From an optimization exercise on the open Yosys and OpenROAD flow, aimed at small area; shortcuts taken in it are not production practice. Where RTL was checked, it was by simulation tests only, not by an equivalence proof against the original. Not every run is shown, and edits may drop behaviour that the tests do not exercise. For run 2, only the layout was checked, not whether the RTL still works. No activity file was given, so power comes from the tool's default toggle rates.

==> flow/run.sh <==
#!/bin/bash
# synth_recipe.tcl (not shown) runs the flow's synth.tcl, then flattens the netlist and writes it again
# the make line also repeats each setting of config.mk as NAME=value (left out here)
make -C /OpenROAD-flow-scripts/flow DESIGN_CONFIG=/design/flow/config.mk WORK_HOME=/design/flow/orfs CLKGATE_MAP_FILE= SYNTH_SCRIPT=/design/flow/synth_recipe.tcl finish
==> flow/config.mk <==
export PLATFORM = sky130hd
export DESIGN_NAME = i2c_Slave
export DESIGN_NICKNAME = i2c_Slave
export VERILOG_FILES = /design/flow/design.v
export SDC_FILE = /design/flow/constraint.sdc
export NUM_CORES = 4
export LEC_CHECK = 0
export CAP_MARGIN = 20
export CORE_MARGIN = 2
export CORE_UTILIZATION = 40
export SLEW_MARGIN = 20
==> flow/constraint.sdc <==
create_clock -name core_clock -period 10.0 [get_ports {clk}]
set_input_delay 2.0000 -clock core_clock [delete_from_list [all_inputs] [get_ports {clk}]]
set_output_delay 2.0000 -clock core_clock [all_outputs]
set_load 0.01 [all_outputs]
==> flow/design.v <==
module i2c_Slave (
    input scl,
    input clk,
    input rst,
    input sda_i,
    output sda_oe,
    output reg busy,
    output reg ack_err,
    output reg done
);
    reg [7:0] mem [0:127];
    reg [7:0] r_addr;
    reg [6:0] addr;
    reg [7:0] dout, din;
    reg r_mem, w_mem;
    reg sda_t;
    reg sda_en;
    reg [3:0] bitcnt;
    reg [3:0] state;
    localparam IDLE = 0, READ_ADDR = 1, SEND_ACK1 = 2, SEND_DATA = 3,
               MASTER_ACK = 4, READ_DATA = 5, SEND_ACK2 = 6,
               WAIT_P = 7, DETECT_STOP = 8;
    integer i;
    always @(posedge clk) begin
        if (rst) begin
            for (i = 0; i < 128; i = i + 1)
                mem[i] <= i;
            dout <= 0;
        end else begin
            if (r_mem)
                dout <= mem[addr];
            if (w_mem)
                mem[addr] <= din;
        end
    end
    reg sda_prev;
    reg scl_prev;
    always @(posedge clk) begin
        if (rst) begin
            sda_prev <= 1;
            scl_prev <= 1;
        end else begin
            sda_prev <= sda_i;
            scl_prev <= scl;
        end
    end
    wire start_condition = (sda_prev == 1 && sda_i == 0 && scl_prev && scl);
    wire stop_condition  = (sda_prev == 0 && sda_i == 1 && scl_prev && scl);
    wire scl_rise = !scl_prev && scl;
    wire scl_fall = scl_prev && !scl;
    always @(posedge clk) begin
        if (rst) begin
            bitcnt <= 0;
            state <= IDLE;
            r_addr <= 0;
            sda_en <= 0;
            sda_t <= 0;
            addr <= 0;
            r_mem <= 0;
            w_mem <= 0;
            din <= 0;
            ack_err <= 0;
            done <= 0;
            busy <= 0;
        end else begin
            r_mem <= 0;
            w_mem <= 0;
            done <= 0;
            if (start_condition) begin
                busy <= 1;
                state <= READ_ADDR;
                bitcnt <= 0;
                sda_en <= 0;
            end else if (stop_condition && state != IDLE) begin
                busy <= 0;
                done <= (state == DETECT_STOP);
                sda_en <= 0;
                state <= IDLE;
            end else begin
                case (state)
                    IDLE: begin
                        sda_en <= 0;
                    end
                    READ_ADDR: begin
                        if (bitcnt < 8) begin
                            if (scl_rise) begin
                                r_addr <= {r_addr[6:0], sda_i};
                                bitcnt <= bitcnt + 1;
                            end
                        end else if (scl_fall) begin
                            addr <= r_addr[7:1];
                            r_mem <= r_addr[0];
                            state <= SEND_ACK1;
                            sda_en <= 1;
                            sda_t <= 0;
                            bitcnt <= 0;
                        end
                    end
                    SEND_ACK1: begin
                        if (scl_fall) begin
                            if (r_addr[0]) begin
                                sda_en <= 1;
                                sda_t <= dout[7];
                                state <= SEND_DATA;
                            end else begin
                                sda_en <= 0;
                                state <= READ_DATA;
                            end
                        end
                    end
                    READ_DATA: begin
                        if (bitcnt < 8) begin
                            if (scl_rise) begin
                                din <= {din[6:0], sda_i};
                                bitcnt <= bitcnt + 1;
                            end
                        end else if (scl_fall) begin
                            w_mem <= 1;
                            state <= SEND_ACK2;
                            bitcnt <= 0;
                            sda_en <= 1;
                            sda_t <= 0;
                        end
                    end
                    SEND_ACK2: begin
                        if (scl_fall) begin
                            sda_en <= 0;
                            state <= DETECT_STOP;
                        end
                    end
                    SEND_DATA: begin
                        if (scl_fall) begin
                            if (bitcnt == 7) begin
                                bitcnt <= 0;
                                sda_en <= 0;
                                state <= MASTER_ACK;
                            end else begin
                                sda_t <= dout[6 - bitcnt];
                                bitcnt <= bitcnt + 1;
                            end
                        end
                    end
                    MASTER_ACK: begin
                        if (scl_rise) begin
                            ack_err <= (sda_i == 0) ? 1 : 0;
                            state <= DETECT_STOP;
                        end
                    end
                    DETECT_STOP: begin
                    end
                    default: state <= IDLE;
                endcase
            end
        end
    end
    assign sda_oe = sda_en && sda_t == 0;
endmodule
==> impl_metrics.py, run 1 <==
metrics = {
    "status": {
        "outcome": "finished clean",
    },
    "worst_setup_path": {
        "cp-start-kind": "input port",
        "r2r-start": "addr[2]",
        "arrival_ps": 4860,
        "crit_type": "input port to register",
        "cp-end-kind": "register",
        "startpoint": "rst",
        "cp.required_ps": 10400,
        "critPathMaxFanout": 62,
    },
    "yosys": {
        "avgSynthCellArea_um2": 13.4,
        "synth_area_leaders": "edfxtp_1, and2_1, mux4_2",
        "synth-async-reset-ratio_pct": 0,
        "synth_ff_type": "edfxtp_1",
        "ys_warn_count": 1,
        "syn_nets": 3742,
        "synth_area_leader_cell": "edfxtp_1",
        "synth_top_area_share_pct": 61.4,
        "synth_edf_count": 1024,
        "syn_area_um2": 50100,
        "ys_seq_elements": 1072,
        "yosysSeqAreaShare_pct": 63.3,
        "synth.distinct_cells": 72,
        "syn_inst": 3736,
    },
    "cts": {
        "cts.sinks": 1072,
        "cts-buffers-inserted": 111,
        "cts_hold_repair.buffers": 0,
        "cts_resized": 0,
        "cts-root-buf": "clkbuf_16",
        "cts_max_level": 3,
        "clk_pin_slew_worst_paths_ps": 60,
        "cts_max_path_buffers": 3,
        "cts_tree": "built",
        "cts_setup_buffers": 0,
    },
    "power": {
        "intPower_uw": 7660,
        "peakVddDrop_uv": 140,
        "power.leakage_uw": 0.0174,
        "pwr-share-comb_pct": 2.4,
        "power.density_nw_per_um2": 176,
        "switching_share_pct": 20.8,
        "power.switching_uw": 2010,
        "p_seq_share_pct": 53.6,
    },
    "floorplan": {
        "fp.dieH_um": 358,
        "start_util_pct": 40.4,
        "dieWidth_um": 358,
        "pin_count": 8,
        "dieArea_um2": 128000,
    },
    "finish": {
        "layout_commonest_cell": "edfxtp_1",
        "area_growth_pct": 9.81,
        "fin_nets": 3542,
        "drive_gt1_share_pct": 16.1,
        "stdcell_count": 5270,
        "layout_common_cells": "edfxtp_1, and2_1, or3_1",
        "nFillCells": 11000,
        "multiInputGateArea_um2": 16800,
    },
    "sta": {
        "min_period_ps": 4470,
        "rsz0062_at_grt": "false",
        "timing.hold.ws_ps": 459,
        "maxSlewHeadroom_pct": 25.4,
        "finalWorstSetupSlack_ps": 5530,
        "fmax_mhz": 224,
        "fin_crit_sh_pct": 44.7,
        "setup_violations": 0,
        "worst_pin_slew_ps": 1120,
        "slew_viol_final": 0,
        "setup_tns_ps": 0,
        "finalHoldViolCount": 0,
    },
    "detailed_routing": {
        "viasPerCell": 5.94,
        "drc_errors": 0,
        "wl_per_cell_um": 27.6,
        "final_antenna_net_count": 0,
        "drt_pass1_iterations": 6,
        "drt_iter0_drc": 3642,
    },
    "flow_run": {
        "cap_violations": 0,
    },
    "global_route": {
        "grt_pass1_vias": 30900,
        "track_usage_pct": 22.6,
        "grt_max_degree": 109,
        "grt_pass1_wl_mm": 213,
        "grt_overflow": 0,
        "grt_antenna_before_repair": 9,
    },
    "place": {
        "dp_cells": 5060,
        "dp_slack_ps": 4870,
        "port_buffers": 7,
        "post_dp_cell_area_um2": 51200,
        "gp_congestion": 0.834,
        "dp_hpwl_mm": 85.4,
    },
    "min_path": {
        "hold_class": "register to register",
        "hp-start": "r_addr[7]",
    },
}
-- run 1: state kept, by name (all words and copies together), names as in the netlist --
register and flops:
addr 7, mem 1024, dout 8, w_mem 1
state 4, busy 1, sda_en 1, done 1
r_addr 8, scl_prev 1, sda_prev 1, bitcnt 4
sda_t 1, din 8, r_mem 1, ack_err 1
-- run 1: per-layer routing --
metal  part of all wire, %  global-route usage [%]  up-vias
met4                   3.5                    8.27       12
met5                 0.051                       0        -
met3                   8.3                    3.89      270
met2                    46                    35.7     1414
li1                      -                       -    13700
met1                    42                    31.5    16000
-- run 1: cell type report --
cell class / count / area share [%]
diodes: 3 / 0.0137
clock buffers: 132 / 5.29
clock inverters: 75 / 1.45
inverters: 10 / 0.0683
multi-input cells: 2270 / 30.6
flip-flops and latches: 1072 / 57.8
well taps: 1637 / 3.73
repair buffers: 71 / 1.09
-- run 1: kinds of logic (layout without fill, tap and decap cells) --
| logic type | count (synthesis) | after routing | synth area share (%) |
|---|---|---|---|
| muxes | 227 | 227 | 8.30 |
| DFF | 1072 | 1072 | 63.3 |
| and+or+nand+nor | 1614 | 1614 | 18.5 |
| AOI/OAI and AO/OA | 427 | 427 | 6.47 |
| other | 0 | 3 | 0 |
| adders and majority gates | 2 | 2 | 0.0500 |
| buffers and inverters | 394 | 288 | 3.32 |
-- run 1: per-stage QoR --
step	total power [uW]	utilization, %
2_1_floorplan	5410	-
3_3_place_gp	5510	41.3
3_5_place_dp	5520	41.3
4_1_cts	9710	44.3
5_1_grt	9920	44.3
6_report	9680	44.3
-- run 1: worst paths after layout --
path / slack, ps / cells past startpoint / end
setup / recovery: 5530 / 6 / mem[12][6]
hold reg to reg: 460 / 2 / r_addr[7]
setup reg to reg: 5770 / 6 / mem[1][2]
hold / removal: 460 / 2 / r_addr[7]
-- run 1: synth_stat cells (5+ instances only) --
cell type	count
edfxtp_1	1024
nand2_1	129
nor2b_1	15
mux4_2	146
o21a_1	5
a22o_1	21
mux2_1	6
and3b_1	5
clkbuf_1	277
and3_1	35
or2_2	128
a2111oi_0	9
nand2b_1	35
o22a_1	5
nor3_1	13
o22ai_1	9
nor3b_1	5
mux2i_1	35
nand3_1	20
buf_2	67
o221ai_1	8
a211oi_1	5
dfxtp_1	48
o211ai_1	6
a221oi_1	129
a22oi_1	30
buf_4	18
or3_1	430
a21oi_1	60
a311oi_1	8
inv_1	7
a221o_1	21
buf_1	17
a31oi_1	16
a21o_1	6
a211o_1	5
o21ai_0	46
and2_1	566
nor2_1	210
mux2_2	40
-- run 1: critical path, stage by stage --
cell,delay (ps)
buf_6,230
nor2b_2,700
nand2_2,700
buf_4,520
nor2_1,330
or2_2,300
-- run 1: power groups by stage --
| stage | sequential (uW) | combinational, uW | clock, uW |
|---|---|---|---|
| after global routing | 5210 | 253 | 4460 |
| after floorplan | 5240 | 169 | 0 |
| after global placement | 5280 | 234 | 0 |
| after detailed placement | 5280 | 237 | 0 |
| final | 5190 | 237 | 4250 |
| after CTS | 5190 | 238 | 4280 |
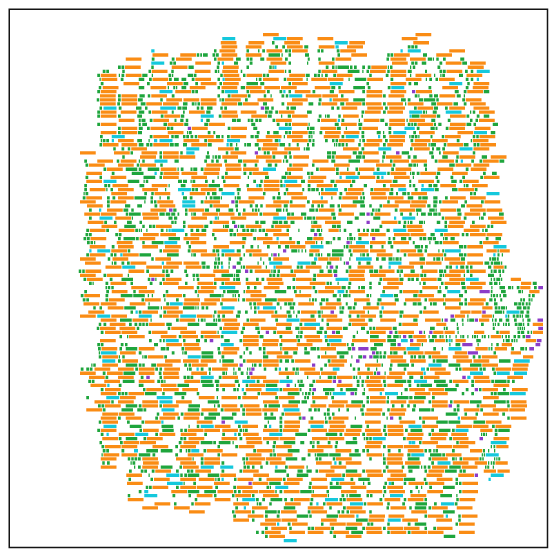
**Above:** run 1 (cell classes on the final placement).
Scale: 1.5 px per um.
legend:
  green:
    class: remaining logic cells
    cells: 2,280
  cyan:
    class: clock drivers and dummy loads
    cells: 207
  purple:
    class: remaining buffers and delay cells
    cells: 71
  orange:
    class: registers
    cells: 1,072
Util after Layout: 44.3%
core area: 124,000 um2
sequential share of cell area: 57.8%
# rows: 129
post-route cell area: 55,000 um2

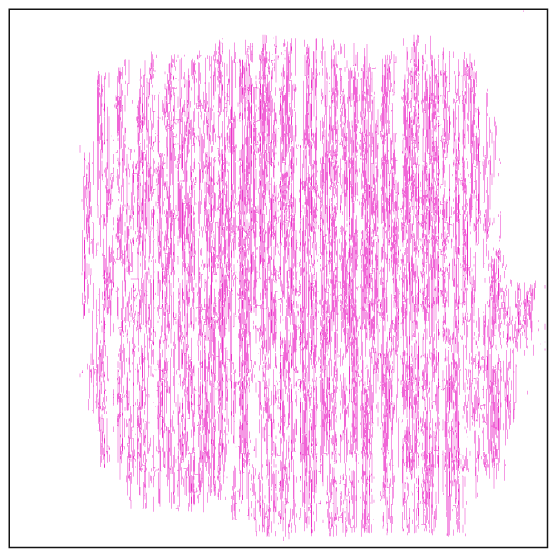
**Above:** run 1 (signal wires on met2).
Scale: 1.5 px per um.
wire length on this layer: 67.5 mm
main direction: vertical
nets with wire on the layer: 2,818
longest straight run: 95.1 um
via count: 31,300
WL final: 145 mm

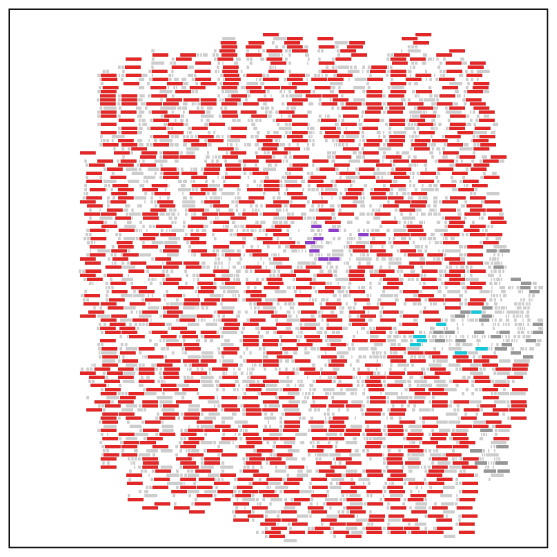
**Above:** run 1 (sequential cells grouped by signal name).
Scale: 1.5 px per um. Other sequential cells in the stronger grey, the rest of the logic in the fainter grey.
legend:
  red:
    name_in_the_netlist: `mem`
    flops: 1,024
    where: widely spread
  purple:
    name_in_the_netlist: `dout`
    flops: 8
    where: centre
  cyan:
    name_in_the_netlist: `addr`
    flops: 7
    where: east
not coloured: 33
seq pwr: 5190 uW
FF/Latch Area: 31,800 um2

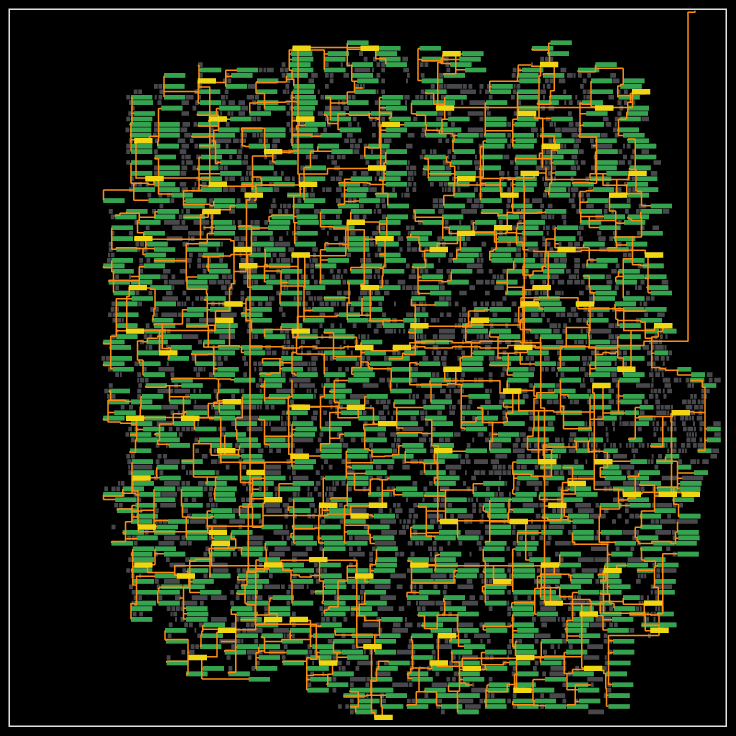
**Above:** run 1 (clock network drawn from the DEF).
Scale: 2 px per um.
legend:
  orange:
    item: clock wires
    length: 13,000 um
  green:
    item: flip-flops
    count: 1,072
  yellow:
    item: clock-net drivers
    count: 111
flops lie: widely spread
routed clock nets: 112
worst-skew pair later-pin latency: 720 ps
Clock Power Share: 43.9%
Clk. pwr: 4250 uW
skew final: 32.6 ps

==> inputs of run 2 (changes only) <==
--- a/flow/design.v
+++ b/flow/design.v
@@ -10,7 +10,9 @@
 );
-    reg [7:0] mem [0:127];
+    reg [1023:0] m;       
+    reg [3:0] c;          
+    reg fl;               
+    reg pw;               
     reg [7:0] r_addr;
     reg [6:0] addr;
-    reg [7:0] dout, din;
-    reg r_mem, w_mem;
+    reg [7:0] din;
     reg sda_t;
@@ -22,15 +24,28 @@
                WAIT_P = 7, DETECT_STOP = 8;
-    integer i;
+    wire hit = pw && (addr[3:0] == ~c);
+    integer r, p;
+    always @(posedge clk) begin
+        for (r = 0; r < 8; r = r + 1) begin
+            for (p = 15; p > 0; p = p - 1)
+                m[(r*16+p)*8 +: 8] <= m[(r*16+p-1)*8 +: 8];
+            if (fl)
+                m[(r*16)*8 +: 8] <= {1'b0, r[2:0], ~c};
+            else if (hit && addr[6:4] == r)
+                m[(r*16)*8 +: 8] <= din;
+            else
+                m[(r*16)*8 +: 8] <= m[(r*16+15)*8 +: 8];
+        end
+    end
     always @(posedge clk) begin
         if (rst) begin
-            for (i = 0; i < 128; i = i + 1)
-                mem[i] <= i;
-            dout <= 0;
+            c <= 0;
+            fl <= 1;
         end else begin
-            if (r_mem)
-                dout <= mem[addr];
-            if (w_mem)
-                mem[addr] <= din;
+            c <= c + 1;
+            if (c == 15)
+                fl <= 0;
         end
     end
+    wire [3:0] rpos = addr[3:0] + c;
+    wire [7:0] rbyte = m[{addr[6:4], rpos} * 8 +: 8];
     reg sda_prev;
@@ -58,4 +73,3 @@
             addr <= 0;
-            r_mem <= 0;
-            w_mem <= 0;
+            pw <= 0;
             din <= 0;
@@ -65,5 +79,5 @@
         end else begin
-            r_mem <= 0;
-            w_mem <= 0;
             done <= 0;
+            if (hit)
+                pw <= 0;
             if (start_condition) begin
@@ -91,3 +105,2 @@
                             addr <= r_addr[7:1];
-                            r_mem <= r_addr[0];
                             state <= SEND_ACK1;
@@ -102,3 +115,3 @@
                                 sda_en <= 1;
-                                sda_t <= dout[7];
+                                sda_t <= rbyte[7];
                                 state <= SEND_DATA;
@@ -117,3 +130,3 @@
                         end else if (scl_fall) begin
-                            w_mem <= 1;
+                            pw <= 1;
                             state <= SEND_ACK2;
@@ -137,3 +150,3 @@
                             end else begin
-                                sda_t <= dout[6 - bitcnt];
+                                sda_t <= rbyte[6 - bitcnt];
                                 bitcnt <= bitcnt + 1;
==> run 2 against run 1 <==
Clock power is 11% lower; power is 11% lower; utilization is 1.4 points higher; count of clock-buffer cells in the layout is 21 higher; combinational power is 47% higher; highest routed layer unchanged; flip-flop and latch count is 4 lower; global-route usage is 5.3 points lower; via count is 45% lower; critical path depth is 4 higher; design area is 33% lower; sequential power is 14% lower.
==> impl_metrics.py, run 2 <==
metrics = {
    "sta": {
        "fin_crit_sh_pct": 48.9,
        "min_period_ps": 4890,
        "fmax_mhz": 205,
        "slew_viol_final": 0,
        "worst_pin_slew_ps": 1110,
        "maxSlewHeadroom_pct": 25.5,
        "setup_tns_ps": 0,
        "timing.hold.ws_ps": 339,
        "rsz0062_at_grt": "false",
        "finalHoldViolCount": 0,
    },
    "finish": {
        "fin_area_um2": 36700,
        "layout_commonest_cell": "dfxtp_1",
        "area_growth_pct": 13.5,
        "layout_common_cells": "dfxtp_1, mux4_2, nand2_1",
        "largest_reg_flops": 1024,
        "diodes": 0,
        "fin_nets": 2171,
        "drive_gt1_share_pct": 21.2,
        "reg_top3": "m: 1024 flops, din: 8 flops, r_addr: 8 flops",
    },
    "cts": {
        "cts-root-buf": "clkbuf_16",
        "cts_hold_repair.buffers": 0,
        "cts-buffers-inserted": 101,
        "cts_max_level": 3,
        "cts_max_path_buffers": 3,
        "cts_tree": "built",
        "clock_latency_ps": 670,
        "clk_pin_slew_worst_paths_ps": 70,
        "cts_resized": 0,
        "cts_setup_buffers": 0,
    },
    "power": {
        "peakVddDrop_uv": 155,
        "power.leakage_uw": 0.0137,
        "switching_share_pct": 21.7,
        "power.switching_uw": 1860,
        "power.density_nw_per_um2": 234,
        "pwr-share-comb_pct": 4.1,
        "finalPower_uw": 8580,
        "p_seq_share_pct": 52.0,
        "intPower_uw": 6720,
    },
    "worst_setup_path": {
        "startpoint": "c[0]",
        "cp-start-kind": "register",
        "cp-end-kind": "register",
        "crit_type": "register to register",
        "arrival_ps": 5420,
        "r2r_setup_slack_ps": 5110,
        "cp.required_ps": 10540,
        "setup.worst_path.end": "sda_t",
    },
    "detailed_routing": {
        "final_antenna_net_count": 0,
        "met2RoutedLength_mm": 32.8,
        "viasPerCell": 5.18,
        "drt_iter0_drc": 942,
        "drt_pass1_iterations": 7,
        "highest_layer": "met5",
        "drc_errors": 0,
        "wl_per_cell_um": 21.4,
        "drt-met1-wl_mm": 31.7,
        "wl_met3_mm": 3.97,
    },
    "status": {
        "outcome": "finished clean",
    },
    "place": {
        "gp_congestion": 0.790,
        "port_buffers": 7,
        "dp_hpwl_mm": 41.7,
    },
    "global_route": {
        "grt_antenna_before_repair": 1,
        "grt_pass1_vias": 18200,
        "grt_pass1_wl_mm": 110,
        "grt_overflow": 0,
        "track_usage_pct": 17.3,
        "grt_max_degree": 128,
    },
    "yosys": {
        "yosysSeqAreaShare_pct": 66.1,
        "synthXorXnorAreaFrac_pct": 0.186,
        "synth.distinct_cells": 67,
        "synth-simple-area-share_pct": 5.27,
        "synth_area_leaders": "dfxtp_1, mux4_2, mux2i_1",
        "synth_top_area_share_pct": 66.1,
        "synth_area_leader_cell": "dfxtp_1",
        "syn_nets": 2153,
        "synth-async-reset-ratio_pct": 0,
        "avgSynthCellArea_um2": 15.1,
        "synth.most_common_cell": "dfxtp_1",
        "syn_area_um2": 32300,
        "synth_ff_type": "dfxtp_1",
        "synthAdderAreaFrac_pct": 0.294,
        "synth_compound_area_share_pct": 3.19,
        "synth_common_cells": "dfxtp_1, mux4_2, nand2_1, mux2i_1, nor2_1",
        "synth_top_family_by_area": "multiplexers",
        "ys_seq_elements": 1068,
    },
    "min_path": {
        "hold_class": "register to register",
    },
    "floorplan": {
        "dieArea_um2": 83100,
        "start_util_pct": 40.3,
        "coreArea_um2": 80300,
    },
    "flow_run": {
        "cap_violations": 0,
    },
}
## run 2: cell count changes in the layout (fill, tap and decap cells not counted), moves of 128 or more
cell and delta:
dfxtp_1 +1031, edfxtp_1 -1024, and2_1 -562, or3_1 -427, a221oi_1 -129, nor2_1 -128
## run 2: metal layers
metal  track usage [%]  vias up
li1                  -     7847
met1              23.4     8746
met2              27.4      372
met3              4.08      123
met4              6.00        2
met5                 0        -
## run 2: worst min path at each step
stage | from | to | slack, ps | cells past startpoint
floorplan | m[112] | m[120] | 320 | 0
global placement | m[459] | m[467] | 330 | 0
detailed placement | m[803] | m[811] | 330 | 0
CTS | m[1011] | m[1019] | 340 | 0
global route | m[803] | m[811] | 350 | 0
finish | m[202] | m[210] | 340 | 0
## run 2: power groups by stage
stage	clock, uW	combinational, uW	sequential (uW)
6_report	3770	348	4460
4_1_cts	3850	355	4460
5_1_grt	4030	375	4470
3_5_place_dp	0	353	4550
3_3_place_gp	0	352	4540
2_1_floorplan	0	294	4520
## run 2: stage by stage
| stage | cells | setup WS (ps) |
|---|---|---|
| after floorplan | 2142 | 6430 |
| after global placement | 3117 | 4990 |
| after detailed placement | 3117 | 5010 |
| after CTS | 3302 | 4980 |
| after global routing | 3302 | 4720 |
| final | 3302 | 5110 |
## run 2: cell type report
type                            instances  area (um2)
Clock buffer                          153        2940
Clock inverter                         32         395
Fill cell                            6888       43600
Inverter                               12        45.0
Multi-Input combinational cell        939       10300
Sequential cell                      1068       21400
Tap cell                             1060        1330
Timing Repair Buffer                   38         353
## run 2: critical path, cell delays in order (launching register included)
cell	delay, ps
dfxtp_1	370
ha_4	640
buf_4	810
buf_12	650
mux4_2	610
mux4_2	450
o2111a_1	240
nand3_1	150
o311ai_0	230
o311ai_0	220
o21ai_1	100
## run 2: kinds of logic after synthesis
group	Yosys count
AOI/OAI and AO/OA	155
xor gates and xnor gates	6
adders and majority gates	7
buffers and inverters	135
DFF	1068
muxes	396
and+or+nand+nor	375
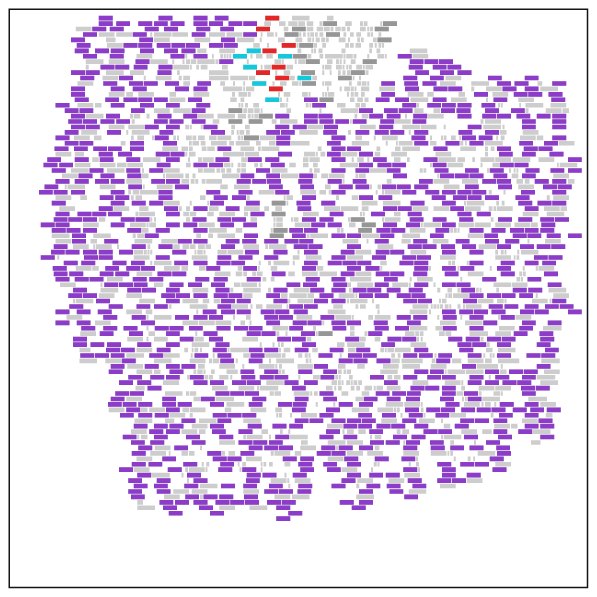
**Above:** run 2 (sequential cells grouped by signal name).
Scale: 2 px per um. Other sequential cells in the stronger grey, the rest of the logic in the fainter grey.
legend:
  cyan:
    name_in_the_netlist: `addr`
    flops: 7
    where: north
  purple:
    name_in_the_netlist: `m`
    flops: 1,024
    where: widely spread
  red:
    name_in_the_netlist: `r_addr`
    flops: 8
    where: north
Util after Layout: 45.7%
sequential share of cell area: 58.2%
FF/Latch Area: 21,400 um2
seq pwr: 4460 uW

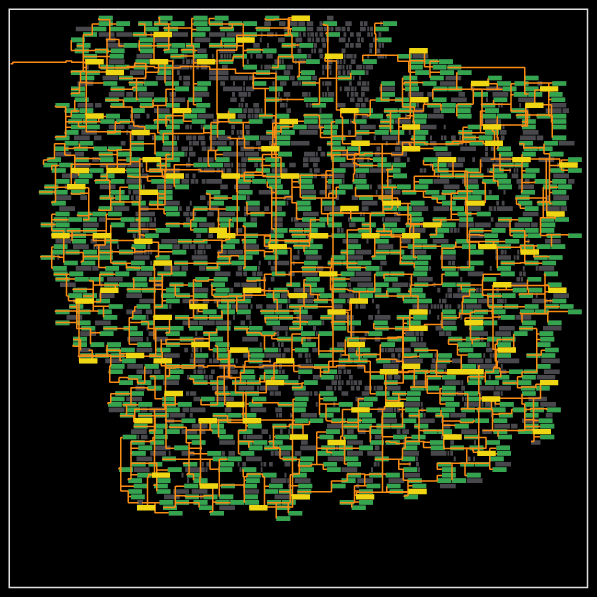
**Above:** run 2 (clock network drawn from the DEF).
Scale: 2 px per um.
legend:
  green:
    item: flip-flops
    count: 1,068
  yellow:
    item: clock-net drivers
    count: 101
  orange:
    item: clock wires
    length: 11,100 um
flops lie: widely spread
Clk. pwr: 3770 uW
Clock Power Share: 44.0%

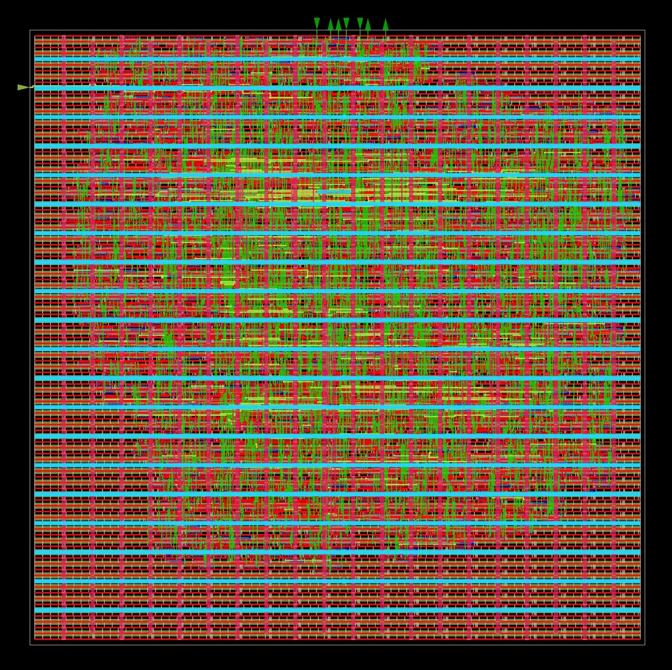
**Above:** run 2 (full-chip view from the flow's report step).
WL final: 70.6 mm
Finished Layout Cells: 3,302
die width: 288 um

==> inputs of run 3 (changes only) <==
--- a/flow/design.v
+++ b/flow/design.v
@@ -14,3 +14,5 @@
     reg pw;               
-    reg [7:0] r_addr;
+    reg [6:0] a7;         
+    reg rw;               
+    reg [7:0] cap;        
     reg [6:0] addr;
@@ -48,4 +50,22 @@
     end
-    wire [3:0] rpos = addr[3:0] + c;
-    wire [7:0] rbyte = m[{addr[6:4], rpos} * 8 +: 8];
+    wire [3:0] rpos = a7[3:0] + c;
+    wire [2:0] rr = a7[6:4];
+    reg [7:0] nxt;
+    always @(*) begin
+        nxt = cap;
+        if (rpos[1:0] == 0) nxt[7] = m[({rr, rpos[3:2], 2'b00}) * 8 + 7];
+        if (rpos == 0 || rpos == 6 || rpos == 11) nxt[6] = m[({rr, rpos}) * 8 + 6];
+        if (rpos[2:0] == 0) begin
+            nxt[5] = m[({rr, rpos[3], 3'b000}) * 8 + 5];
+            nxt[4] = m[({rr, rpos[3], 3'b000}) * 8 + 4];
+            nxt[3] = m[({rr, rpos[3], 3'b000}) * 8 + 3];
+            nxt[2] = m[({rr, rpos[3], 3'b000}) * 8 + 2];
+        end
+        if (rpos == 0) begin
+            nxt[1] = m[({rr, 4'b0000}) * 8 + 1];
+            nxt[0] = m[({rr, 4'b0000}) * 8 + 0];
+        end
+    end
+    always @(posedge clk)
+        cap <= nxt;
     reg sda_prev;
@@ -69,3 +89,4 @@
             state <= IDLE;
-            r_addr <= 0;
+            a7 <= 0;
+            rw <= 0;
             sda_en <= 0;
@@ -100,3 +121,6 @@
                             if (scl_rise) begin
-                                r_addr <= {r_addr[6:0], sda_i};
+                                if (bitcnt[2:0] == 7)
+                                    rw <= sda_i;
+                                else
+                                    a7 <= {a7[5:0], sda_i};
                                 bitcnt <= bitcnt + 1;
@@ -104,3 +128,3 @@
                         end else if (scl_fall) begin
-                            addr <= r_addr[7:1];
+                            addr <= a7;
                             state <= SEND_ACK1;
@@ -113,5 +137,5 @@
                         if (scl_fall) begin
-                            if (r_addr[0]) begin
+                            if (rw) begin
                                 sda_en <= 1;
-                                sda_t <= rbyte[7];
+                                sda_t <= nxt[7];
                                 state <= SEND_DATA;
@@ -150,3 +174,3 @@
                             end else begin
-                                sda_t <= rbyte[6 - bitcnt];
+                                sda_t <= nxt[6 - bitcnt];
                                 bitcnt <= bitcnt + 1;
--- a/flow/config.mk
+++ b/flow/config.mk
@@ -10,2 +10,5 @@
 export CORE_UTILIZATION = 40
+export CTS_BUF_LIST = sky130_fd_sc_hd__clkbuf_8
+export CTS_CLUSTER_DIAMETER = 50
+export CTS_CLUSTER_SIZE = 18
 export SLEW_MARGIN = 20
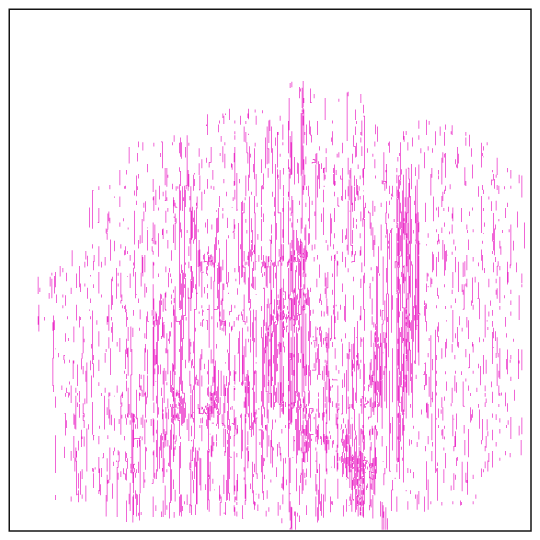
**Above:** run 3 (signal wires on met2).
Scale: 2 px per um.
main direction: vertical
share of all routed wire: 42%
longest straight run: 106 um
nets with wire on the layer: 1,509
WL final: 43.2 mm
GR Util met2: 19.5%
via count: 11,700

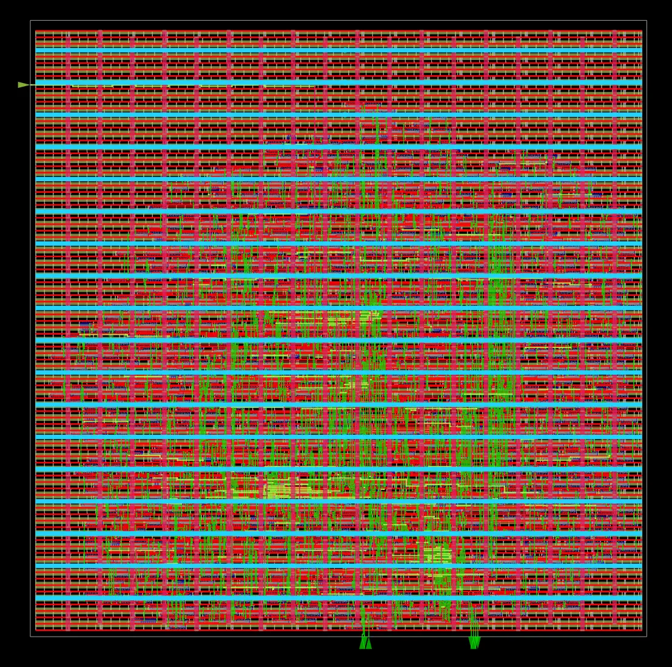
**Above:** run 3 (full-chip view from the flow's report step).
Util after Layout: 44.1%
Finished Layout Cells: 2,600
die width: 260 um
post-route cell area: 28,500 um2
# rows: 93

==> run 3 against run 2 <==
Highest routed layer is now met4; critical endpoint unchanged; global-route usage fell by 4.1 points; register-to-register slack improved by 950 ps; clock power fell by 45%; via count fell by 32%; count of clock-buffer cells in the layout fell by 73; first-iteration DRC count fell by 25%; non-clock buffer count fell by 19; largest power group unchanged; still clean; area after synthesis fell by 19%.
==> impl_metrics.py, run 3 <==
metrics = {
    "yosys": {
        "syn_area_um2": 26200,
        "synth_ff_type": "dfxtp_1",
        "synth_top_area_share_pct": 82.1,
        "syn_nets": 1691,
        "yosysSeqAreaShare_pct": 82.1,
        "syn_inst": 1679,
        "synth_edf_count": 0,
        "ys_seq_elements": 1076,
        "synth-async-reset-ratio_pct": 0,
        "ys_warn_count": 1,
        "synth.distinct_cells": 67,
        "synth_area_leader_cell": "dfxtp_1",
        "synth_area_leaders": "dfxtp_1, mux4_2, mux2i_1",
        "synth.most_common_cell": "dfxtp_1",
        "avgSynthCellArea_um2": 15.6,
        "synth_common_cells": "dfxtp_1, mux2i_1, nor2_1, nand2_1",
    },
    "detailed_routing": {
        "wl_per_cell_um": 16.6,
        "drt_iter0_drc": 703,
        "drt_pass1_iterations": 7,
        "wl_met3_mm": 2.03,
        "viasPerCell": 4.48,
        "met2RoutedLength_mm": 18.3,
        "drt-met1-wl_mm": 21.7,
        "drc_errors": 0,
        "final_antenna_net_count": 0,
        "highest_layer": "met4",
    },
    "sta": {
        "min_period_ps": 3930,
        "finalClockSkew_ps": 22.8,
        "setup_violations": 0,
        "worst_pin_slew_ps": 1010,
        "slew_viol_final": 0,
        "fmax_mhz": 254,
        "finalHoldViolCount": 0,
        "maxSlewHeadroom_pct": 32.2,
        "finalWorstSetupSlack_ps": 6070,
        "setup_tns_ps": 0,
        "rsz0062_at_grt": "false",
        "fin_crit_sh_pct": 39.3,
    },
    "cts": {
        "cts_max_level": 3,
        "clk_pin_slew_worst_paths_ps": 100,
        "cts_setup_buffers": 0,
        "cts_tree": "built",
        "cts.sinks": 1076,
        "cts_max_path_buffers": 3,
        "cts-buffers-inserted": 75,
        "clock_latency_ps": 680,
        "cts_resized": 0,
        "cts_hold_repair.buffers": 0,
        "cts-root-buf": "clkbuf_8",
    },
    "power": {
        "intPower_uw": 5260,
        "power.switching_uw": 1360,
        "p_seq_share_pct": 67.4,
        "clkPwrFrac_pct": 31.4,
        "peakVddDrop_uv": 95.5,
        "power.leakage_uw": 0.0113,
        "switching_share_pct": 20.5,
        "pwr-share-comb_pct": 1.2,
        "power.density_nw_per_um2": 232,
    },
    "finish": {
        "nFillCells": 5749,
        "multiInputGateArea_um2": 4380,
        "fin_nets": 1725,
        "area_growth_pct": 8.73,
        "top_register": "m",
        "seq_area_um2": 21500,
        "reg_top3": "m: 1024 flops, cap: 8 flops, din: 8 flops",
        "largest_reg_flops": 1024,
        "layout_common_cells": "dfxtp_1, mux2i_1, clkbuf_8",
        "layout_commonest_cell": "dfxtp_1",
        "drive_gt1_share_pct": 10.6,
    },
    "floorplan": {
        "dieArea_um2": 67700,
        "start_util_pct": 40.6,
        "pin_count": 8,
    },
    "global_route": {
        "grt_overflow": 0,
        "grt_max_degree": 45,
        "grt_antenna_before_repair": 1,
        "grt_pass1_wl_mm": 68.6,
        "grt_pass1_vias": 11800,
        "track_usage_pct": 13.2,
    },
    "worst_setup_path": {
        "cp.required_ps": 10600,
        "arrival_ps": 4530,
        "cp-start-kind": "register",
        "critPathMaxFanout": 32,
        "crit_type": "register to register",
        "cp-end-kind": "register",
        "r2r_setup_slack_ps": 6070,
    },
    "place": {
        "port_buffers": 7,
        "post_dp_cell_area_um2": 27200,
        "dp_hpwl_mm": 26.4,
        "gp_congestion": 0.830,
        "dp_slack_ps": 5920,
    },
    "min_path": {
        "hold_class": "register to register",
    },
    "flow_run": {
        "cap_violations": 0,
    },
    "status": {
        "outcome": "finished clean",
    },
}
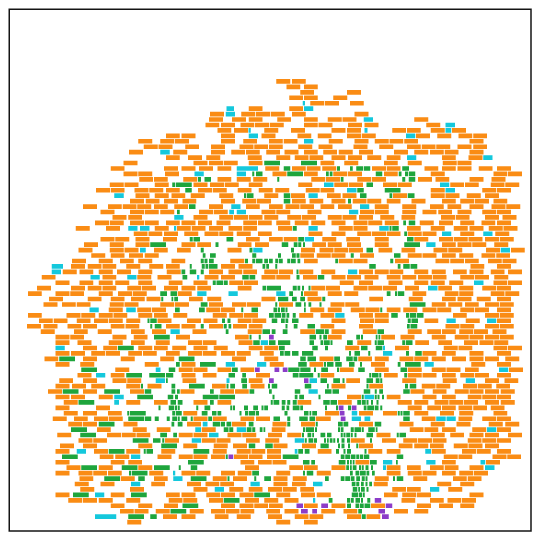
**Above:** run 3 (cell classes on the final placement).
Scale: 2 px per um.
legend:
  purple:
    class: remaining buffers and delay cells
    cells: 19
  green:
    class: remaining logic cells
    cells: 541
  cyan:
    class: clock drivers and dummy loads
    cells: 108
  orange:
    class: registers
    cells: 1,076
sequential share of cell area: 75.5%
core area: 64,700 um2

## run 3: power by group through the flow
stage / Combinational [uW] / Clock, uW / Sequential (uW)
after detailed placement: 78.5 / 0 / 4560
final: 78.0 / 2080 / 4460
after global placement: 76.2 / 0 / 4560
after CTS: 78.7 / 2160 / 4470
after floorplan: 58.8 / 0 / 4540
after global routing: 85.3 / 2330 / 4480
## run 3: stage by stage
step           utilization, %  total power (uW)  hold slack (ps)  instances
2_1_floorplan               -              4600              310       1679
5_1_grt                  44.1              6900              320       2600
3_5_place_dp             42.0              4640              312       2491
3_3_place_gp             42.0              4630              310       2491
6_report                 44.1              6620              316       2600
4_1_cts                  44.1              6710              319       2599
## run 3: area by class of cell
cell class	count	share of cell area [%]
Clock inverter	28	0.864
Timing Repair Buffer	19	0.561
Sequential cell	1076	75.5
Inverter	6	0.0789
Antenna cell	1	0.00877
Multi-Input combinational cell	535	15.4
Tap cell	855	3.75
Clock buffer	80	3.86
## run 3: worst max-delay path, stage by stage, from the launching register on
cell and delay [ps]:
dfxtp_1 510, ha_2 270, fa_1 450, buf_4 300, nor2_2 290, nand2_1 380, or2_1 360, a31oi_1 260
a22oi_1 150, o211ai_2 230, nor3b_1 80, o31a_1 340, o31ai_1 220
## run 3: final timing paths
| kind | from | endpoint | cells past startpoint |
|---|---|---|---|
| max | c[0] | sda_t | 12 |
| min | m[693] | m[701] | 0 |
| max reg2reg | c[0] | sda_t | 12 |
| min reg2reg | m[693] | m[701] | 0 |
## run 3: cells by family (layout without fill, tap and decap cells)
logic type	after synthesis	count (layout)	synth area share [%]
and+or+nand+nor	230	230	4.35
AOI/OAI and AO/OA	133	133	3.30
DFF	1076	1076	82.1
xor gates and xnor gates	10	10	0.391
buffers and inverters	68	133	1.21
muxes	154	154	8.24
adders and majority gates	8	8	0.410
other	0	1	0
## run 3: per-layer routing
metal,up-vias,track usage [%]
met5,-,0
met4,0,5.05
met3,88,3.07
met2,240,19.5
met1,5647,18.8
li1,5677,-
==> inputs of run 4 (changes only) <==
--- a/flow/config.mk
+++ b/flow/config.mk
@@ -10,5 +10,2 @@
 export CORE_UTILIZATION = 40
-export CTS_BUF_LIST = sky130_fd_sc_hd__clkbuf_8
-export CTS_CLUSTER_DIAMETER = 50
-export CTS_CLUSTER_SIZE = 18
 export SLEW_MARGIN = 20
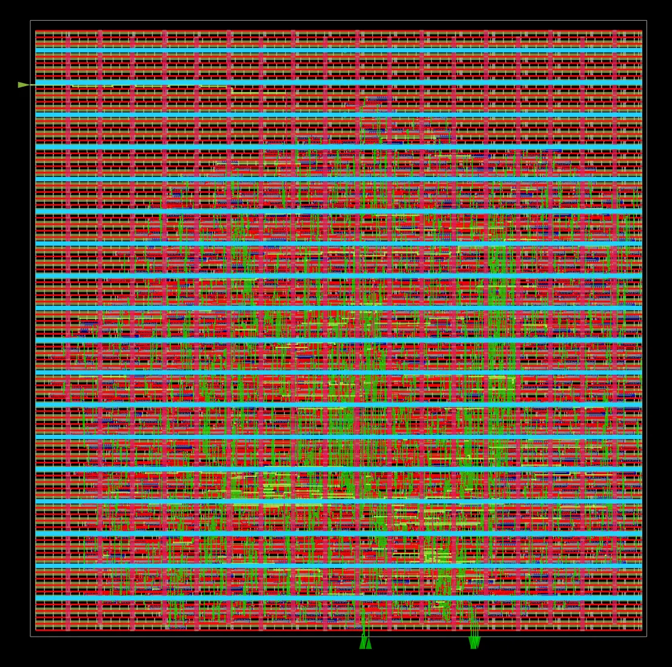
**Above:** run 4 (full-chip view from the flow's report step).
Total Die Area: 67,700 um2
post-route cell area: 30,600 um2
Finished Layout Cells: 2,665
Ports: 8
Util after Layout: 47.2%

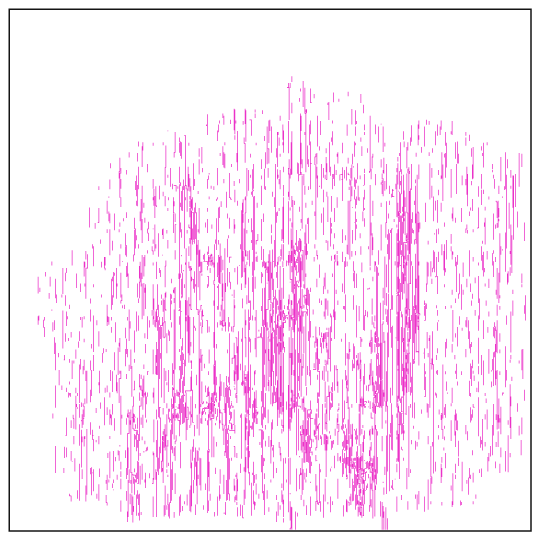
**Above:** run 4 (signal wires on met2).
Scale: 2 px per um.
main direction: vertical
share of all routed wire: 43%
nets with wire on the layer: 1,543
wire length on this layer: 19,300 um
longest straight run: 90.9 um
WL final: 44.8 mm
via count: 11,900
GR Util met2: 20.4%

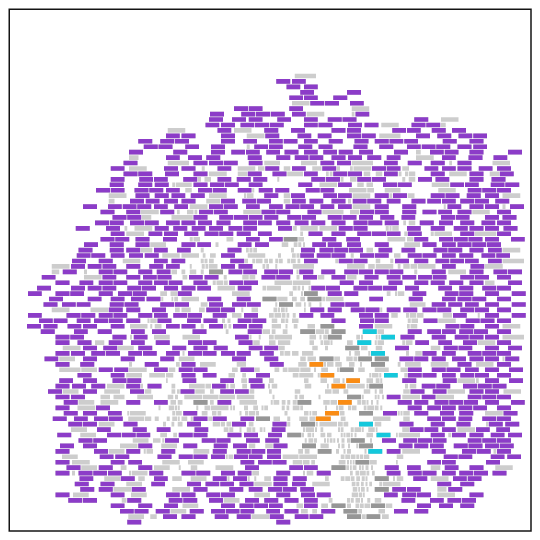
**Above:** run 4 (sequential cells grouped by signal name).
Scale: 2 px per um. Other sequential cells in the stronger grey, the rest of the logic in the fainter grey.
legend:
  cyan:
    name_in_the_netlist: `din`
    flops: 8
  orange:
    name_in_the_netlist: `a7`
    flops: 7
  purple:
    name_in_the_netlist: `m`
    flops: 1,024
    where: widely spread
not coloured: 37
sequential share of cell area: 70.5%
seq pwr: 4470 uW
FF/Latch Area: 21,500 um2

==> run 4 against run 3 <==
Routed wire length up 3.6%; utilization up 3.1 points; largest power group unchanged; first-iteration DRC count down 2.7%; still clean on timing, DRC and antenna.
==> impl_metrics.py, run 4 <==
metrics = {
    "status": {
        "outcome": "finished clean",
    },
    "detailed_routing": {
        "final_antenna_net_count": 0,
        "drt-met1-wl_mm": 22.2,
        "drt_pass1_iterations": 5,
        "wl_met3_mm": 2.09,
        "wl_per_cell_um": 16.8,
    },
    "global_route": {
        "grt_pass1_vias": 12200,
        "grt_overflow": 0,
        "grt_antenna_before_repair": 0,
        "track_usage_pct": 13.6,
    },
    "cts": {
        "cts_setup_buffers": 0,
        "clock_latency_ps": 650,
        "cts.sinks": 1076,
        "cts-root-buf": "clkbuf_16",
        "cts-buffers-inserted": 95,
    },
    "worst_setup_path": {
        "r2r-start": "c[0]",
        "cp.required_ps": 10570,
        "crit_type": "register to register",
        "setup.worst_path.end": "sda_t",
        "cp-end-kind": "register",
        "cp-start-kind": "register",
        "worst_r2r_path_depth": 12,
        "arrival_ps": 4470,
        "critPathMaxFanout": 32,
    },
    "yosys": {
        "synth_common_cells": "dfxtp_1, mux2i_1, nor2_1, nand2_1",
        "yosysSeqAreaShare_pct": 82.1,
        "synth_top_area_share_pct": 82.1,
        "avgSynthCellArea_um2": 15.6,
        "synth-async-reset-ratio_pct": 0,
        "syn_area_um2": 26200,
        "synth_edf_count": 0,
        "ys_seq_elements": 1076,
        "synth_area_leaders": "dfxtp_1, mux4_2, mux2i_1",
        "ys_warn_count": 1,
        "syn_inst": 1679,
        "synth.most_common_cell": "dfxtp_1",
    },
    "sta": {
        "maxSlewHeadroom_pct": 31.4,
        "setup_violations": 0,
        "min_period_ps": 3900,
        "slew_viol_final": 0,
        "worst_pin_slew_ps": 1030,
        "finalHoldViolCount": 0,
    },
    "min_path": {
        "min_path_cells": 0,
        "hp-start": "m[116]",
        "hold_class": "register to register",
    },
    "finish": {
        "fin_nets": 1745,
        "diodes": 0,
        "top_register": "m",
        "largest_reg_flops": 1024,
    },
    "power": {
        "power.density_nw_per_um2": 273,
        "p_seq_share_pct": 53.5,
        "power.leakage_uw": 0.0123,
        "power.switching_uw": 1640,
        "peakVddDrop_uv": 120,
        "finalPower_uw": 8350,
        "clkPwrFrac_pct": 45.6,
    },
    "flow_run": {
        "cap_violations": 0,
    },
    "floorplan": {
        "rows": 93,
        "dieWidth_um": 260,
        "start_util_pct": 40.6,
    },
    "place": {
        "port_buffers": 7,
    },
}
-- run 4: kinds of logic after synthesis --
logic type      count (synthesis)  share of synthesized area (%)
flops                        1076                           82.1
mux                           154                           8.24
xor+xnor                       10                          0.391
fa+ha+maj                       8                          0.410
compound gates                133                           3.30
buf+inv                        68                           1.21
simple gates                  230                           4.35
-- run 4: layout make-up --
cell class | instances | area [um2]
well taps | 855 | 1070
flip-flops and latches | 1076 | 21500
clock buffers | 126 | 2750
fillers | 5518 | 34100
repair buffers | 19 | 160
inverters | 6 | 22.5
multi-input cells | 535 | 4380
clock inverters | 48 | 627
-- run 4: how the worst min path moves through the flow --
| stage | slack (ps) | to |
|---|---|---|
| 2_1_floorplan | 310 | m[1000] |
| 3_3_place_gp | 310 | m[474] |
| 3_5_place_dp | 310 | m[153] |
| 4_1_cts | 320 | m[355] |
| 5_1_grt | 320 | m[355] |
| 6_report | 310 | m[124] |
-- run 4: critical path, stage by stage (launching register included) --
cell      delay, ps
dfxtp_1         490
ha_2            260
fa_1            440
buf_4           300
nor2_2          280
nand2_1         370
or2_1           360
a31oi_1         260
a22oi_1         150
o211ai_2        250
nor3b_1          80
o31a_1          340
o31ai_1         220
-- run 4: power by group through the flow --
stage	sequential [uW]	clock, uW	combinational, uW
floorplan	4540	0	58.8
global placement	4560	0	76.2
detailed placement	4560	0	78.5
CTS	4470	3880	78.8
global route	4480	4060	85.2
finish	4470	3800	77.9
-- run 4: routing by layer --
metal / GRT usage [%] / vias up
li1: - / 5764
met1: 19.1 / 5827
met2: 20.4 / 257
met3: 3.24 / 85
met4: 5.06 / 0
met5: 0 / -
-- run 4: metrics by stage --
stage | hold WS (ps) | cells | instance area [um2] | util, % | setup slack (ps)
3_5_place_dp | 312 | 2491 | 27200 | 42.0 | 5920
4_1_cts | 316 | 2665 | 30600 | 47.2 | 6090
3_3_place_gp | 310 | 2491 | 27200 | 42.0 | 5890
6_report | 314 | 2665 | 30600 | 47.2 | 6100
2_1_floorplan | 310 | 1679 | 26200 | - | 6680
5_1_grt | 318 | 2665 | 30600 | 47.2 | 5920
**Run 4: cell classes on the final placement**

Scale: 2 px per um.
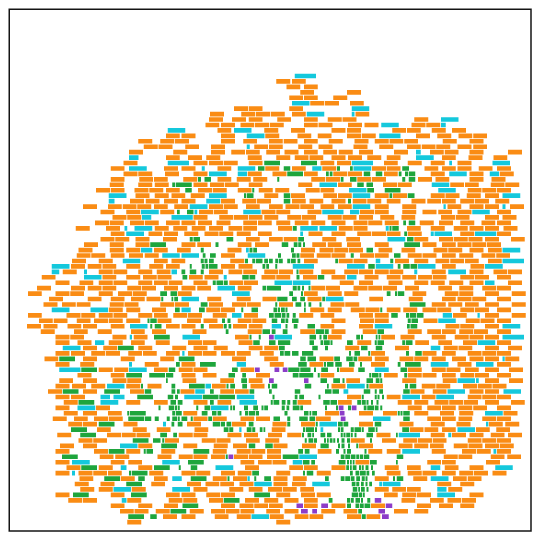

==> run 5: a larger rewrite; changed files in full <==
==> flow/design.v <==
module i2c_Slave (
    input scl,
    input clk,
    input rst,
    input sda_i,
    output sda_oe,
    output busy,
    output reg ack_err,
    output reg done
);
    reg [1023:0] m;       
    reg [4:0] c;          
    reg fl;               
    reg pw;               
    reg [6:0] a7;         
    reg rw;               
    reg [6:0] addr;       
    reg [7:0] din;        
    reg oe;               
    reg [3:0] bitcnt;
    reg [2:0] state;
    localparam IDLE = 0, READ_ADDR = 1, SEND_ACK1 = 2, SEND_DATA = 3,
               MASTER_ACK = 4, READ_DATA = 5, SEND_ACK2 = 6,
               DETECT_STOP = 7;
    assign busy = (state != IDLE);
    assign sda_oe = oe;
    wire hit = pw && (addr[3:0] == ~c[3:0]);
    reg [7:0] sel;
    reg [7:0] wdn [0:7];   
    integer r, p;
    always @(*) begin
        for (r = 0; r < 8; r = r + 1) begin
            sel[r] = fl || (hit && addr[6:4] == r);
            wdn[r] = (fl ? {1'b0, r[2:0], ~c[3:0]} : din) ^ {8{c[4]}};
        end
    end
    always @(posedge clk) begin
        for (r = 0; r < 8; r = r + 1) begin
            for (p = 15; p > 0; p = p - 1)
                m[(r*16+p)*8 +: 8] <= m[(r*16+p-1)*8 +: 8];
            m[(r*16)*8 +: 8] <= ~((m[(r*16+15)*8 +: 8] | {8{sel[r]}}) &
                                  (wdn[r] | {8{!sel[r]}}));
        end
    end
    always @(posedge clk) begin
        if (rst) begin
            c <= 0;
            fl <= 1;
        end else begin
            c <= c + 1;
            if (c[3:0] == 15)
                fl <= 0;
        end
    end
    wire [4:0] rsum = a7[3:0] + c;
    wire [3:0] rpos = rsum[3:0];
    wire rinv = rsum[4];
    wire [2:0] rr = a7[6:4];
    reg [7:0] tap, at;
    reg [7:0] nxt;
    always @(*) begin
        tap = 0;
        at = 0;
        at[7] = (rpos[1:0] == 0);
        tap[7] = m[({rr, rpos[3:2], 2'b00}) * 8 + 7];
        at[6] = (rpos == 0 || rpos == 6 || rpos == 11);
        tap[6] = m[({rr, rpos == 6 ? 4'd6 : rpos == 11 ? 4'd11 : 4'd0}) * 8 + 6];
        at[5:2] = {4{rpos[2:0] == 0}};
        tap[5] = m[({rr, rpos[3], 3'b000}) * 8 + 5];
        tap[4] = m[({rr, rpos[3], 3'b000}) * 8 + 4];
        tap[3] = m[({rr, rpos[3], 3'b000}) * 8 + 3];
        tap[2] = m[({rr, rpos[3], 3'b000}) * 8 + 2];
        at[1:0] = {2{rpos == 0}};
        tap[1] = m[({rr, 4'b0000}) * 8 + 1];
        tap[0] = m[({rr, 4'b0000}) * 8 + 0];
        for (p = 0; p < 8; p = p + 1)
            nxt[p] = at[p] ? tap[p] ^ rinv : din[p];
    end
    reg sda_prev;
    reg scl_prev;
    always @(posedge clk) begin
        if (rst) begin
            sda_prev <= 1;
            scl_prev <= 1;
        end else begin
            sda_prev <= sda_i;
            scl_prev <= scl;
        end
    end
    wire start_condition = (sda_prev == 1 && sda_i == 0 && scl_prev && scl);
    wire stop_condition  = (sda_prev == 0 && sda_i == 1 && scl_prev && scl);
    wire scl_rise = !scl_prev && scl;
    wire scl_fall = scl_prev && !scl;
    wire shift_din = !start_condition && !(stop_condition && state != IDLE) &&
                     state == READ_DATA && !bitcnt[3] && scl_rise;
    always @(posedge clk) begin
        if (shift_din)
            din <= {din[6:0], sda_i};
        else if (state != READ_DATA && !pw)
            din <= nxt;
    end
    always @(posedge clk) begin
        if (rst) begin
            bitcnt <= 0;
            state <= IDLE;
            oe <= 0;
            pw <= 0;
            ack_err <= 0;
            done <= 0;
        end else begin
            done <= 0;
            if (hit)
                pw <= 0;
            if (start_condition) begin
                state <= READ_ADDR;
                bitcnt <= 0;
                oe <= 0;
            end else if (stop_condition && state != IDLE) begin
                done <= (state == DETECT_STOP);
                oe <= 0;
                state <= IDLE;
            end else begin
                case (state)
                    READ_ADDR: begin
                        if (!bitcnt[3]) begin
                            if (scl_rise) begin
                                if (bitcnt[2:0] == 7)
                                    rw <= sda_i;
                                else
                                    a7 <= {a7[5:0], sda_i};
                                bitcnt <= bitcnt + 1;
                            end
                        end else if (scl_fall) begin
                            addr <= a7;
                            state <= SEND_ACK1;
                            oe <= 1;
                            bitcnt <= 0;
                        end
                    end
                    SEND_ACK1: begin
                        if (scl_fall) begin
                            if (rw) begin
                                oe <= !nxt[7];
                                state <= SEND_DATA;
                            end else begin
                                oe <= 0;
                                state <= READ_DATA;
                            end
                        end
                    end
                    READ_DATA: begin
                        if (!bitcnt[3]) begin
                            if (scl_rise)
                                bitcnt <= bitcnt + 1;
                        end else if (scl_fall) begin
                            pw <= 1;
                            state <= SEND_ACK2;
                            bitcnt <= 0;
                            oe <= 1;
                        end
                    end
                    SEND_ACK2: begin
                        if (scl_fall) begin
                            oe <= 0;
                            state <= DETECT_STOP;
                        end
                    end
                    SEND_DATA: begin
                        if (scl_fall) begin
                            if (bitcnt == 7) begin
                                bitcnt <= 0;
                                oe <= 0;
                                state <= MASTER_ACK;
                            end else begin
                                oe <= !nxt[6 - bitcnt];
                                bitcnt <= bitcnt + 1;
                            end
                        end
                    end
                    MASTER_ACK: begin
                        if (scl_rise) begin
                            ack_err <= (sda_i == 0) ? 1 : 0;
                            state <= DETECT_STOP;
                        end
                    end
                    default: begin
                    end
                endcase
            end
        end
    end
endmodule
==> flow/config.mk <==
export PLATFORM = sky130hd
export DESIGN_NAME = i2c_Slave
export DESIGN_NICKNAME = i2c_Slave
export VERILOG_FILES = /design/flow/design.v
export SDC_FILE = /design/flow/constraint.sdc
export NUM_CORES = 4
export LEC_CHECK = 0
export CAP_MARGIN = 20
export CORE_MARGIN = 2
export CORE_UTILIZATION = 70
export CTS_BUF_LIST = sky130_fd_sc_hd__clkbuf_4
export CTS_CLUSTER_DIAMETER = 40
export CTS_CLUSTER_SIZE = 12
export SLEW_MARGIN = 20
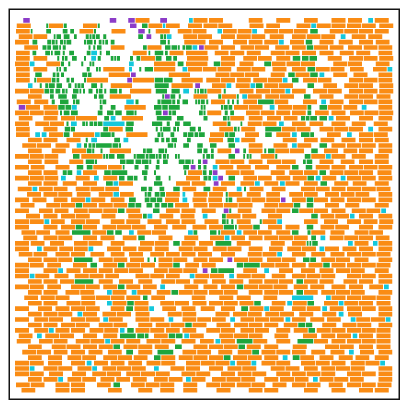
**Above:** run 5 (cell classes on the final placement).
Scale: 2 px per um.
legend:
  green:
    class: remaining logic cells
    cells: 478
  cyan:
    class: clock drivers and dummy loads
    cells: 124
  purple:
    class: remaining buffers and delay cells
    cells: 24
  orange:
    class: registers
    cells: 1,066
Util after Layout: 75.7%
# rows: 69
post-route cell area: 26,900 um2
sequential share of cell area: 80.1%
core area: 35,600 um2

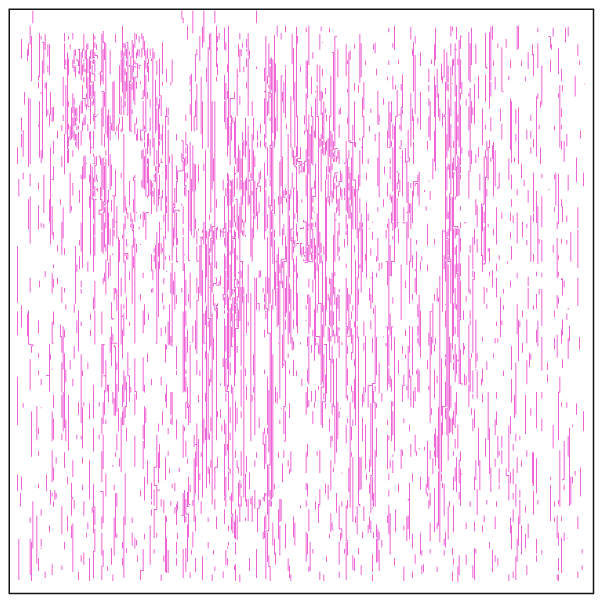
**Above:** run 5 (signal wires on met2).
Scale: 3 px per um.
nets with wire on the layer: 1,496
share of all routed wire: 44%
longest straight run: 88.7 um
wire length on this layer: 17,100 um
via count: 11,000
WL final: 39.2 mm
GR Util met2: 32.1%

==> run 5 against run 4 <==
First-iteration DRC count is 35% lower; still clean on timing, DRC and antenna; final cell count fell by 19%; largest power group unchanged; critical path type is now register to output pin; critical path depth shrank 9; flip-flop and latch count down 10.
==> impl_metrics.py, run 5 <==
metrics = {
    "global_route": {
        "track_usage_pct": 21.4,
        "grt_pass1_vias": 11200,
        "grt_overflow": 0,
        "grt_max_degree": 34,
        "grt_antenna_before_repair": 2,
        "grt_pass1_wl_mm": 61.2,
    },
    "worst_setup_path": {
        "cp-start-kind": "register",
        "slowest_delay_ps": 800,
        "cp-end-kind": "output pin",
        "path_depth": 3,
        "arrival_ps": 2580,
        "path_cells": "nor2_1 > nand2_1 > clkdlybuf4s50_1",
        "worst_r2r_path_depth": 12,
        "crit_type": "register to output pin",
        "crit_family": "flip-flops",
        "cp.buffers_inverters": 1,
        "cp.required_ps": 8000,
        "critPathMaxFanout": 22,
        "cpMaxStageDelayCell": "dfxtp_1",
    },
    "power": {
        "peakVddDrop_uv": 181,
        "power.density_nw_per_um2": 240,
        "p_seq_share_pct": 69.6,
        "intPower_uw": 5090,
        "power.leakage_uw": 0.0106,
        "pwr-share-comb_pct": 3.2,
        "power.switching_uw": 1370,
        "switching_share_pct": 21.2,
        "clkPwrFrac_pct": 27.2,
    },
    "sta": {
        "finalHoldViolCount": 0,
        "slew_viol_final": 0,
        "finalClockSkew_ps": 58.4,
        "worst_pin_slew_ps": 1120,
        "rsz0062_at_grt": "false",
        "maxSlewHeadroom_pct": 24.5,
        "min_period_ps": 4580,
        "setup_violations": 0,
        "fmax_mhz": 219,
        "fin_crit_sh_pct": 45.8,
        "setup_tns_ps": 0,
        "finalWorstSetupSlack_ps": 5420,
    },
    "yosys": {
        "synth_area_leader_cell": "dfxtp_1",
        "avgSynthCellArea_um2": 16.1,
        "synth_common_cells": "dfxtp_1, mux2i_1, nand2_1, nor2_1, a21oi_1",
        "syn_area_um2": 25300,
        "synth_ff_type": "dfxtp_1",
        "synth-async-reset-ratio_pct": 0,
        "syn_inst": 1573,
        "yosysSeqAreaShare_pct": 85.2,
        "syn_nets": 1585,
        "ys_seq_elements": 1066,
        "ys_warn_count": 2,
        "synth_top_area_share_pct": 82.4,
        "synth_area_leaders": "dfxtp_1, mux2i_1, edfxtp_1",
        "synth.most_common_cell": "dfxtp_1",
        "synth.distinct_cells": 79,
        "synth_edf_count": 23,
    },
    "floorplan": {
        "dieArea_um2": 37700,
        "start_util_pct": 71.2,
        "dieWidth_um": 194,
        "fp.dieH_um": 194,
        "pin_count": 8,
    },
    "cts": {
        "cts_setup_buffers": 0,
        "cts-buffers-inserted": 103,
        "cts.sinks": 1066,
        "cts_resized": 0,
        "clk_pin_slew_worst_paths_ps": 120,
        "cts-root-buf": "clkbuf_4",
        "cts_hold_repair.buffers": 0,
        "clock_latency_ps": 840,
        "cts_max_level": 3,
        "cts_max_path_buffers": 3,
        "cts_tree": "built",
    },
    "place": {
        "gp_congestion": 0.842,
        "dp_slack_ps": 5620,
        "dp_hpwl_mm": 25.0,
        "port_buffers": 7,
    },
    "detailed_routing": {
        "final_antenna_net_count": 0,
        "wl_per_cell_um": 18.2,
        "viasPerCell": 5.12,
        "drt_pass1_iterations": 4,
        "drc_errors": 0,
        "drt_iter0_drc": 447,
    },
    "flow_run": {
        "cap_violations": 0,
    },
    "status": {
        "outcome": "finished clean",
    },
    "min_path": {
        "hold_class": "register to register",
        "min_path_cells": 0,
    },
    "finish": {
        "area_growth_pct": 6.38,
        "top_register": "m",
        "fin_nets": 1685,
        "layout_common_cells": "dfxtp_1, clkbuf_4, mux2i_1",
        "layout_commonest_cell": "dfxtp_1",
        "reg_top3": "m: 1024 flops, din: 8 flops",
        "largest_reg_flops": 1024,
        "drive_gt1_share_pct": 11.2,
    },
}
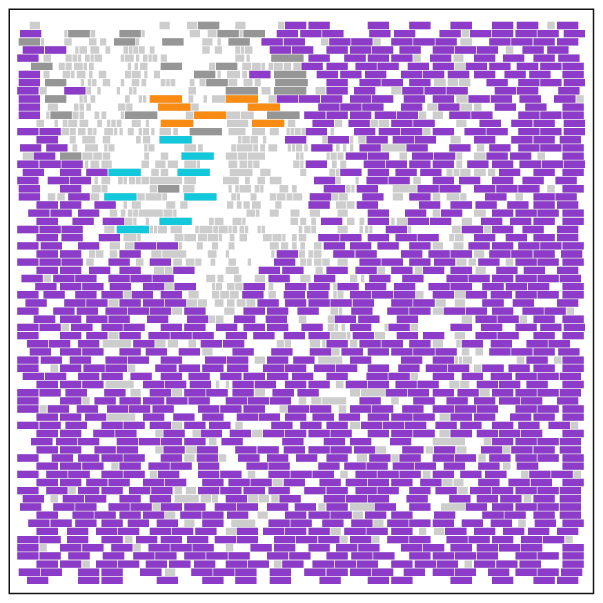
**Above:** run 5 (sequential cells grouped by signal name).
Scale: 3 px per um. Other sequential cells in the stronger grey, the rest of the logic in the fainter grey.
legend:
  cyan:
    name_in_the_netlist: `din`
    flops: 8
  orange:
    name_in_the_netlist: `a7`
    flops: 7
  purple:
    name_in_the_netlist: `m`
    flops: 1,024
    where: widely spread
not coloured: 27
seq pwr: 4500 uW
FF/Latch Area: 21,600 um2

==> run 5: metrics by stage <==
stage	power [uW]	std cells	util, %	area (um2)	hold slack (ps)
CTS	6520	2153	75.7	26900	291
floorplan	4710	1573	-	25300	310
global placement	4790	2029	73.0	26000	310
detailed placement	4790	2029	73.0	26000	312
finish	6460	2156	75.7	26900	278
global route	6710	2156	75.7	26900	292
==> run 5: kinds of logic (layout without fill, tap and decap cells) <==
kind of cell | Yosys count | in the layout | share of synthesized area (%)
AOI/OAI and AO/OA | 124 | 124 | 3.48
adders and majority gates | 8 | 8 | 0.425
other | 0 | 3 | 0
DFF | 1066 | 1066 | 85.2
and+or+nand+nor | 193 | 193 | 3.85
muxes | 113 | 113 | 5.27
xor gates and xnor gates | 30 | 30 | 1.07
buffers and inverters | 39 | 158 | 0.731
==> run 5: routing by layer <==
metal  GRT usage [%]  up-vias  part of all wire, %
li1                -     5435                    -
met1            31.1     5281                   50
met2            32.1      236                   44
met3            4.82       78                  4.2
met4            7.63        0                  2.3
met5               0        -                    0
==> run 5: path summary, 6_finish.rpt <==
kind                            slack, ps     end      from
worst max-delay path                 5420    busy  state[1]
worst min register to register        280  m[582]    m[574]
worst max register to register       5650  din[6]     a7[0]
worst min-delay path                  280  m[582]    m[574]
==> run 5: layout make-up <==
cell class / count / area [um2]
inverters: 10 / 37.5
flip-flops and latches: 1066 / 21600
repair buffers: 24 / 198
well taps: 461 / 577
diodes: 3 / 7.51
fillers: 2183 / 8630
multi-input cells: 468 / 3570
clock inverters: 12 / 135
clock buffers: 112 / 841
==> run 5: power groups by stage <==
stage | registers (uW) | clock network [uW] | logic (uW)
after floorplan | 4550 | 0 | 165
after global placement | 4590 | 0 | 199
after detailed placement | 4590 | 0 | 202
after CTS | 4500 | 1810 | 203
after global routing | 4520 | 1970 | 222
final | 4500 | 1760 | 204
**Run 5: clock network drawn from the DEF**

Scale: 3 px per um.
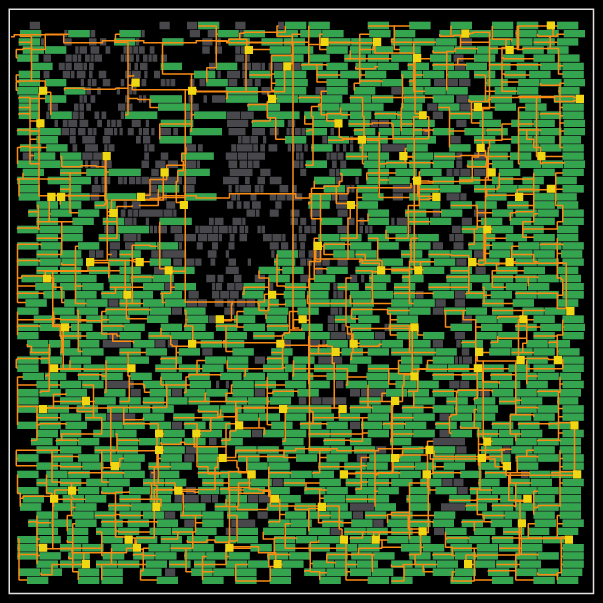

==> inputs of run 6 (changes only) <==
--- a/flow/design.v
+++ b/flow/design.v
@@ -26,3 +26,4 @@
     assign sda_oe = oe;
-    wire hit = pw && (addr[3:0] == ~c[3:0]);
+    wire [4:0] cn = c + 1;
+    wire hit = pw && (addr[3:0] == cn[3:0]);
     reg [7:0] sel;
@@ -33,3 +34,3 @@
             sel[r] = fl || (hit && addr[6:4] == r);
-            wdn[r] = (fl ? {1'b0, r[2:0], ~c[3:0]} : din) ^ {8{c[4]}};
+            wdn[r] = (fl ? {1'b0, r[2:0], cn[3:0]} : din) ^ {8{!cn[4]}};
         end
@@ -49,3 +50,3 @@
         end else begin
-            c <= c + 1;
+            c <= cn;
             if (c[3:0] == 15)
@@ -54,25 +55,26 @@
     end
-    wire [4:0] rsum = a7[3:0] + c;
-    wire [3:0] rpos = rsum[3:0];
-    wire rinv = rsum[4];
     wire [2:0] rr = a7[6:4];
-    reg [7:0] tap, at;
+    wire [3:0] x = a7[3:0];
+    wire [3:0] cl = c[3:0];
+    wire [1:0] q4 = cl[3:2] - x[3:2];       
+    wire at4 = (cl[1:0] == x[1:0]);
+    wire inv4 = c[4] ^ (cl < {q4, 2'b00});
+    wire q8 = cl[3] ^ x[3];                 
+    wire at8 = (cl[2:0] == x[2:0]);
+    wire inv8 = c[4] ^ (q8 && !cl[3]);
+    wire at16 = (cl == x);
+    wire inv16 = c[4];
     reg [7:0] nxt;
     always @(*) begin
-        tap = 0;
-        at = 0;
-        at[7] = (rpos[1:0] == 0);
-        tap[7] = m[({rr, rpos[3:2], 2'b00}) * 8 + 7];
-        at[6] = (rpos == 0 || rpos == 6 || rpos == 11);
-        tap[6] = m[({rr, rpos == 6 ? 4'd6 : rpos == 11 ? 4'd11 : 4'd0}) * 8 + 6];
-        at[5:2] = {4{rpos[2:0] == 0}};
-        tap[5] = m[({rr, rpos[3], 3'b000}) * 8 + 5];
-        tap[4] = m[({rr, rpos[3], 3'b000}) * 8 + 4];
-        tap[3] = m[({rr, rpos[3], 3'b000}) * 8 + 3];
-        tap[2] = m[({rr, rpos[3], 3'b000}) * 8 + 2];
-        at[1:0] = {2{rpos == 0}};
-        tap[1] = m[({rr, 4'b0000}) * 8 + 1];
-        tap[0] = m[({rr, 4'b0000}) * 8 + 0];
-        for (p = 0; p < 8; p = p + 1)
-            nxt[p] = at[p] ? tap[p] ^ rinv : din[p];
+        nxt = din;
+        if (at4) begin
+            nxt[7] = m[({rr, q4, 2'b00}) * 8 + 7] ^ inv4;
+            nxt[6] = m[({rr, q4, 2'b00}) * 8 + 6] ^ inv4;
+        end
+        if (at8)
+            for (p = 2; p < 6; p = p + 1)
+                nxt[p] = m[({rr, q8, 3'b000}) * 8 + p] ^ inv8;
+        if (at16)
+            for (p = 0; p < 2; p = p + 1)
+                nxt[p] = m[({rr, 4'b0000}) * 8 + p] ^ inv16;
     end
@@ -142,3 +144,3 @@
                             if (rw) begin
-                                oe <= !nxt[7];
+                                oe <= !din[7];
                                 state <= SEND_DATA;
@@ -174,3 +176,3 @@
                             end else begin
-                                oe <= !nxt[6 - bitcnt];
+                                oe <= !din[6 - bitcnt];
                                 bitcnt <= bitcnt + 1;
--- a/flow/config.mk
+++ b/flow/config.mk
@@ -7,3 +7,3 @@
 export LEC_CHECK = 0
-export CAP_MARGIN = 20
+export CAP_MARGIN = 0
 export CORE_MARGIN = 2
@@ -13,2 +13,2 @@
 export CTS_CLUSTER_SIZE = 12
-export SLEW_MARGIN = 20
+export SLEW_MARGIN = 0
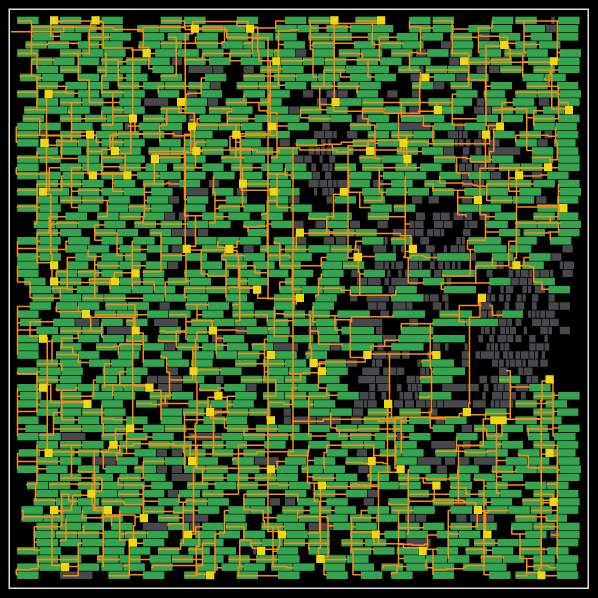
**Above:** run 6 (clock network drawn from the DEF).
Scale: 3 px per um.
legend:
  yellow:
    item: clock-net drivers
    count: 102
  green:
    item: flip-flops
    count: 1,066
  orange:
    item: clock wires
    length: 9,050 um
flops lie: widely spread
routed clock nets: 103
Clk. pwr: 1830 uW
worst-skew pair later-pin latency: 830 ps
skew final: 32.5 ps
Clock Power Share: 28.4%

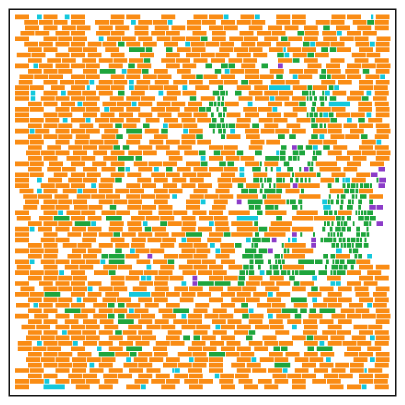
**Above:** run 6 (cell classes on the final placement).
Scale: 2 px per um.
legend:
  cyan:
    class: clock drivers and dummy loads
    cells: 128
  purple:
    class: remaining buffers and delay cells
    cells: 20
  green:
    class: remaining logic cells
    cells: 378
  orange:
    class: registers
    cells: 1,066
post-route cell area: 26,600 um2
sequential share of cell area: 81.2%
core area: 35,300 um2
Util after Layout: 75.2%

==> run 6 against run 5 <==
Still clean on timing, DRC and antenna; design area is 1.4% lower; register-to-register slack improved by 960 ps; routed wire length shrank 11%; power fell by 0.22%; fmax increased by 4.1%; flip-flop and latch count stayed put; clock skew fell by 26 ps.
==> impl_metrics.py, run 6 <==
metrics = {
    "status": {
        "outcome": "finished clean",
    },
    "global_route": {
        "track_usage_pct": 19.8,
        "grt_overflow": 0,
        "grt_max_degree": 24,
        "grt_pass1_vias": 10100,
        "grt_antenna_before_repair": 2,
        "grt_pass1_wl_mm": 54.4,
    },
    "cts": {
        "cts.sinks": 1066,
        "cts-root-buf": "clkbuf_4",
        "cts_max_path_buffers": 3,
        "cts_hold_repair.buffers": 0,
        "cts_tree": "built",
        "cts-buffers-inserted": 102,
        "cts_max_level": 3,
        "cts_setup_buffers": 0,
        "clk_pin_slew_worst_paths_ps": 120,
        "cts_resized": 0,
    },
    "finish": {
        "fin_nets": 1579,
        "layout_commonest_cell": "dfxtp_1",
        "layout_common_cells": "dfxtp_1, clkbuf_4, mux2i_1",
        "largest_reg_flops": 1024,
        "reg_top3": "m: 1024 flops, din: 8 flops",
        "drive_gt1_share_pct": 11.1,
        "area_growth_pct": 6.80,
        "top_register": "m",
    },
    "yosys": {
        "synth.distinct_cells": 44,
        "synth_top_area_share_pct": 83.9,
        "synth.most_common_cell": "dfxtp_1",
        "synth_compound_area_share_pct": 1.99,
        "syn_area_um2": 24900,
        "synth-async-reset-ratio_pct": 0,
        "synth_common_cells": "dfxtp_1, mux2i_1, nand2_1, nor2_1, mux4_2",
        "synth_top_family_by_area": "multiplexers",
        "yosysSeqAreaShare_pct": 86.7,
        "synthAdderAreaFrac_pct": 0.382,
        "synth_edf_count": 23,
        "synth_area_leaders": "dfxtp_1, mux2i_1, edfxtp_1",
        "synthXorXnorAreaFrac_pct": 1.12,
        "synth_area_leader_cell": "dfxtp_1",
        "synth-simple-area-share_pct": 2.70,
        "ys_seq_elements": 1066,
        "synth_ff_type": "dfxtp_1",
        "syn_nets": 1484,
        "syn_inst": 1473,
        "ys_warn_count": 2,
        "avgSynthCellArea_um2": 16.9,
        "synth_mux_area_share_pct": 6.50,
    },
    "place": {
        "port_buffers": 7,
        "post_dp_cell_area_um2": 25500,
        "dp_hpwl_mm": 21.1,
        "gp_congestion": 0.817,
    },
    "min_path": {
        "min_to": "m[625]",
        "hp-start": "m[617]",
        "hold_class": "register to register",
        "min_path_cells": 0,
    },
    "sta": {
        "finalHoldViolCount": 0,
        "setup_violations": 0,
        "min_period_ps": 4390,
        "slew_viol_final": 0,
        "fmax_mhz": 228,
        "worst_pin_slew_ps": 1160,
        "timing.hold.ws_ps": 307,
        "rsz0062_at_grt": "false",
        "maxSlewHeadroom_pct": 22.4,
        "fin_crit_sh_pct": 43.9,
        "setup_tns_ps": 0,
    },
    "power": {
        "power.density_nw_per_um2": 242,
        "peakVddDrop_uv": 186,
        "power.leakage_uw": 0.0105,
    },
    "floorplan": {
        "dieWidth_um": 193,
        "dieArea_um2": 37100,
        "pin_count": 8,
        "fp.dieH_um": 193,
        "start_util_pct": 70.4,
        "rows": 69,
    },
    "worst_setup_path": {
        "r2r_setup_slack_ps": 6610,
        "slowest_delay_ps": 820,
        "crit_type": "register to output pin",
        "cp-end-kind": "output pin",
        "r2r-start": "a7[2]",
        "r2r_end": "din[6]",
        "critPathMaxFanout": 22,
        "cpMaxStageDelayCell": "dfxtp_1",
        "worst_r2r_path_depth": 9,
        "path_cells": "nor3_1 > inv_1 > clkdlybuf4s50_1",
        "cp-start-kind": "register",
        "cp.required_ps": 8000,
        "arrival_ps": 2390,
    },
    "detailed_routing": {
        "viasPerCell": 4.90,
        "drt_pass1_iterations": 4,
        "num_vias": 10100,
        "final_antenna_net_count": 0,
        "drt_iter0_drc": 376,
        "wl_per_cell_um": 17.0,
        "wl_mm": 35.0,
        "drc_errors": 0,
    },
    "flow_run": {
        "cap_violations": 0,
    },
}
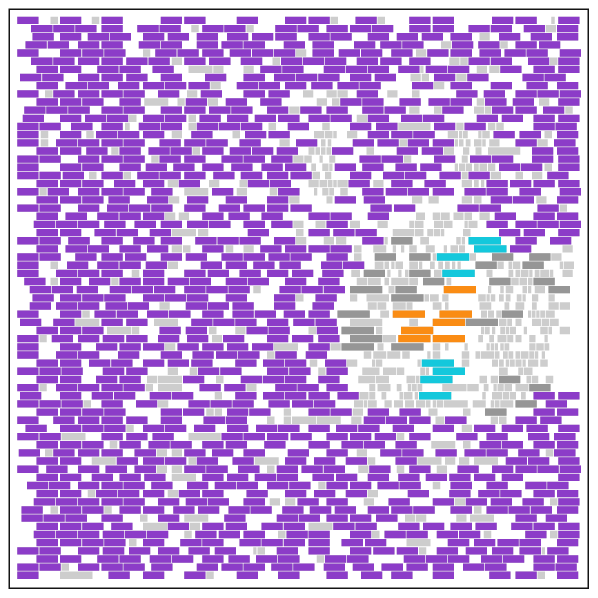
**Above:** run 6 (sequential cells grouped by signal name).
Scale: 3 px per um. Other sequential cells in the stronger grey, the rest of the logic in the fainter grey.
legend:
  orange:
    name_in_the_netlist: `a7`
    flops: 7
    where: east
  purple:
    name_in_the_netlist: `m`
    flops: 1,024
    where: widely spread
  cyan:
    name_in_the_netlist: `din`
    flops: 8
    where: east
not coloured: 27
seq pwr: 4530 uW

==> run 6: cell types whose count changed after synthesis, moves of 8 or more <==
cell,previous run,this run
nand2_1,55,31
nor2_1,50,28
mux2i_1,85,102
mux4_2,11,26
mux2_2,14,1
xor2_1,2,15
xnor2_1,27,15
nand2b_1,6,16
a21oi_1,30,21
o22ai_1,8,0
==> run 6: critical path: cells and delay by family (launching register included) <==
family                 cells  cell delay [ps]
flip-flops                 1              820
AND/OR/NAND/NOR            1              170
buffers and inverters      2              620
==> run 6: cell type report <==
cell class	instances	area, um2
timing repair buffer	20	168
clock inverter	18	225
tap	461	577
clock buffer	110	826
antenna	2	5.00
sequential	1066	21600
inverter	8	30.0
multi-input combinational	370	3170
fill	2131	8740
==> run 6: logic make-up (layout without fill, tap and decap cells) <==
kind of cell,after synthesis,after routing
AO/OA/AOI/OAI,72,72
flip-flops,1066,1066
XOR/XNOR,31,31
multiplexers,129,129
AND/OR/NAND/NOR,131,131
buffers and inverters,37,156
other,0,2
adder cells (fa/ha/maj),7,7
==> run 6: worst max-delay path by stage <==
stage                     startpoint    end  slack, ps  depth (start not counted)
after floorplan                sda_i  a7[0]       6610                          3
after global placement           scl  a7[2]       5650                          5
after detailed placement         scl  a7[3]       5490                          5
after CTS                   state[1]   busy       5520                          3
after global routing        state[1]   busy       5410                          3
final                       state[1]   busy       5610                          3
==> run 6: metrics by stage <==
step / total power, uW / worst slack (ps) / std cells / utilization (%)
after floorplan: 4650 / 6610 / 1473 / -
final: 6440 / 5610 / 2055 / 75.2
after CTS: 6510 / 5520 / 2053 / 75.2
after detailed placement: 4710 / 5490 / 1925 / 72.2
after global routing: 6690 / 5410 / 2055 / 75.2
after global placement: 4700 / 5650 / 1925 / 72.2
==> run 6: per-layer routing <==
layer / vias to the layer above / share of wire [%] / global-route usage (%)
met4: 0 / 2.8 / 8.13
met2: 164 / 43 / 29.0
met3: 73 / 3.3 / 4.27
met1: 4786 / 51 / 28.9
met5: - / 0 / 0
li1: 5042 / - / -
==> run 6: report_power, final <==
| part | internal, uW | leakage [uW] | total [uW] | switching [uW] |
|---|---|---|---|---|
| combinational | 34.3 | 0.00115 | 75.3 | 41.0 |
| clock | 649 | 0.000607 | 1830 | 1180 |
| sequential | 4470 | 0.00873 | 4530 | 67.3 |
==> inputs of run 7 (changes only) <==
--- a/flow/config.mk
+++ b/flow/config.mk
@@ -7,3 +7,3 @@
 export LEC_CHECK = 0
-export CAP_MARGIN = 0
+export CAP_MARGIN = 20
 export CORE_MARGIN = 2
@@ -13,2 +13,2 @@
 export CTS_CLUSTER_SIZE = 12
-export SLEW_MARGIN = 0
+export SLEW_MARGIN = 20
==> run 7 against run 6 <==
Final cell count is the same; first-iteration DRC count shrank 8.2%; sequential power is essentially flat; clock power is essentially flat; synthesized cell count is the same; combinational power is essentially flat; register-to-register slack gained 240 ps; worst setup slack lost 6.7 ps; sequential share of layout area is essentially flat; power is essentially flat; critical endpoint unchanged; fmax shrank 0.15%.
==> impl_metrics.py, run 7 <==
metrics = {
    "yosys": {
        "syn_nets": 1484,
        "synth.most_common_cell": "dfxtp_1",
        "avgSynthCellArea_um2": 16.9,
        "synth-async-reset-ratio_pct": 0,
        "synth_common_cells": "dfxtp_1, mux2i_1, nand2_1, nor2_1, mux4_2",
        "ys_warn_count": 2,
        "synth.distinct_cells": 44,
        "syn_area_um2": 24900,
        "synth_ff_type": "dfxtp_1",
        "synth_area_leader_cell": "dfxtp_1",
        "synth_area_leaders": "dfxtp_1, mux2i_1, edfxtp_1",
        "synth_top_area_share_pct": 83.9,
        "ys_seq_elements": 1066,
        "synth_edf_count": 23,
        "syn_inst": 1473,
    },
    "worst_setup_path": {
        "cpMaxStageDelayCell": "dfxtp_1",
        "path_cells": "nor3_1 > inv_1 > clkdlybuf4s50_1",
        "r2r_end": "din[3]",
        "worst_r2r_path_depth": 6,
        "r2r_setup_slack_ps": 6850,
        "cp.required_ps": 8000,
        "crit_type": "register to output pin",
        "critPathMaxFanout": 22,
        "slowest_delay_ps": 820,
        "cp-start-kind": "register",
        "arrival_ps": 2400,
        "r2r-start": "c[3]",
        "cp-end-kind": "output pin",
    },
    "min_path": {
        "min_to": "m[625]",
        "hp-start": "m[617]",
        "min_path_cells": 0,
    },
    "finish": {
        "nFillCells": 2129,
        "area_growth_pct": 6.84,
        "layout_common_cells": "dfxtp_1, clkbuf_4, mux2i_1",
        "layout_commonest_cell": "dfxtp_1",
        "reg_top3": "m: 1024 flops, din: 8 flops",
        "drive_gt1_share_pct": 11.2,
        "top_register": "m",
        "fin_nets": 1579,
        "largest_reg_flops": 1024,
    },
    "sta": {
        "setup_tns_ps": 0,
        "slew_viol_final": 0,
        "setup_violations": 0,
        "worst_pin_slew_ps": 1150,
        "fmax_mhz": 227,
        "finalHoldViolCount": 0,
        "maxSlewHeadroom_pct": 23.3,
        "fin_crit_sh_pct": 44.0,
        "rsz0062_at_grt": "false",
        "min_period_ps": 4400,
    },
    "floorplan": {
        "rows": 69,
        "start_util_pct": 70.4,
        "coreArea_um2": 35300,
        "pin_count": 8,
    },
    "power": {
        "peakVddDrop_uv": 186,
        "finalPower_uw": 6440,
        "power.leakage_uw": 0.0105,
    },
    "cts": {
        "clock_latency_ps": 830,
        "cts_hold_repair.buffers": 0,
        "cts_setup_buffers": 0,
        "clk_pin_slew_worst_paths_ps": 120,
        "cts.sinks": 1066,
        "cts_max_level": 3,
        "cts_resized": 0,
        "cts-buffers-inserted": 102,
        "cts-root-buf": "clkbuf_4",
    },
    "flow_run": {
        "cap_violations": 0,
    },
    "global_route": {
        "grt_overflow": 0,
        "grt_pass1_wl_mm": 54.4,
        "grt_pass1_vias": 10100,
        "grt_max_degree": 24,
        "grt_antenna_before_repair": 2,
        "track_usage_pct": 19.8,
    },
    "place": {
        "port_buffers": 7,
        "dp_hpwl_mm": 21.1,
    },
    "detailed_routing": {
        "drt_pass1_iterations": 4,
        "drt_iter0_drc": 345,
        "final_antenna_net_count": 0,
        "viasPerCell": 4.88,
        "num_vias": 10000,
        "drc_errors": 0,
    },
    "status": {
        "outcome": "finished clean",
    },
}
==> run 7: cell counts after synthesis <==
Identical to the previous run, type by type.
==> run 7: worst max path at each step <==
stage / cells past startpoint / startpoint / slack [ps] / to
2_1_floorplan: 3 / sda_i / 6610 / a7[0]
3_3_place_gp: 5 / scl / 5650 / a7[2]
3_5_place_dp: 5 / scl / 5490 / a7[3]
4_1_cts: 3 / state[1] / 5520 / busy
5_1_grt: 3 / state[1] / 5410 / busy
6_report: 3 / state[1] / 5600 / busy
==> run 7: area by class of cell <==
class                           instances  area, um2  share of cell area (%)
Sequential cell                      1066      21600                    81.2
Multi-Input combinational cell        370       3180                    11.9
Clock buffer                          110        826                    3.11
Tap cell                              461        577                    2.17
Clock inverter                         18        225                   0.847
Timing Repair Buffer                   20        168                   0.631
Inverter                                8       30.0                   0.113
Antenna cell                            2       5.00                  0.0188
==> run 7: critical path: cells and delay by family (launching register included) <==
kind	cells	cell delay (ps)
flops	1	820
simple gates	1	160
buf+inv	2	620
==> run 7: power by group <==
part | internal [uW] | switching, uW
registers | 4470 | 67.3
logic | 34.4 | 41.2
clock network | 649 | 1180
total | 5150 | 1290
==> run 7: metrics by stage <==
| step | setup slack, ps | utilization, % | hold slack (ps) | area, um2 | cells |
|---|---|---|---|---|---|
| 4_1_cts | 5520 | 75.2 | 321 | 26600 | 2053 |
| 3_3_place_gp | 5650 | 72.2 | 310 | 25500 | 1925 |
| 5_1_grt | 5410 | 75.3 | 329 | 26600 | 2055 |
| 2_1_floorplan | 6610 | - | 310 | 24900 | 1473 |
| 3_5_place_dp | 5490 | 72.2 | 312 | 25500 | 1925 |
| 6_report | 5600 | 75.3 | 309 | 26600 | 2055 |
==> run 7: per-layer routing <==
layer | vias to the layer above | GRT usage (%) | share of wire [%]
li1 | 5041 | - | -
met1 | 4762 | 28.9 | 51
met2 | 159 | 29.0 | 43
met3 | 69 | 4.27 | 3.3
met4 | 0 | 8.13 | 2.7
met5 | - | 0 | 0
==> run 7: cell families (layout without fill, tap and decap cells) <==
logic type | after synthesis | in the layout | share of synthesized area, %
adder cells (fa/ha/maj) | 7 | 7 | 0.382
buffers and inverters | 37 | 156 | 0.583
AO/OA/AOI/OAI | 72 | 72 | 1.99
other | 0 | 2 | 0
XOR/XNOR | 31 | 31 | 1.12
flip-flops | 1066 | 1066 | 86.7
AND/OR/NAND/NOR | 131 | 131 | 2.70
multiplexers | 129 | 129 | 6.50
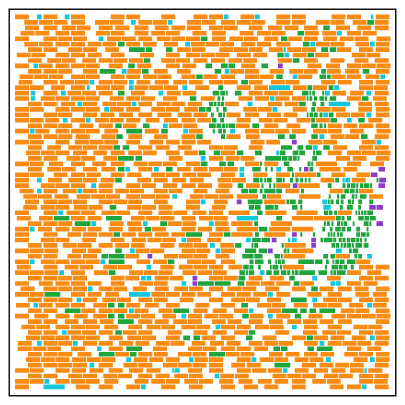
**Above:** run 7 (cell classes on the final placement).
Scale: 2 px per um.
legend:
  cyan:
    class: clock drivers and dummy loads
    cells: 128
  green:
    class: remaining logic cells
    cells: 378
  orange:
    class: registers
    cells: 1,066
  purple:
    class: remaining buffers and delay cells
    cells: 20
sequential share of cell area: 81.2%
Util after Layout: 75.3%
post-route cell area: 26,600 um2

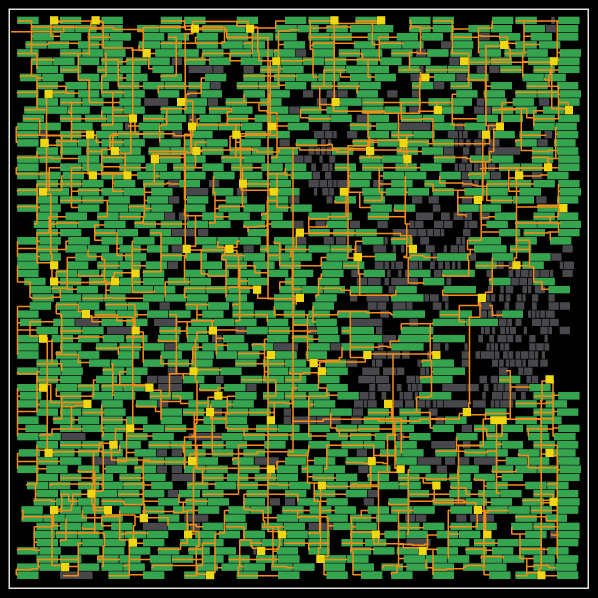
**Above:** run 7 (clock network drawn from the DEF).
Scale: 3 px per um.
legend:
  green:
    item: flip-flops
    count: 1,066
  yellow:
    item: clock-net drivers
    count: 102
  orange:
    item: clock wires
    length: 9,090 um
flops lie: widely spread
skew final: 31.1 ps
Clock Power Share: 28.5%

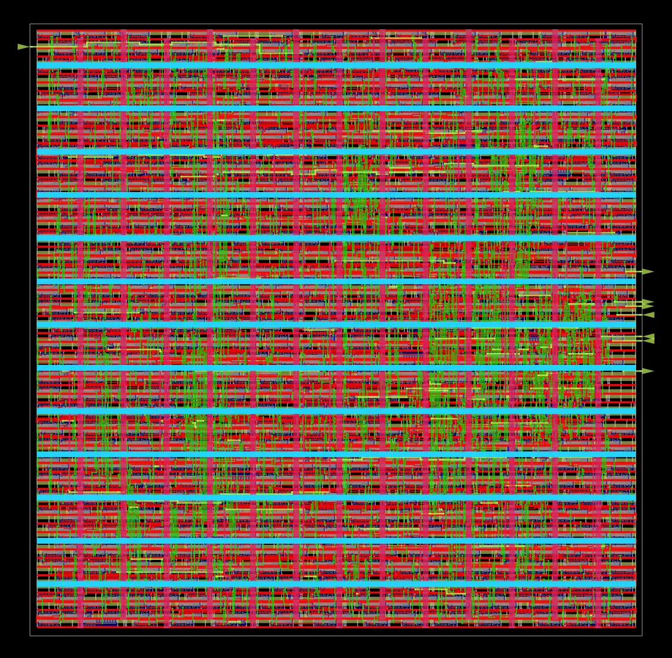
**Above:** run 7 (full-chip view from the flow's report step).
die width: 193 um
Total Die Area: 37,100 um2
WL final: 35.1 mm

==> inputs of run 8 (changes only) <==
==> flow/flow/run.sh (new file) <==
#!/bin/bash
# Standard layout (standard.sh, unchanged synthesis and steps), with
# clock tree synthesis told not to add dummy load cells for skew balancing.
set -euo pipefail
export CTS_ARGS="-sink_clustering_enable -repair_clock_nets -sink_clustering_size 12 -sink_clustering_max_diameter 40 -buf_list sky130_fd_sc_hd__clkbuf_4 -dont_use_dummy_load"
bash standard.sh finish > standard.log 2>&1
==> flow/standard.sh (new file) <==
#!/bin/bash
# synth_recipe.tcl (not shown) runs the flow's synth.tcl, then flattens the netlist and writes it again
# the make line also repeats each setting of config.mk as NAME=value (left out here)
make -C /OpenROAD-flow-scripts/flow DESIGN_CONFIG=/design/flow/config.mk WORK_HOME=/design/flow/orfs CLKGATE_MAP_FILE= SYNTH_SCRIPT=/design/flow/synth_recipe.tcl "${@:-finish}"
--- a/flow/config.mk
+++ b/flow/config.mk
@@ -13,2 +13,3 @@
 export CTS_CLUSTER_SIZE = 12
+export GPL_TIMING_DRIVEN = 0
 export SLEW_MARGIN = 20
removed: flow/run.sh
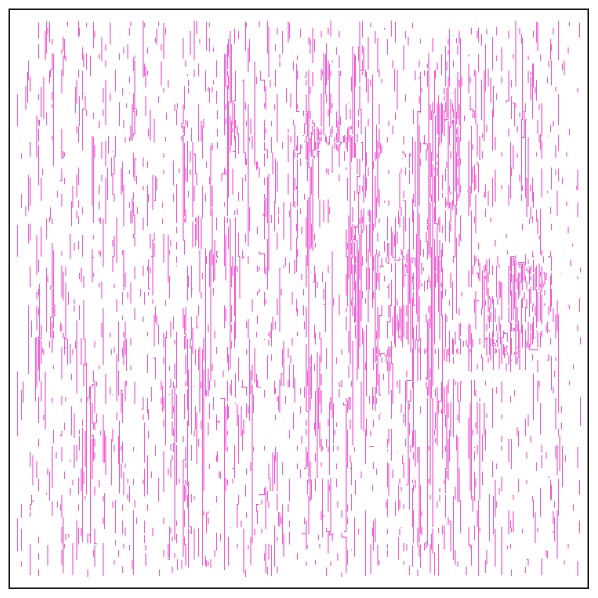
**Above:** run 8 (signal wires on met2).
Scale: 3 px per um.
nets with wire on the layer: 1,421
longest straight run: 77.5 um
main direction: vertical
wire length on this layer: 14,500 um
share of all routed wire: 42%
GR Util met2: 28.3%
WL final: 34.9 mm
via count: 10,200

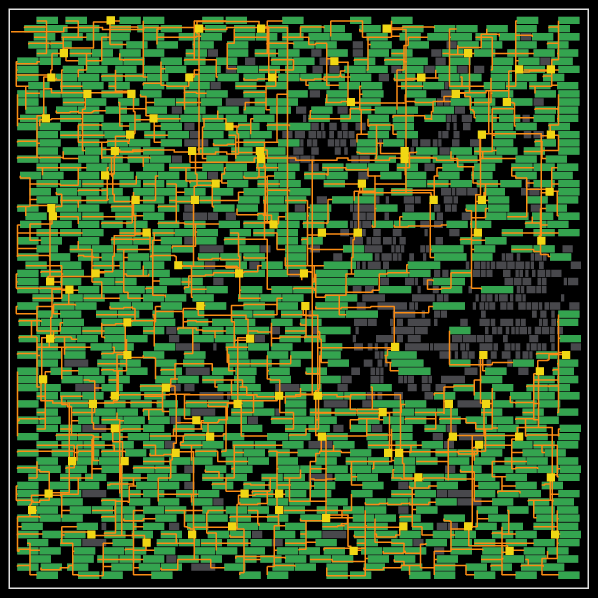
**Above:** run 8 (clock network drawn from the DEF).
Scale: 3 px per um.
legend:
  yellow:
    item: clock-net drivers
    count: 101
  orange:
    item: clock wires
    length: 8,770 um
  green:
    item: flip-flops
    count: 1,066
routed clock nets: 102
flops lie: widely spread
skew final: 59.0 ps
Clock Power Share: 25.6%
worst-skew pair later-pin latency: 820 ps

==> run 8 against run 7 <==
Routed wire length decreased by 0.51%; non-clock buffer count increased by 16; clock skew grew 28 ps; hold slack got worse by 10 ps.
==> impl_metrics.py, run 8 <==
metrics = {
    "sta": {
        "rsz0062_at_grt": "false",
        "finalHoldViolCount": 0,
        "setup_violations": 0,
        "maxSlewHeadroom_pct": 23.0,
        "fmax_mhz": 215,
        "setup_tns_ps": 0,
        "min_period_ps": 4640,
        "slew_viol_final": 0,
        "timing.hold.ws_ps": 299,
        "fin_crit_sh_pct": 46.4,
        "worst_pin_slew_ps": 1150,
    },
    "worst_setup_path": {
        "arrival_ps": 2640,
        "cp-start-kind": "register",
        "crit_type": "register to output pin",
        "critPathMaxFanout": 10,
        "cp-end-kind": "output pin",
        "r2r_setup_slack_ps": 6370,
        "cp.required_ps": 8000,
    },
    "cts": {
        "cts-buffers-inserted": 101,
        "cts.sinks": 1066,
        "cts-root-buf": "clkbuf_4",
        "cts_hold_repair.buffers": 0,
        "cts_resized": 0,
        "cts_setup_buffers": 0,
        "clk_pin_slew_worst_paths_ps": 120,
        "cts_max_level": 3,
    },
    "power": {
        "switching_share_pct": 19.9,
        "peakVddDrop_uv": 199,
        "intPower_uw": 4970,
        "power.switching_uw": 1230,
        "p_seq_share_pct": 73.0,
        "pwr-share-comb_pct": 1.3,
        "power.density_nw_per_um2": 235,
        "power.leakage_uw": 0.0103,
    },
    "global_route": {
        "grt_overflow": 0,
        "track_usage_pct": 19.8,
        "grt_antenna_before_repair": 2,
        "grt_pass1_wl_mm": 54.4,
        "grt_max_degree": 16,
        "grt_pass1_vias": 10000,
    },
    "finish": {
        "multiInputGateArea_um2": 3220,
        "reg_top3": "m: 1024 flops, din: 8 flops",
        "layout_common_cells": "dfxtp_1, mux2i_1, clkbuf_4",
        "top_register": "m",
        "seq_area_um2": 21600,
        "nFillCells": 2205,
        "layout_commonest_cell": "dfxtp_1",
        "area_growth_pct": 5.95,
        "largest_reg_flops": 1024,
        "fin_nets": 1594,
        "drive_gt1_share_pct": 9.36,
    },
    "yosys": {
        "syn_inst": 1473,
        "synthAdderAreaFrac_pct": 0.382,
        "synth.most_common_cell": "dfxtp_1",
        "synth_mux_area_share_pct": 6.50,
        "syn_nets": 1484,
        "ys_warn_count": 2,
        "synth_edf_count": 23,
        "ys_seq_elements": 1066,
        "synth_compound_area_share_pct": 1.99,
        "synth_ff_type": "dfxtp_1",
        "synth-async-reset-ratio_pct": 0,
        "synth_top_family_by_area": "multiplexers",
        "avgSynthCellArea_um2": 16.9,
        "synth-simple-area-share_pct": 2.70,
        "synth_top_area_share_pct": 83.9,
        "synth_common_cells": "dfxtp_1, mux2i_1, nand2_1, nor2_1, mux4_2",
        "synth_area_leader_cell": "dfxtp_1",
        "synth.distinct_cells": 44,
        "synth_area_leaders": "dfxtp_1, mux2i_1, edfxtp_1",
        "syn_area_um2": 24900,
        "synthXorXnorAreaFrac_pct": 1.12,
    },
    "detailed_routing": {
        "drt_iter0_drc": 438,
        "viasPerCell": 4.96,
        "final_antenna_net_count": 0,
        "drc_errors": 0,
        "drt_pass1_iterations": 4,
    },
    "min_path": {
        "hold_class": "register to register",
    },
    "place": {
        "dp_hpwl_mm": 21.6,
        "port_buffers": 7,
        "post_dp_cell_area_um2": 25600,
    },
    "floorplan": {
        "coreArea_um2": 35300,
        "dieArea_um2": 37100,
        "rows": 69,
        "dieWidth_um": 193,
        "start_util_pct": 70.4,
        "pin_count": 8,
    },
    "status": {
        "outcome": "finished clean",
    },
    "flow_run": {
        "cap_violations": 0,
    },
}
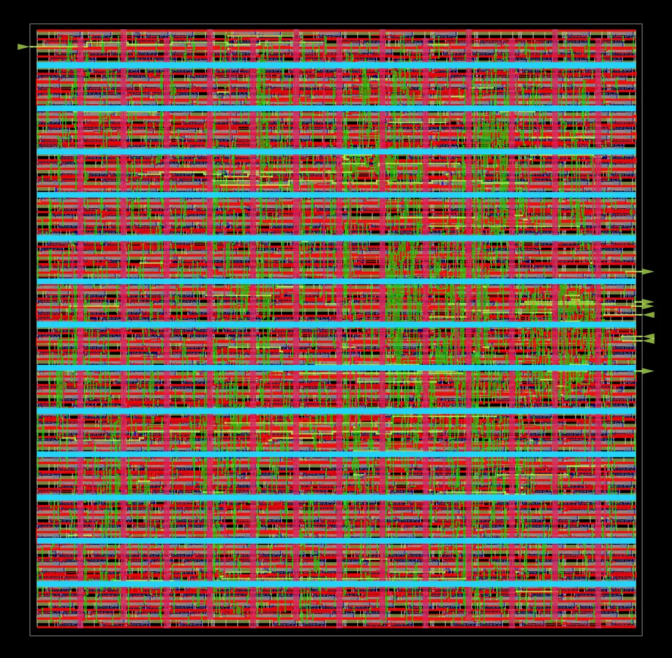
**Above:** run 8 (full-chip view from the flow's report step).
post-route cell area: 26,400 um2
die height: 193 um
Finished Layout Cells: 2,049

-- run 8: path summary, 6_finish.rpt --
kind,from,depth (start not counted),endpoint
worst max-delay path,state[1],5,busy
worst min-delay path,m[320],0,m[328]
worst max register to register,c[3],8,din[3]
worst min register to register,m[320],0,m[328]
-- run 8: through the flow --
| stage | setup slack, ps | power, uW | util [%] | std cells |
|---|---|---|---|---|
| 2_1_floorplan | 6610 | 4650 | - | 1473 |
| 3_3_place_gp | 5430 | 4700 | 72.3 | 1941 |
| 3_5_place_dp | 5460 | 4710 | 72.4 | 1941 |
| 4_1_cts | 5290 | 6270 | 74.6 | 2042 |
| 5_1_grt | 5110 | 6460 | 74.6 | 2048 |
| 6_report | 5360 | 6200 | 74.6 | 2049 |
-- run 8: cell families after synthesis --
family | Yosys count
XOR/XNOR | 31
AND/OR/NAND/NOR | 131
buffers and inverters | 37
multiplexers | 129
AO/OA/AOI/OAI | 72
adder cells (fa/ha/maj) | 7
flip-flops | 1066
-- run 8: routing by layer --
metal	vias to the layer above	wire length [um]	part of all wire (%)	global-route usage, %
met5	-	0	0	0
met4	0	964	2.8	7.57
met3	76	1450	4.2	4.69
met2	170	14500	42	28.3
met1	4877	17900	51	29.7
li1	5033	-	-	-
-- run 8: area by class of cell --
type | count | area share, %
Multi-Input combinational cell | 370 | 12.2
Timing Repair Buffer | 7 | 0.266
Buffer | 29 | 0.437
Tap cell | 461 | 2.19
Clock buffer | 101 | 2.88
Sequential cell | 1066 | 81.8
Inverter | 8 | 0.114
Antenna cell | 7 | 0.0665
-- run 8: power groups by stage --
stage               registers (uW)  logic [uW]  clock network, uW
floorplan                     4600        59.3                  0
global placement              4620        79.8                  0
detailed placement            4630        82.0                  0
CTS                           4530        82.6               1650
global route                  4550        90.0               1820
finish                        4530        82.7               1590
-- run 8: critical path, cell delays in order (launching register included) --
cell and delay [ps]:
dfxtp_1 380, buf_1 390, clkbuf_1 370, nor3_1 120, inv_1 70, clkdlybuf4s50_1 520
**Run 8: sequential cells grouped by signal name**

Scale: 3 px per um. Other sequential cells in the stronger grey, the rest of the logic in the fainter grey.
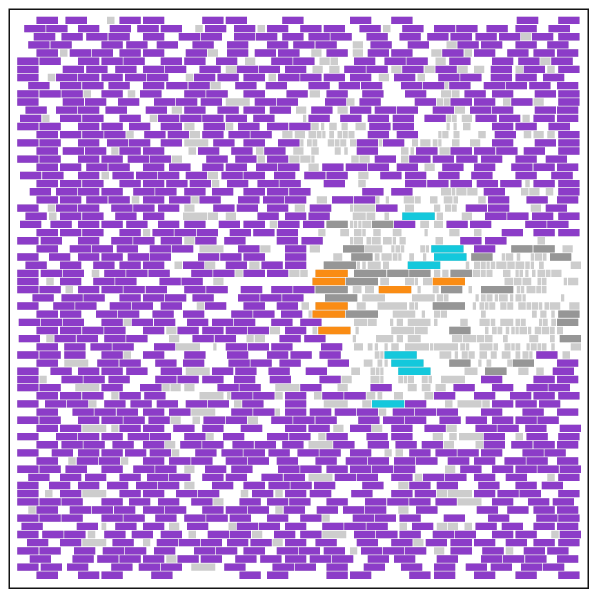

==> inputs of run 9 (changes only) <==
--- a/flow/config.mk
+++ b/flow/config.mk
@@ -13,3 +13,2 @@
 export CTS_CLUSTER_SIZE = 12
-export GPL_TIMING_DRIVEN = 0
 export SLEW_MARGIN = 20
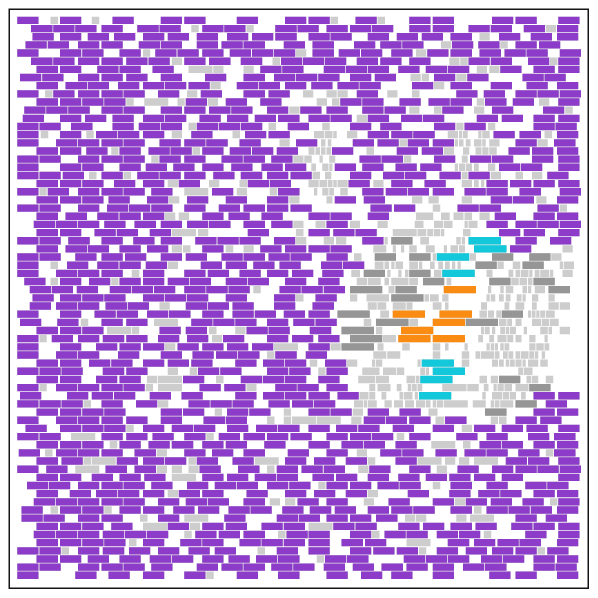
**Above:** run 9 (sequential cells grouped by signal name).
Scale: 3 px per um. Other sequential cells in the stronger grey, the rest of the logic in the fainter grey.
legend:
  purple:
    name_in_the_netlist: `m`
    flops: 1,024
    where: widely spread
  cyan:
    name_in_the_netlist: `din`
    flops: 8
    where: east
  orange:
    name_in_the_netlist: `a7`
    flops: 7
    where: east
not coloured: 27
sequential share of cell area: 82.0%
Util after Layout: 74.5%

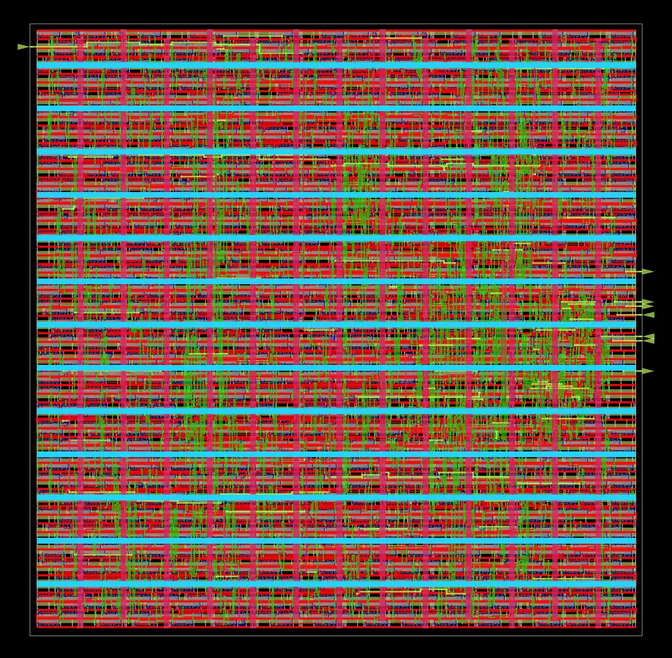
**Above:** run 9 (full-chip view from the flow's report step).
post-route cell area: 26,300 um2
WL final: 34.5 mm
Finished Layout Cells: 2,029

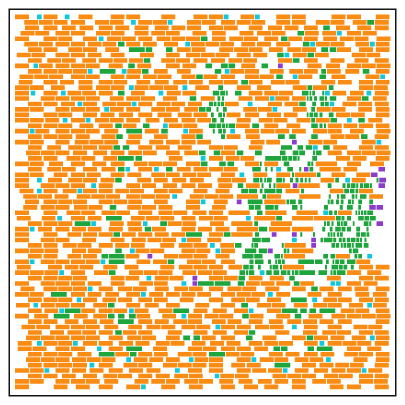
**Above:** run 9 (cell classes on the final placement).
Scale: 2 px per um.
legend:
  orange:
    class: registers
    cells: 1,066
  purple:
    class: remaining buffers and delay cells
    cells: 20
  green:
    class: remaining logic cells
    cells: 378
  cyan:
    class: clock-net drivers
    cells: 102

==> run 9 against run 8 <==
Sequential share of layout area rose by 0.20 points; power rose by 0.11%; area after synthesis did not move; hold slack got worse by 4.1 ps; critical path type unchanged; critical endpoint unchanged.
==> impl_metrics.py, run 9 <==
metrics = {
    "cts": {
        "cts_hold_repair.buffers": 0,
        "cts.sinks": 1066,
        "cts-root-buf": "clkbuf_4",
        "cts_resized": 0,
        "clock_latency_ps": 790,
        "cts-buffers-inserted": 102,
        "cts_max_level": 3,
        "clk_pin_slew_worst_paths_ps": 110,
    },
    "power": {
        "peakVddDrop_uv": 173,
        "clkPwrFrac_pct": 25.8,
        "power.switching_uw": 1240,
        "p_seq_share_pct": 73.0,
        "switching_share_pct": 19.9,
        "pwr-share-comb_pct": 1.2,
        "finalPower_uw": 6210,
        "power.density_nw_per_um2": 236,
    },
    "finish": {
        "drive_gt1_share_pct": 10.1,
        "top_register": "m",
        "layout_common_cells": "dfxtp_1, mux2i_1, clkbuf_4",
        "reg_top3": "m: 1024 flops, din: 8 flops",
        "layout_commonest_cell": "dfxtp_1",
        "fin_nets": 1579,
        "area_growth_pct": 5.69,
    },
    "worst_setup_path": {
        "crit_type": "register to output pin",
        "worst_r2r_path_depth": 6,
        "cp-start-kind": "register",
        "r2r_setup_slack_ps": 6860,
        "cp.required_ps": 8000,
        "critPathMaxFanout": 22,
        "arrival_ps": 2380,
    },
    "detailed_routing": {
        "drc_errors": 0,
        "drt_iter0_drc": 374,
        "viasPerCell": 4.92,
        "drt_pass1_iterations": 5,
        "final_antenna_net_count": 0,
    },
    "yosys": {
        "syn_nets": 1484,
        "synth.most_common_cell": "dfxtp_1",
        "synth_area_leader_cell": "dfxtp_1",
        "synth_ff_type": "dfxtp_1",
        "syn_inst": 1473,
        "synth_common_cells": "dfxtp_1, mux2i_1, nand2_1, nor2_1, mux4_2",
        "ys_warn_count": 2,
        "avgSynthCellArea_um2": 16.9,
        "synth.distinct_cells": 44,
        "synth_edf_count": 23,
        "ys_seq_elements": 1066,
    },
    "global_route": {
        "grt_max_degree": 24,
        "track_usage_pct": 19.5,
        "grt_overflow": 0,
        "grt_pass1_wl_mm": 53.9,
    },
    "sta": {
        "setup_violations": 0,
        "finalHoldViolCount": 0,
        "worst_pin_slew_ps": 1180,
        "setup_tns_ps": 0,
        "fin_crit_sh_pct": 43.8,
        "rsz0062_at_grt": "false",
        "min_period_ps": 4380,
    },
    "floorplan": {
        "start_util_pct": 70.4,
        "fp.dieH_um": 193,
        "dieWidth_um": 193,
    },
    "status": {
        "outcome": "finished clean",
    },
    "min_path": {
        "min_path_cells": 0,
    },
    "place": {
        "dp_hpwl_mm": 21.1,
    },
}
-- run 9: cell counts after synthesis --
Identical to the previous run, type by type.
-- run 9: cell families after synthesis --
logic type / after synthesis / share of synthesized area, %
flip-flops: 1066 / 86.7
multiplexers: 129 / 6.50
adder cells (fa/ha/maj): 7 / 0.382
AND/OR/NAND/NOR: 131 / 2.70
buffers and inverters: 37 / 0.583
AO/OA/AOI/OAI: 72 / 1.99
XOR/XNOR: 31 / 1.12
-- run 9: critical path, cell delays in order (launching register included) --
cell,delay [ps]
dfxtp_1,830
nor3_1,170
inv_1,90
clkdlybuf4s50_1,530
-- run 9: through the flow --
step | util [%] | hold slack [ps] | worst slack, ps | std cells | instance area, um2
after floorplan | - | 310 | 6610 | 1473 | 24900
after global placement | 72.2 | 310 | 5650 | 1925 | 25500
after detailed placement | 72.2 | 312 | 5490 | 1925 | 25500
after CTS | 74.4 | 298 | 5570 | 2027 | 26300
after global routing | 74.5 | 307 | 5450 | 2029 | 26300
final | 74.5 | 295 | 5620 | 2029 | 26300
-- run 9: cell type report --
type	count	area (um2)	share of cell area, %
well taps	461	577	2.19
clock buffers	102	766	2.91
diodes	2	5.00	0.0190
multi-input cells	370	3180	12.1
flip-flops and latches	1066	21600	82.0
repair buffers	20	168	0.638
inverters	8	30.0	0.114
-- run 9: power groups by stage --
| stage | combinational (uW) | clock, uW | sequential [uW] |
|---|---|---|---|
| 2_1_floorplan | 59.3 | 0 | 4600 |
| 4_1_cts | 75.8 | 1660 | 4540 |
| 6_report | 75.6 | 1600 | 4530 |
| 3_3_place_gp | 73.4 | 0 | 4620 |
| 5_1_grt | 83.1 | 1820 | 4560 |
| 3_5_place_dp | 75.1 | 0 | 4630 |
-- run 9: final timing paths --
kind | startpoint | end
worst max-delay path | state[1] | busy
worst min-delay path | m[149] | m[157]
worst max register to register | c[3] | din[3]
worst min register to register | m[149] | m[157]
-- run 9: per-layer routing --
metal	GRT usage (%)	part of all wire (%)	vias to the layer above	routed length (um)
met2	28.6	43	152	14800
li1	-	-	5011	-
met1	28.9	52	4761	17800
met3	4.31	3.3	56	1150
met4	7.11	2.1	0	720
met5	0	0	-	0
==> inputs of run 10 (changes only) <==
--- a/flow/design.v
+++ b/flow/design.v
@@ -105,3 +105,2 @@
         if (rst) begin
-            bitcnt <= 0;
             state <= IDLE;
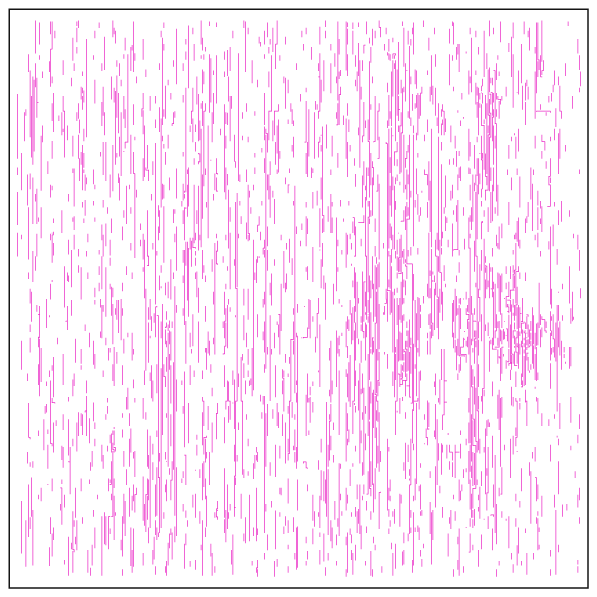
**Above:** run 10 (signal wires on met2).
Scale: 3 px per um.
main direction: vertical
wire length on this layer: 14,500 um
longest straight run: 77.9 um
GR Util met2: 27.9%
WL final: 34.2 mm
via count: 9,953

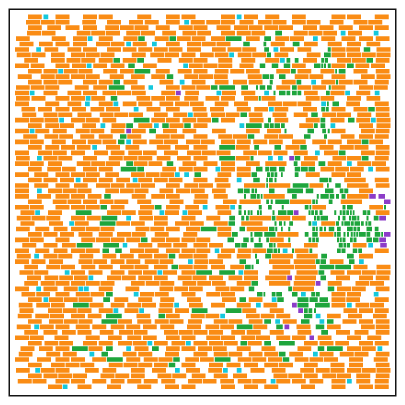
**Above:** run 10 (cell classes on the final placement).
Scale: 2 px per um.
legend:
  cyan:
    class: clock-net drivers
    cells: 103
  purple:
    class: remaining buffers and delay cells
    cells: 17
  green:
    class: remaining logic cells
    cells: 363
  orange:
    class: registers
    cells: 1,066
Util after Layout: 74.3%
sequential share of cell area: 82.3%

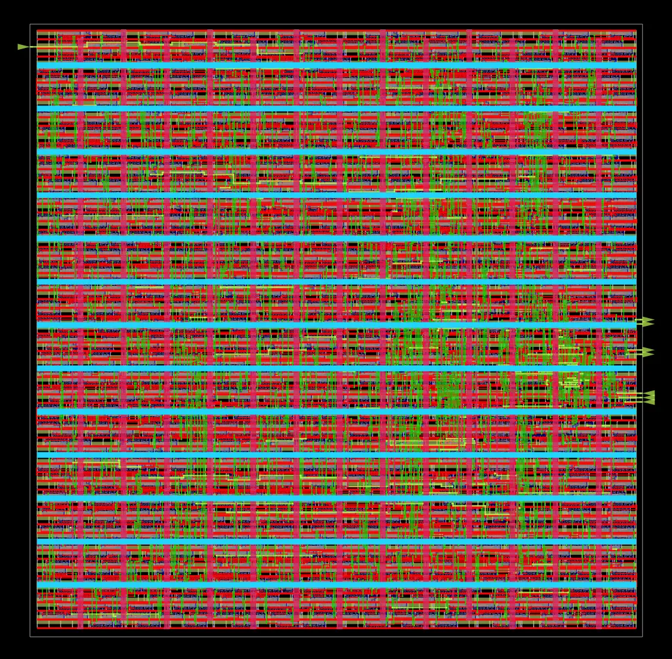
**Above:** run 10 (full-chip view from the flow's report step).
Finished Layout Cells: 2,011
die width: 192 um
Total Die Area: 37,000 um2

==> run 10 against run 9 <==
Sequential share of layout area is 0.27 points higher; worst setup slack better by 65 ps; critical path depth stayed put; non-clock buffer count is 3 lower; highest routed layer unchanged; routed wire length is 0.90% lower; largest cell class unchanged; die area hardly changed; count of clock-buffer cells in the layout is 1 higher; final cell count is 0.89% lower.
==> impl_metrics.py, run 10 <==
metrics = {
    "status": {
        "outcome": "finished clean",
    },
    "global_route": {
        "grt_max_degree": 41,
        "grt_pass1_vias": 9963,
        "track_usage_pct": 19.3,
        "grt_antenna_before_repair": 1,
        "grt_pass1_wl_mm": 53.2,
        "grt_overflow": 0,
    },
    "worst_setup_path": {
        "slowest_delay_ps": 710,
        "cpMaxStageDelayCell": "dfxtp_1",
        "crit_type": "register to output pin",
        "r2r_end": "m[519]",
        "worst_r2r_path_depth": 7,
        "r2r-start": "c[0]",
        "path_cells": "nor2_1 > nand2_1 > clkdlybuf4s50_1",
        "cp.required_ps": 8000,
        "critPathMaxFanout": 18,
        "cp-end-kind": "output pin",
        "cp-start-kind": "register",
        "arrival_ps": 2310,
        "r2r_setup_slack_ps": 6900,
    },
    "yosys": {
        "synth_common_cells": "dfxtp_1, mux2i_1, mux4_2, nand2_1, nor2_1",
        "ys_warn_count": 2,
        "synth_area_leader_cell": "dfxtp_1",
        "synth_area_leaders": "dfxtp_1, mux2i_1, edfxtp_1",
        "synth.most_common_cell": "dfxtp_1",
        "syn_inst": 1457,
        "ys_seq_elements": 1066,
        "synth_edf_count": 27,
        "synth.distinct_cells": 52,
        "syn_nets": 1468,
        "synth_top_area_share_pct": 83.7,
        "syn_area_um2": 24900,
        "synth_ff_type": "dfxtp_1",
        "avgSynthCellArea_um2": 17.1,
        "yosysSeqAreaShare_pct": 86.9,
        "synth-async-reset-ratio_pct": 0,
    },
    "floorplan": {
        "pin_count": 8,
        "rows": 69,
        "coreArea_um2": 35300,
        "start_util_pct": 70.4,
    },
    "detailed_routing": {
        "drt_pass1_iterations": 4,
        "viasPerCell": 4.95,
        "drc_errors": 0,
        "final_antenna_net_count": 0,
        "drt_iter0_drc": 415,
        "wl_per_cell_um": 17.0,
    },
    "min_path": {
        "hp-start": "m[238]",
        "min_path_cells": 0,
        "hold_class": "register to register",
        "min_to": "m[246]",
    },
    "cts": {
        "cts_max_level": 3,
        "cts_max_path_buffers": 3,
        "clock_latency_ps": 800,
        "cts_resized": 0,
        "cts-buffers-inserted": 103,
        "cts.sinks": 1066,
        "cts_hold_repair.buffers": 0,
        "cts_setup_buffers": 0,
        "clk_pin_slew_worst_paths_ps": 120,
        "cts_tree": "built",
        "cts-root-buf": "clkbuf_4",
    },
    "finish": {
        "layout_commonest_cell": "dfxtp_1",
        "reg_top3": "m: 1024 flops, din: 8 flops",
        "multiInputGateArea_um2": 3110,
        "layout_common_cells": "dfxtp_1, clkbuf_4, mux2i_1",
        "drive_gt1_share_pct": 10.3,
        "seq_area_um2": 21600,
        "fin_nets": 1562,
        "top_register": "m",
        "area_growth_pct": 5.61,
        "nFillCells": 2209,
        "largest_reg_flops": 1024,
    },
    "sta": {
        "fmax_mhz": 232,
        "finalHoldViolCount": 0,
        "finalClockSkew_ps": 83.9,
        "rsz0062_at_grt": "false",
        "setup_tns_ps": 0,
        "slew_viol_final": 0,
        "setup_violations": 0,
        "maxSlewHeadroom_pct": 26.7,
        "worst_pin_slew_ps": 1100,
        "min_period_ps": 4310,
        "fin_crit_sh_pct": 43.1,
    },
    "power": {
        "peakVddDrop_uv": 169,
        "power.density_nw_per_um2": 240,
        "power.leakage_uw": 0.0103,
    },
    "place": {
        "dp_cells": 1907,
        "dp_hpwl_mm": 20.7,
        "port_buffers": 7,
        "gp_congestion": 0.818,
    },
    "flow_run": {
        "cap_violations": 0,
    },
}
run 10: cell count changes in the layout (fill, tap and decap cells not counted), sizes merged, moves of 3 or more:
cell	previous run	this run
edfxtp	23	27
nand2b	16	9
nor2b	12	16
mux4	26	31
dfxtp	1043	1039
buf	13	10
a21oi	21	17
nand3b	5	1
o21bai	3	0
mux2i	102	85
a31oi	11	8
a22oi	9	2
run 10: where the power goes:
| group | leakage [uW] | internal [uW] | switching [uW] | total, uW |
|---|---|---|---|---|
| Combinational | 0.00110 | 62.4 | 73.0 | 135 |
| Clock | 0.000474 | 476 | 1120 | 1600 |
| Sequential | 0.00874 | 4480 | 83.0 | 4560 |
run 10: metrics by stage:
step | total power [uW] | hold WS, ps | instance area, um2 | worst slack, ps
6_report | 6300 | 289 | 26300 | 5690
3_5_place_dp | 4790 | 312 | 25500 | 5330
3_3_place_gp | 4780 | 310 | 25500 | 5390
2_1_floorplan | 4720 | 310 | 24900 | 6170
5_1_grt | 6560 | 302 | 26300 | 5470
4_1_cts | 6360 | 303 | 26300 | 5660
run 10: cells by family after synthesis:
logic type,count (synthesis),share of synthesized area (%)
adder cells (fa/ha/maj),7,0.383
multiplexers,117,6.28
flip-flops,1066,86.9
XOR/XNOR,30,1.09
buffers and inverters,37,0.584
AO/OA/AOI/OAI,68,2.02
AND/OR/NAND/NOR,132,2.71
run 10: area by class of cell:
class                           count  share of cell area [%]
Inverter                            9                   0.129
Tap cell                          461                    2.20
Antenna cell                        1                 0.00953
Clock buffer                      103                    2.95
Sequential cell                  1066                    82.3
Multi-Input combinational cell    354                    11.8
Timing Repair Buffer               17                   0.553
run 10: how the worst max path moves through the flow:
stage / end / slack, ps / start
after floorplan: a7[0] / 6170 / scl
after global placement: a7[5] / 5390 / sda_i
after detailed placement: a7[4] / 5330 / sda_i
after CTS: busy / 5660 / state[1]
after global routing: busy / 5470 / state[1]
final: busy / 5690 / state[1]
run 10: per-layer routing:
layer  part of all wire [%]  track usage (%)  vias up
met5                      0                0        -
met4                    2.8             8.10        0
met3                    3.9             4.56       66
met2                     42             27.9      199
met1                     51             28.3     4721
li1                       -                -     4967
run 10: critical path: cells and delay by family (launching register included):
family / cells / cell delay [ps]
buffers and inverters: 1 / 530
flip-flops: 1 / 710
AND/OR/NAND/NOR: 2 / 350

==> gallery <==
Signal wires on met2.
picture 1
Scale: 3 px per um.
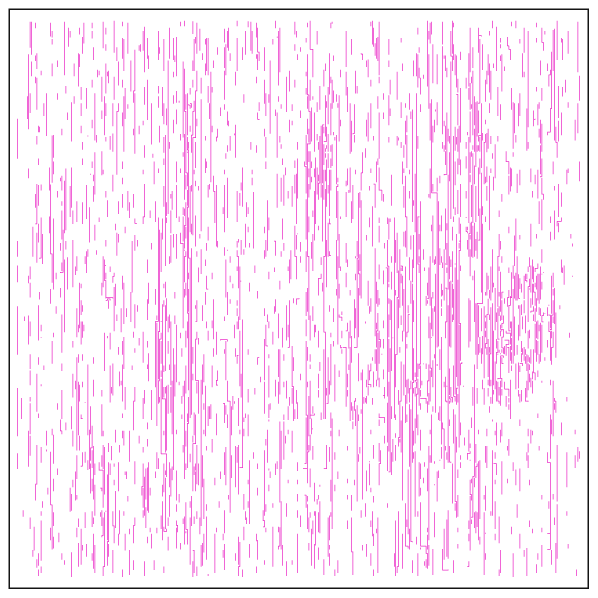
picture 2
Scale: 2 px per um.
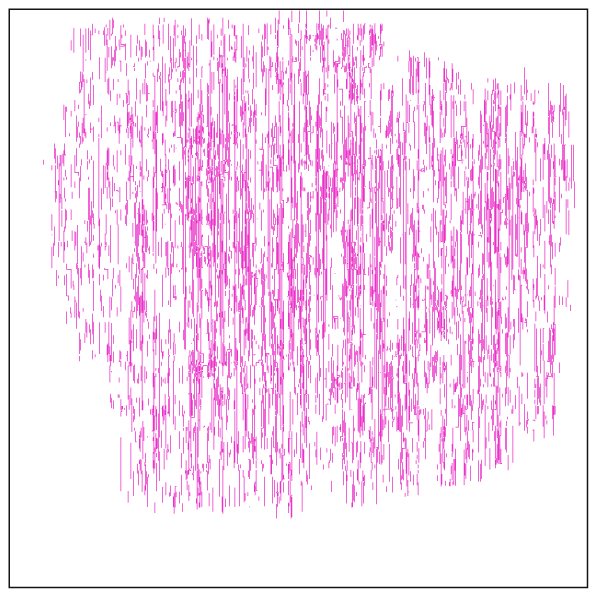
| from | picture |
|---|---|
| run 9 | picture 1 |
| run 2 | picture 2 |
Of these, largest die: picture 2

Key to picture 2:
nets with wire on the layer: 1,946
main direction: vertical
share of all routed wire: 46%


==> layout pictures side by side <==
Sequential cells grouped by signal name.
image #1
Scale: 3 px per um. Other sequential cells in the stronger grey, the rest of the logic in the fainter grey.
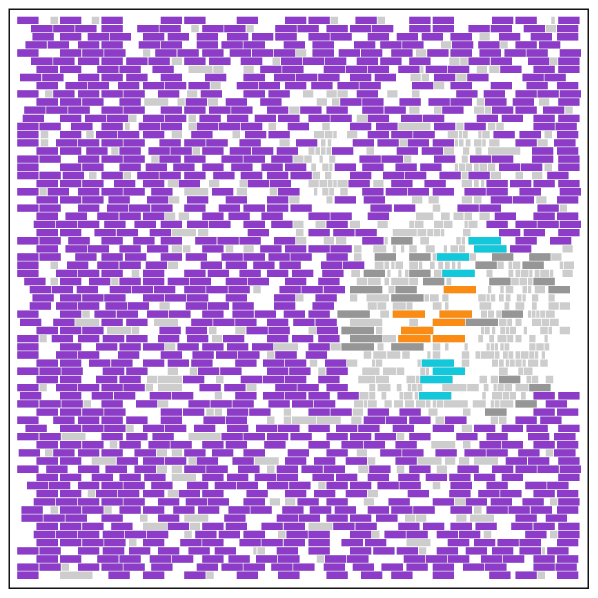
image #2
Scale: 2 px per um. Other sequential cells in the stronger grey, the rest of the logic in the fainter grey.
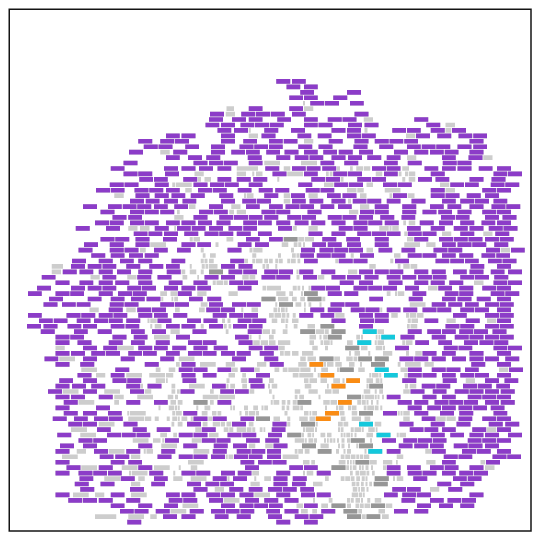
- image #2 = run 3
- image #1 = run 7
The one with the largest die is image #2.
The one with the most cells is image #2.

==> separate check: timing with driven ports <==
No port has a modelled driver above. Below, the same layouts with a new extraction and two added sets of constraints. Step 1: set_driving_cell puts a clkbuf_16 on clk and a buf_2 on each other input, an assumption about the parent block. Step 2 adds t to the input delays and takes it off the output delays; t is the mean of the earliest and latest rising clock arrival at the registers after step 1. Input paths then give back, and output paths get back, about the clock's delay inside the block. Three values: ideal ports, drivers, drivers and shift; two values: the first two.
run | t, ns | setup slack, ns | worst data-port slew with drivers (ns)
run 1 | 0.772 | 5.531 / 5.572 / 4.800 | 0.04
run 2 | 0.728 | 5.114 / 5.114 / 5.114 | 0.03
run 3 | 0.724 | 6.069 / 6.069 / 5.843 | 0.04
run 4 | 0.692 | 6.096 / 6.096 / 5.836 | 0.05
run 5 | 0.864 | 5.424 / 5.372 / 5.590 | 0.03
run 6 | 0.855 | 5.606 / 5.556 / 5.465 | 0.03
run 7 | 0.855 | 5.599 / 5.549 / 5.467 | 0.03
run 8 | 0.830 | 5.357 / 5.311 / 5.473 | 0.03
run 9 | 0.807 | 5.622 / 5.573 / 5.409 | 0.03
run 10 | 0.809 | 5.687 / 5.635 / 5.312 | 0.03
After both steps setup and hold are still met in every run listed. For run 1, which loses most, drivers alone change the setup slack by +0.041 ns; drivers and shift together by -0.731 ns.
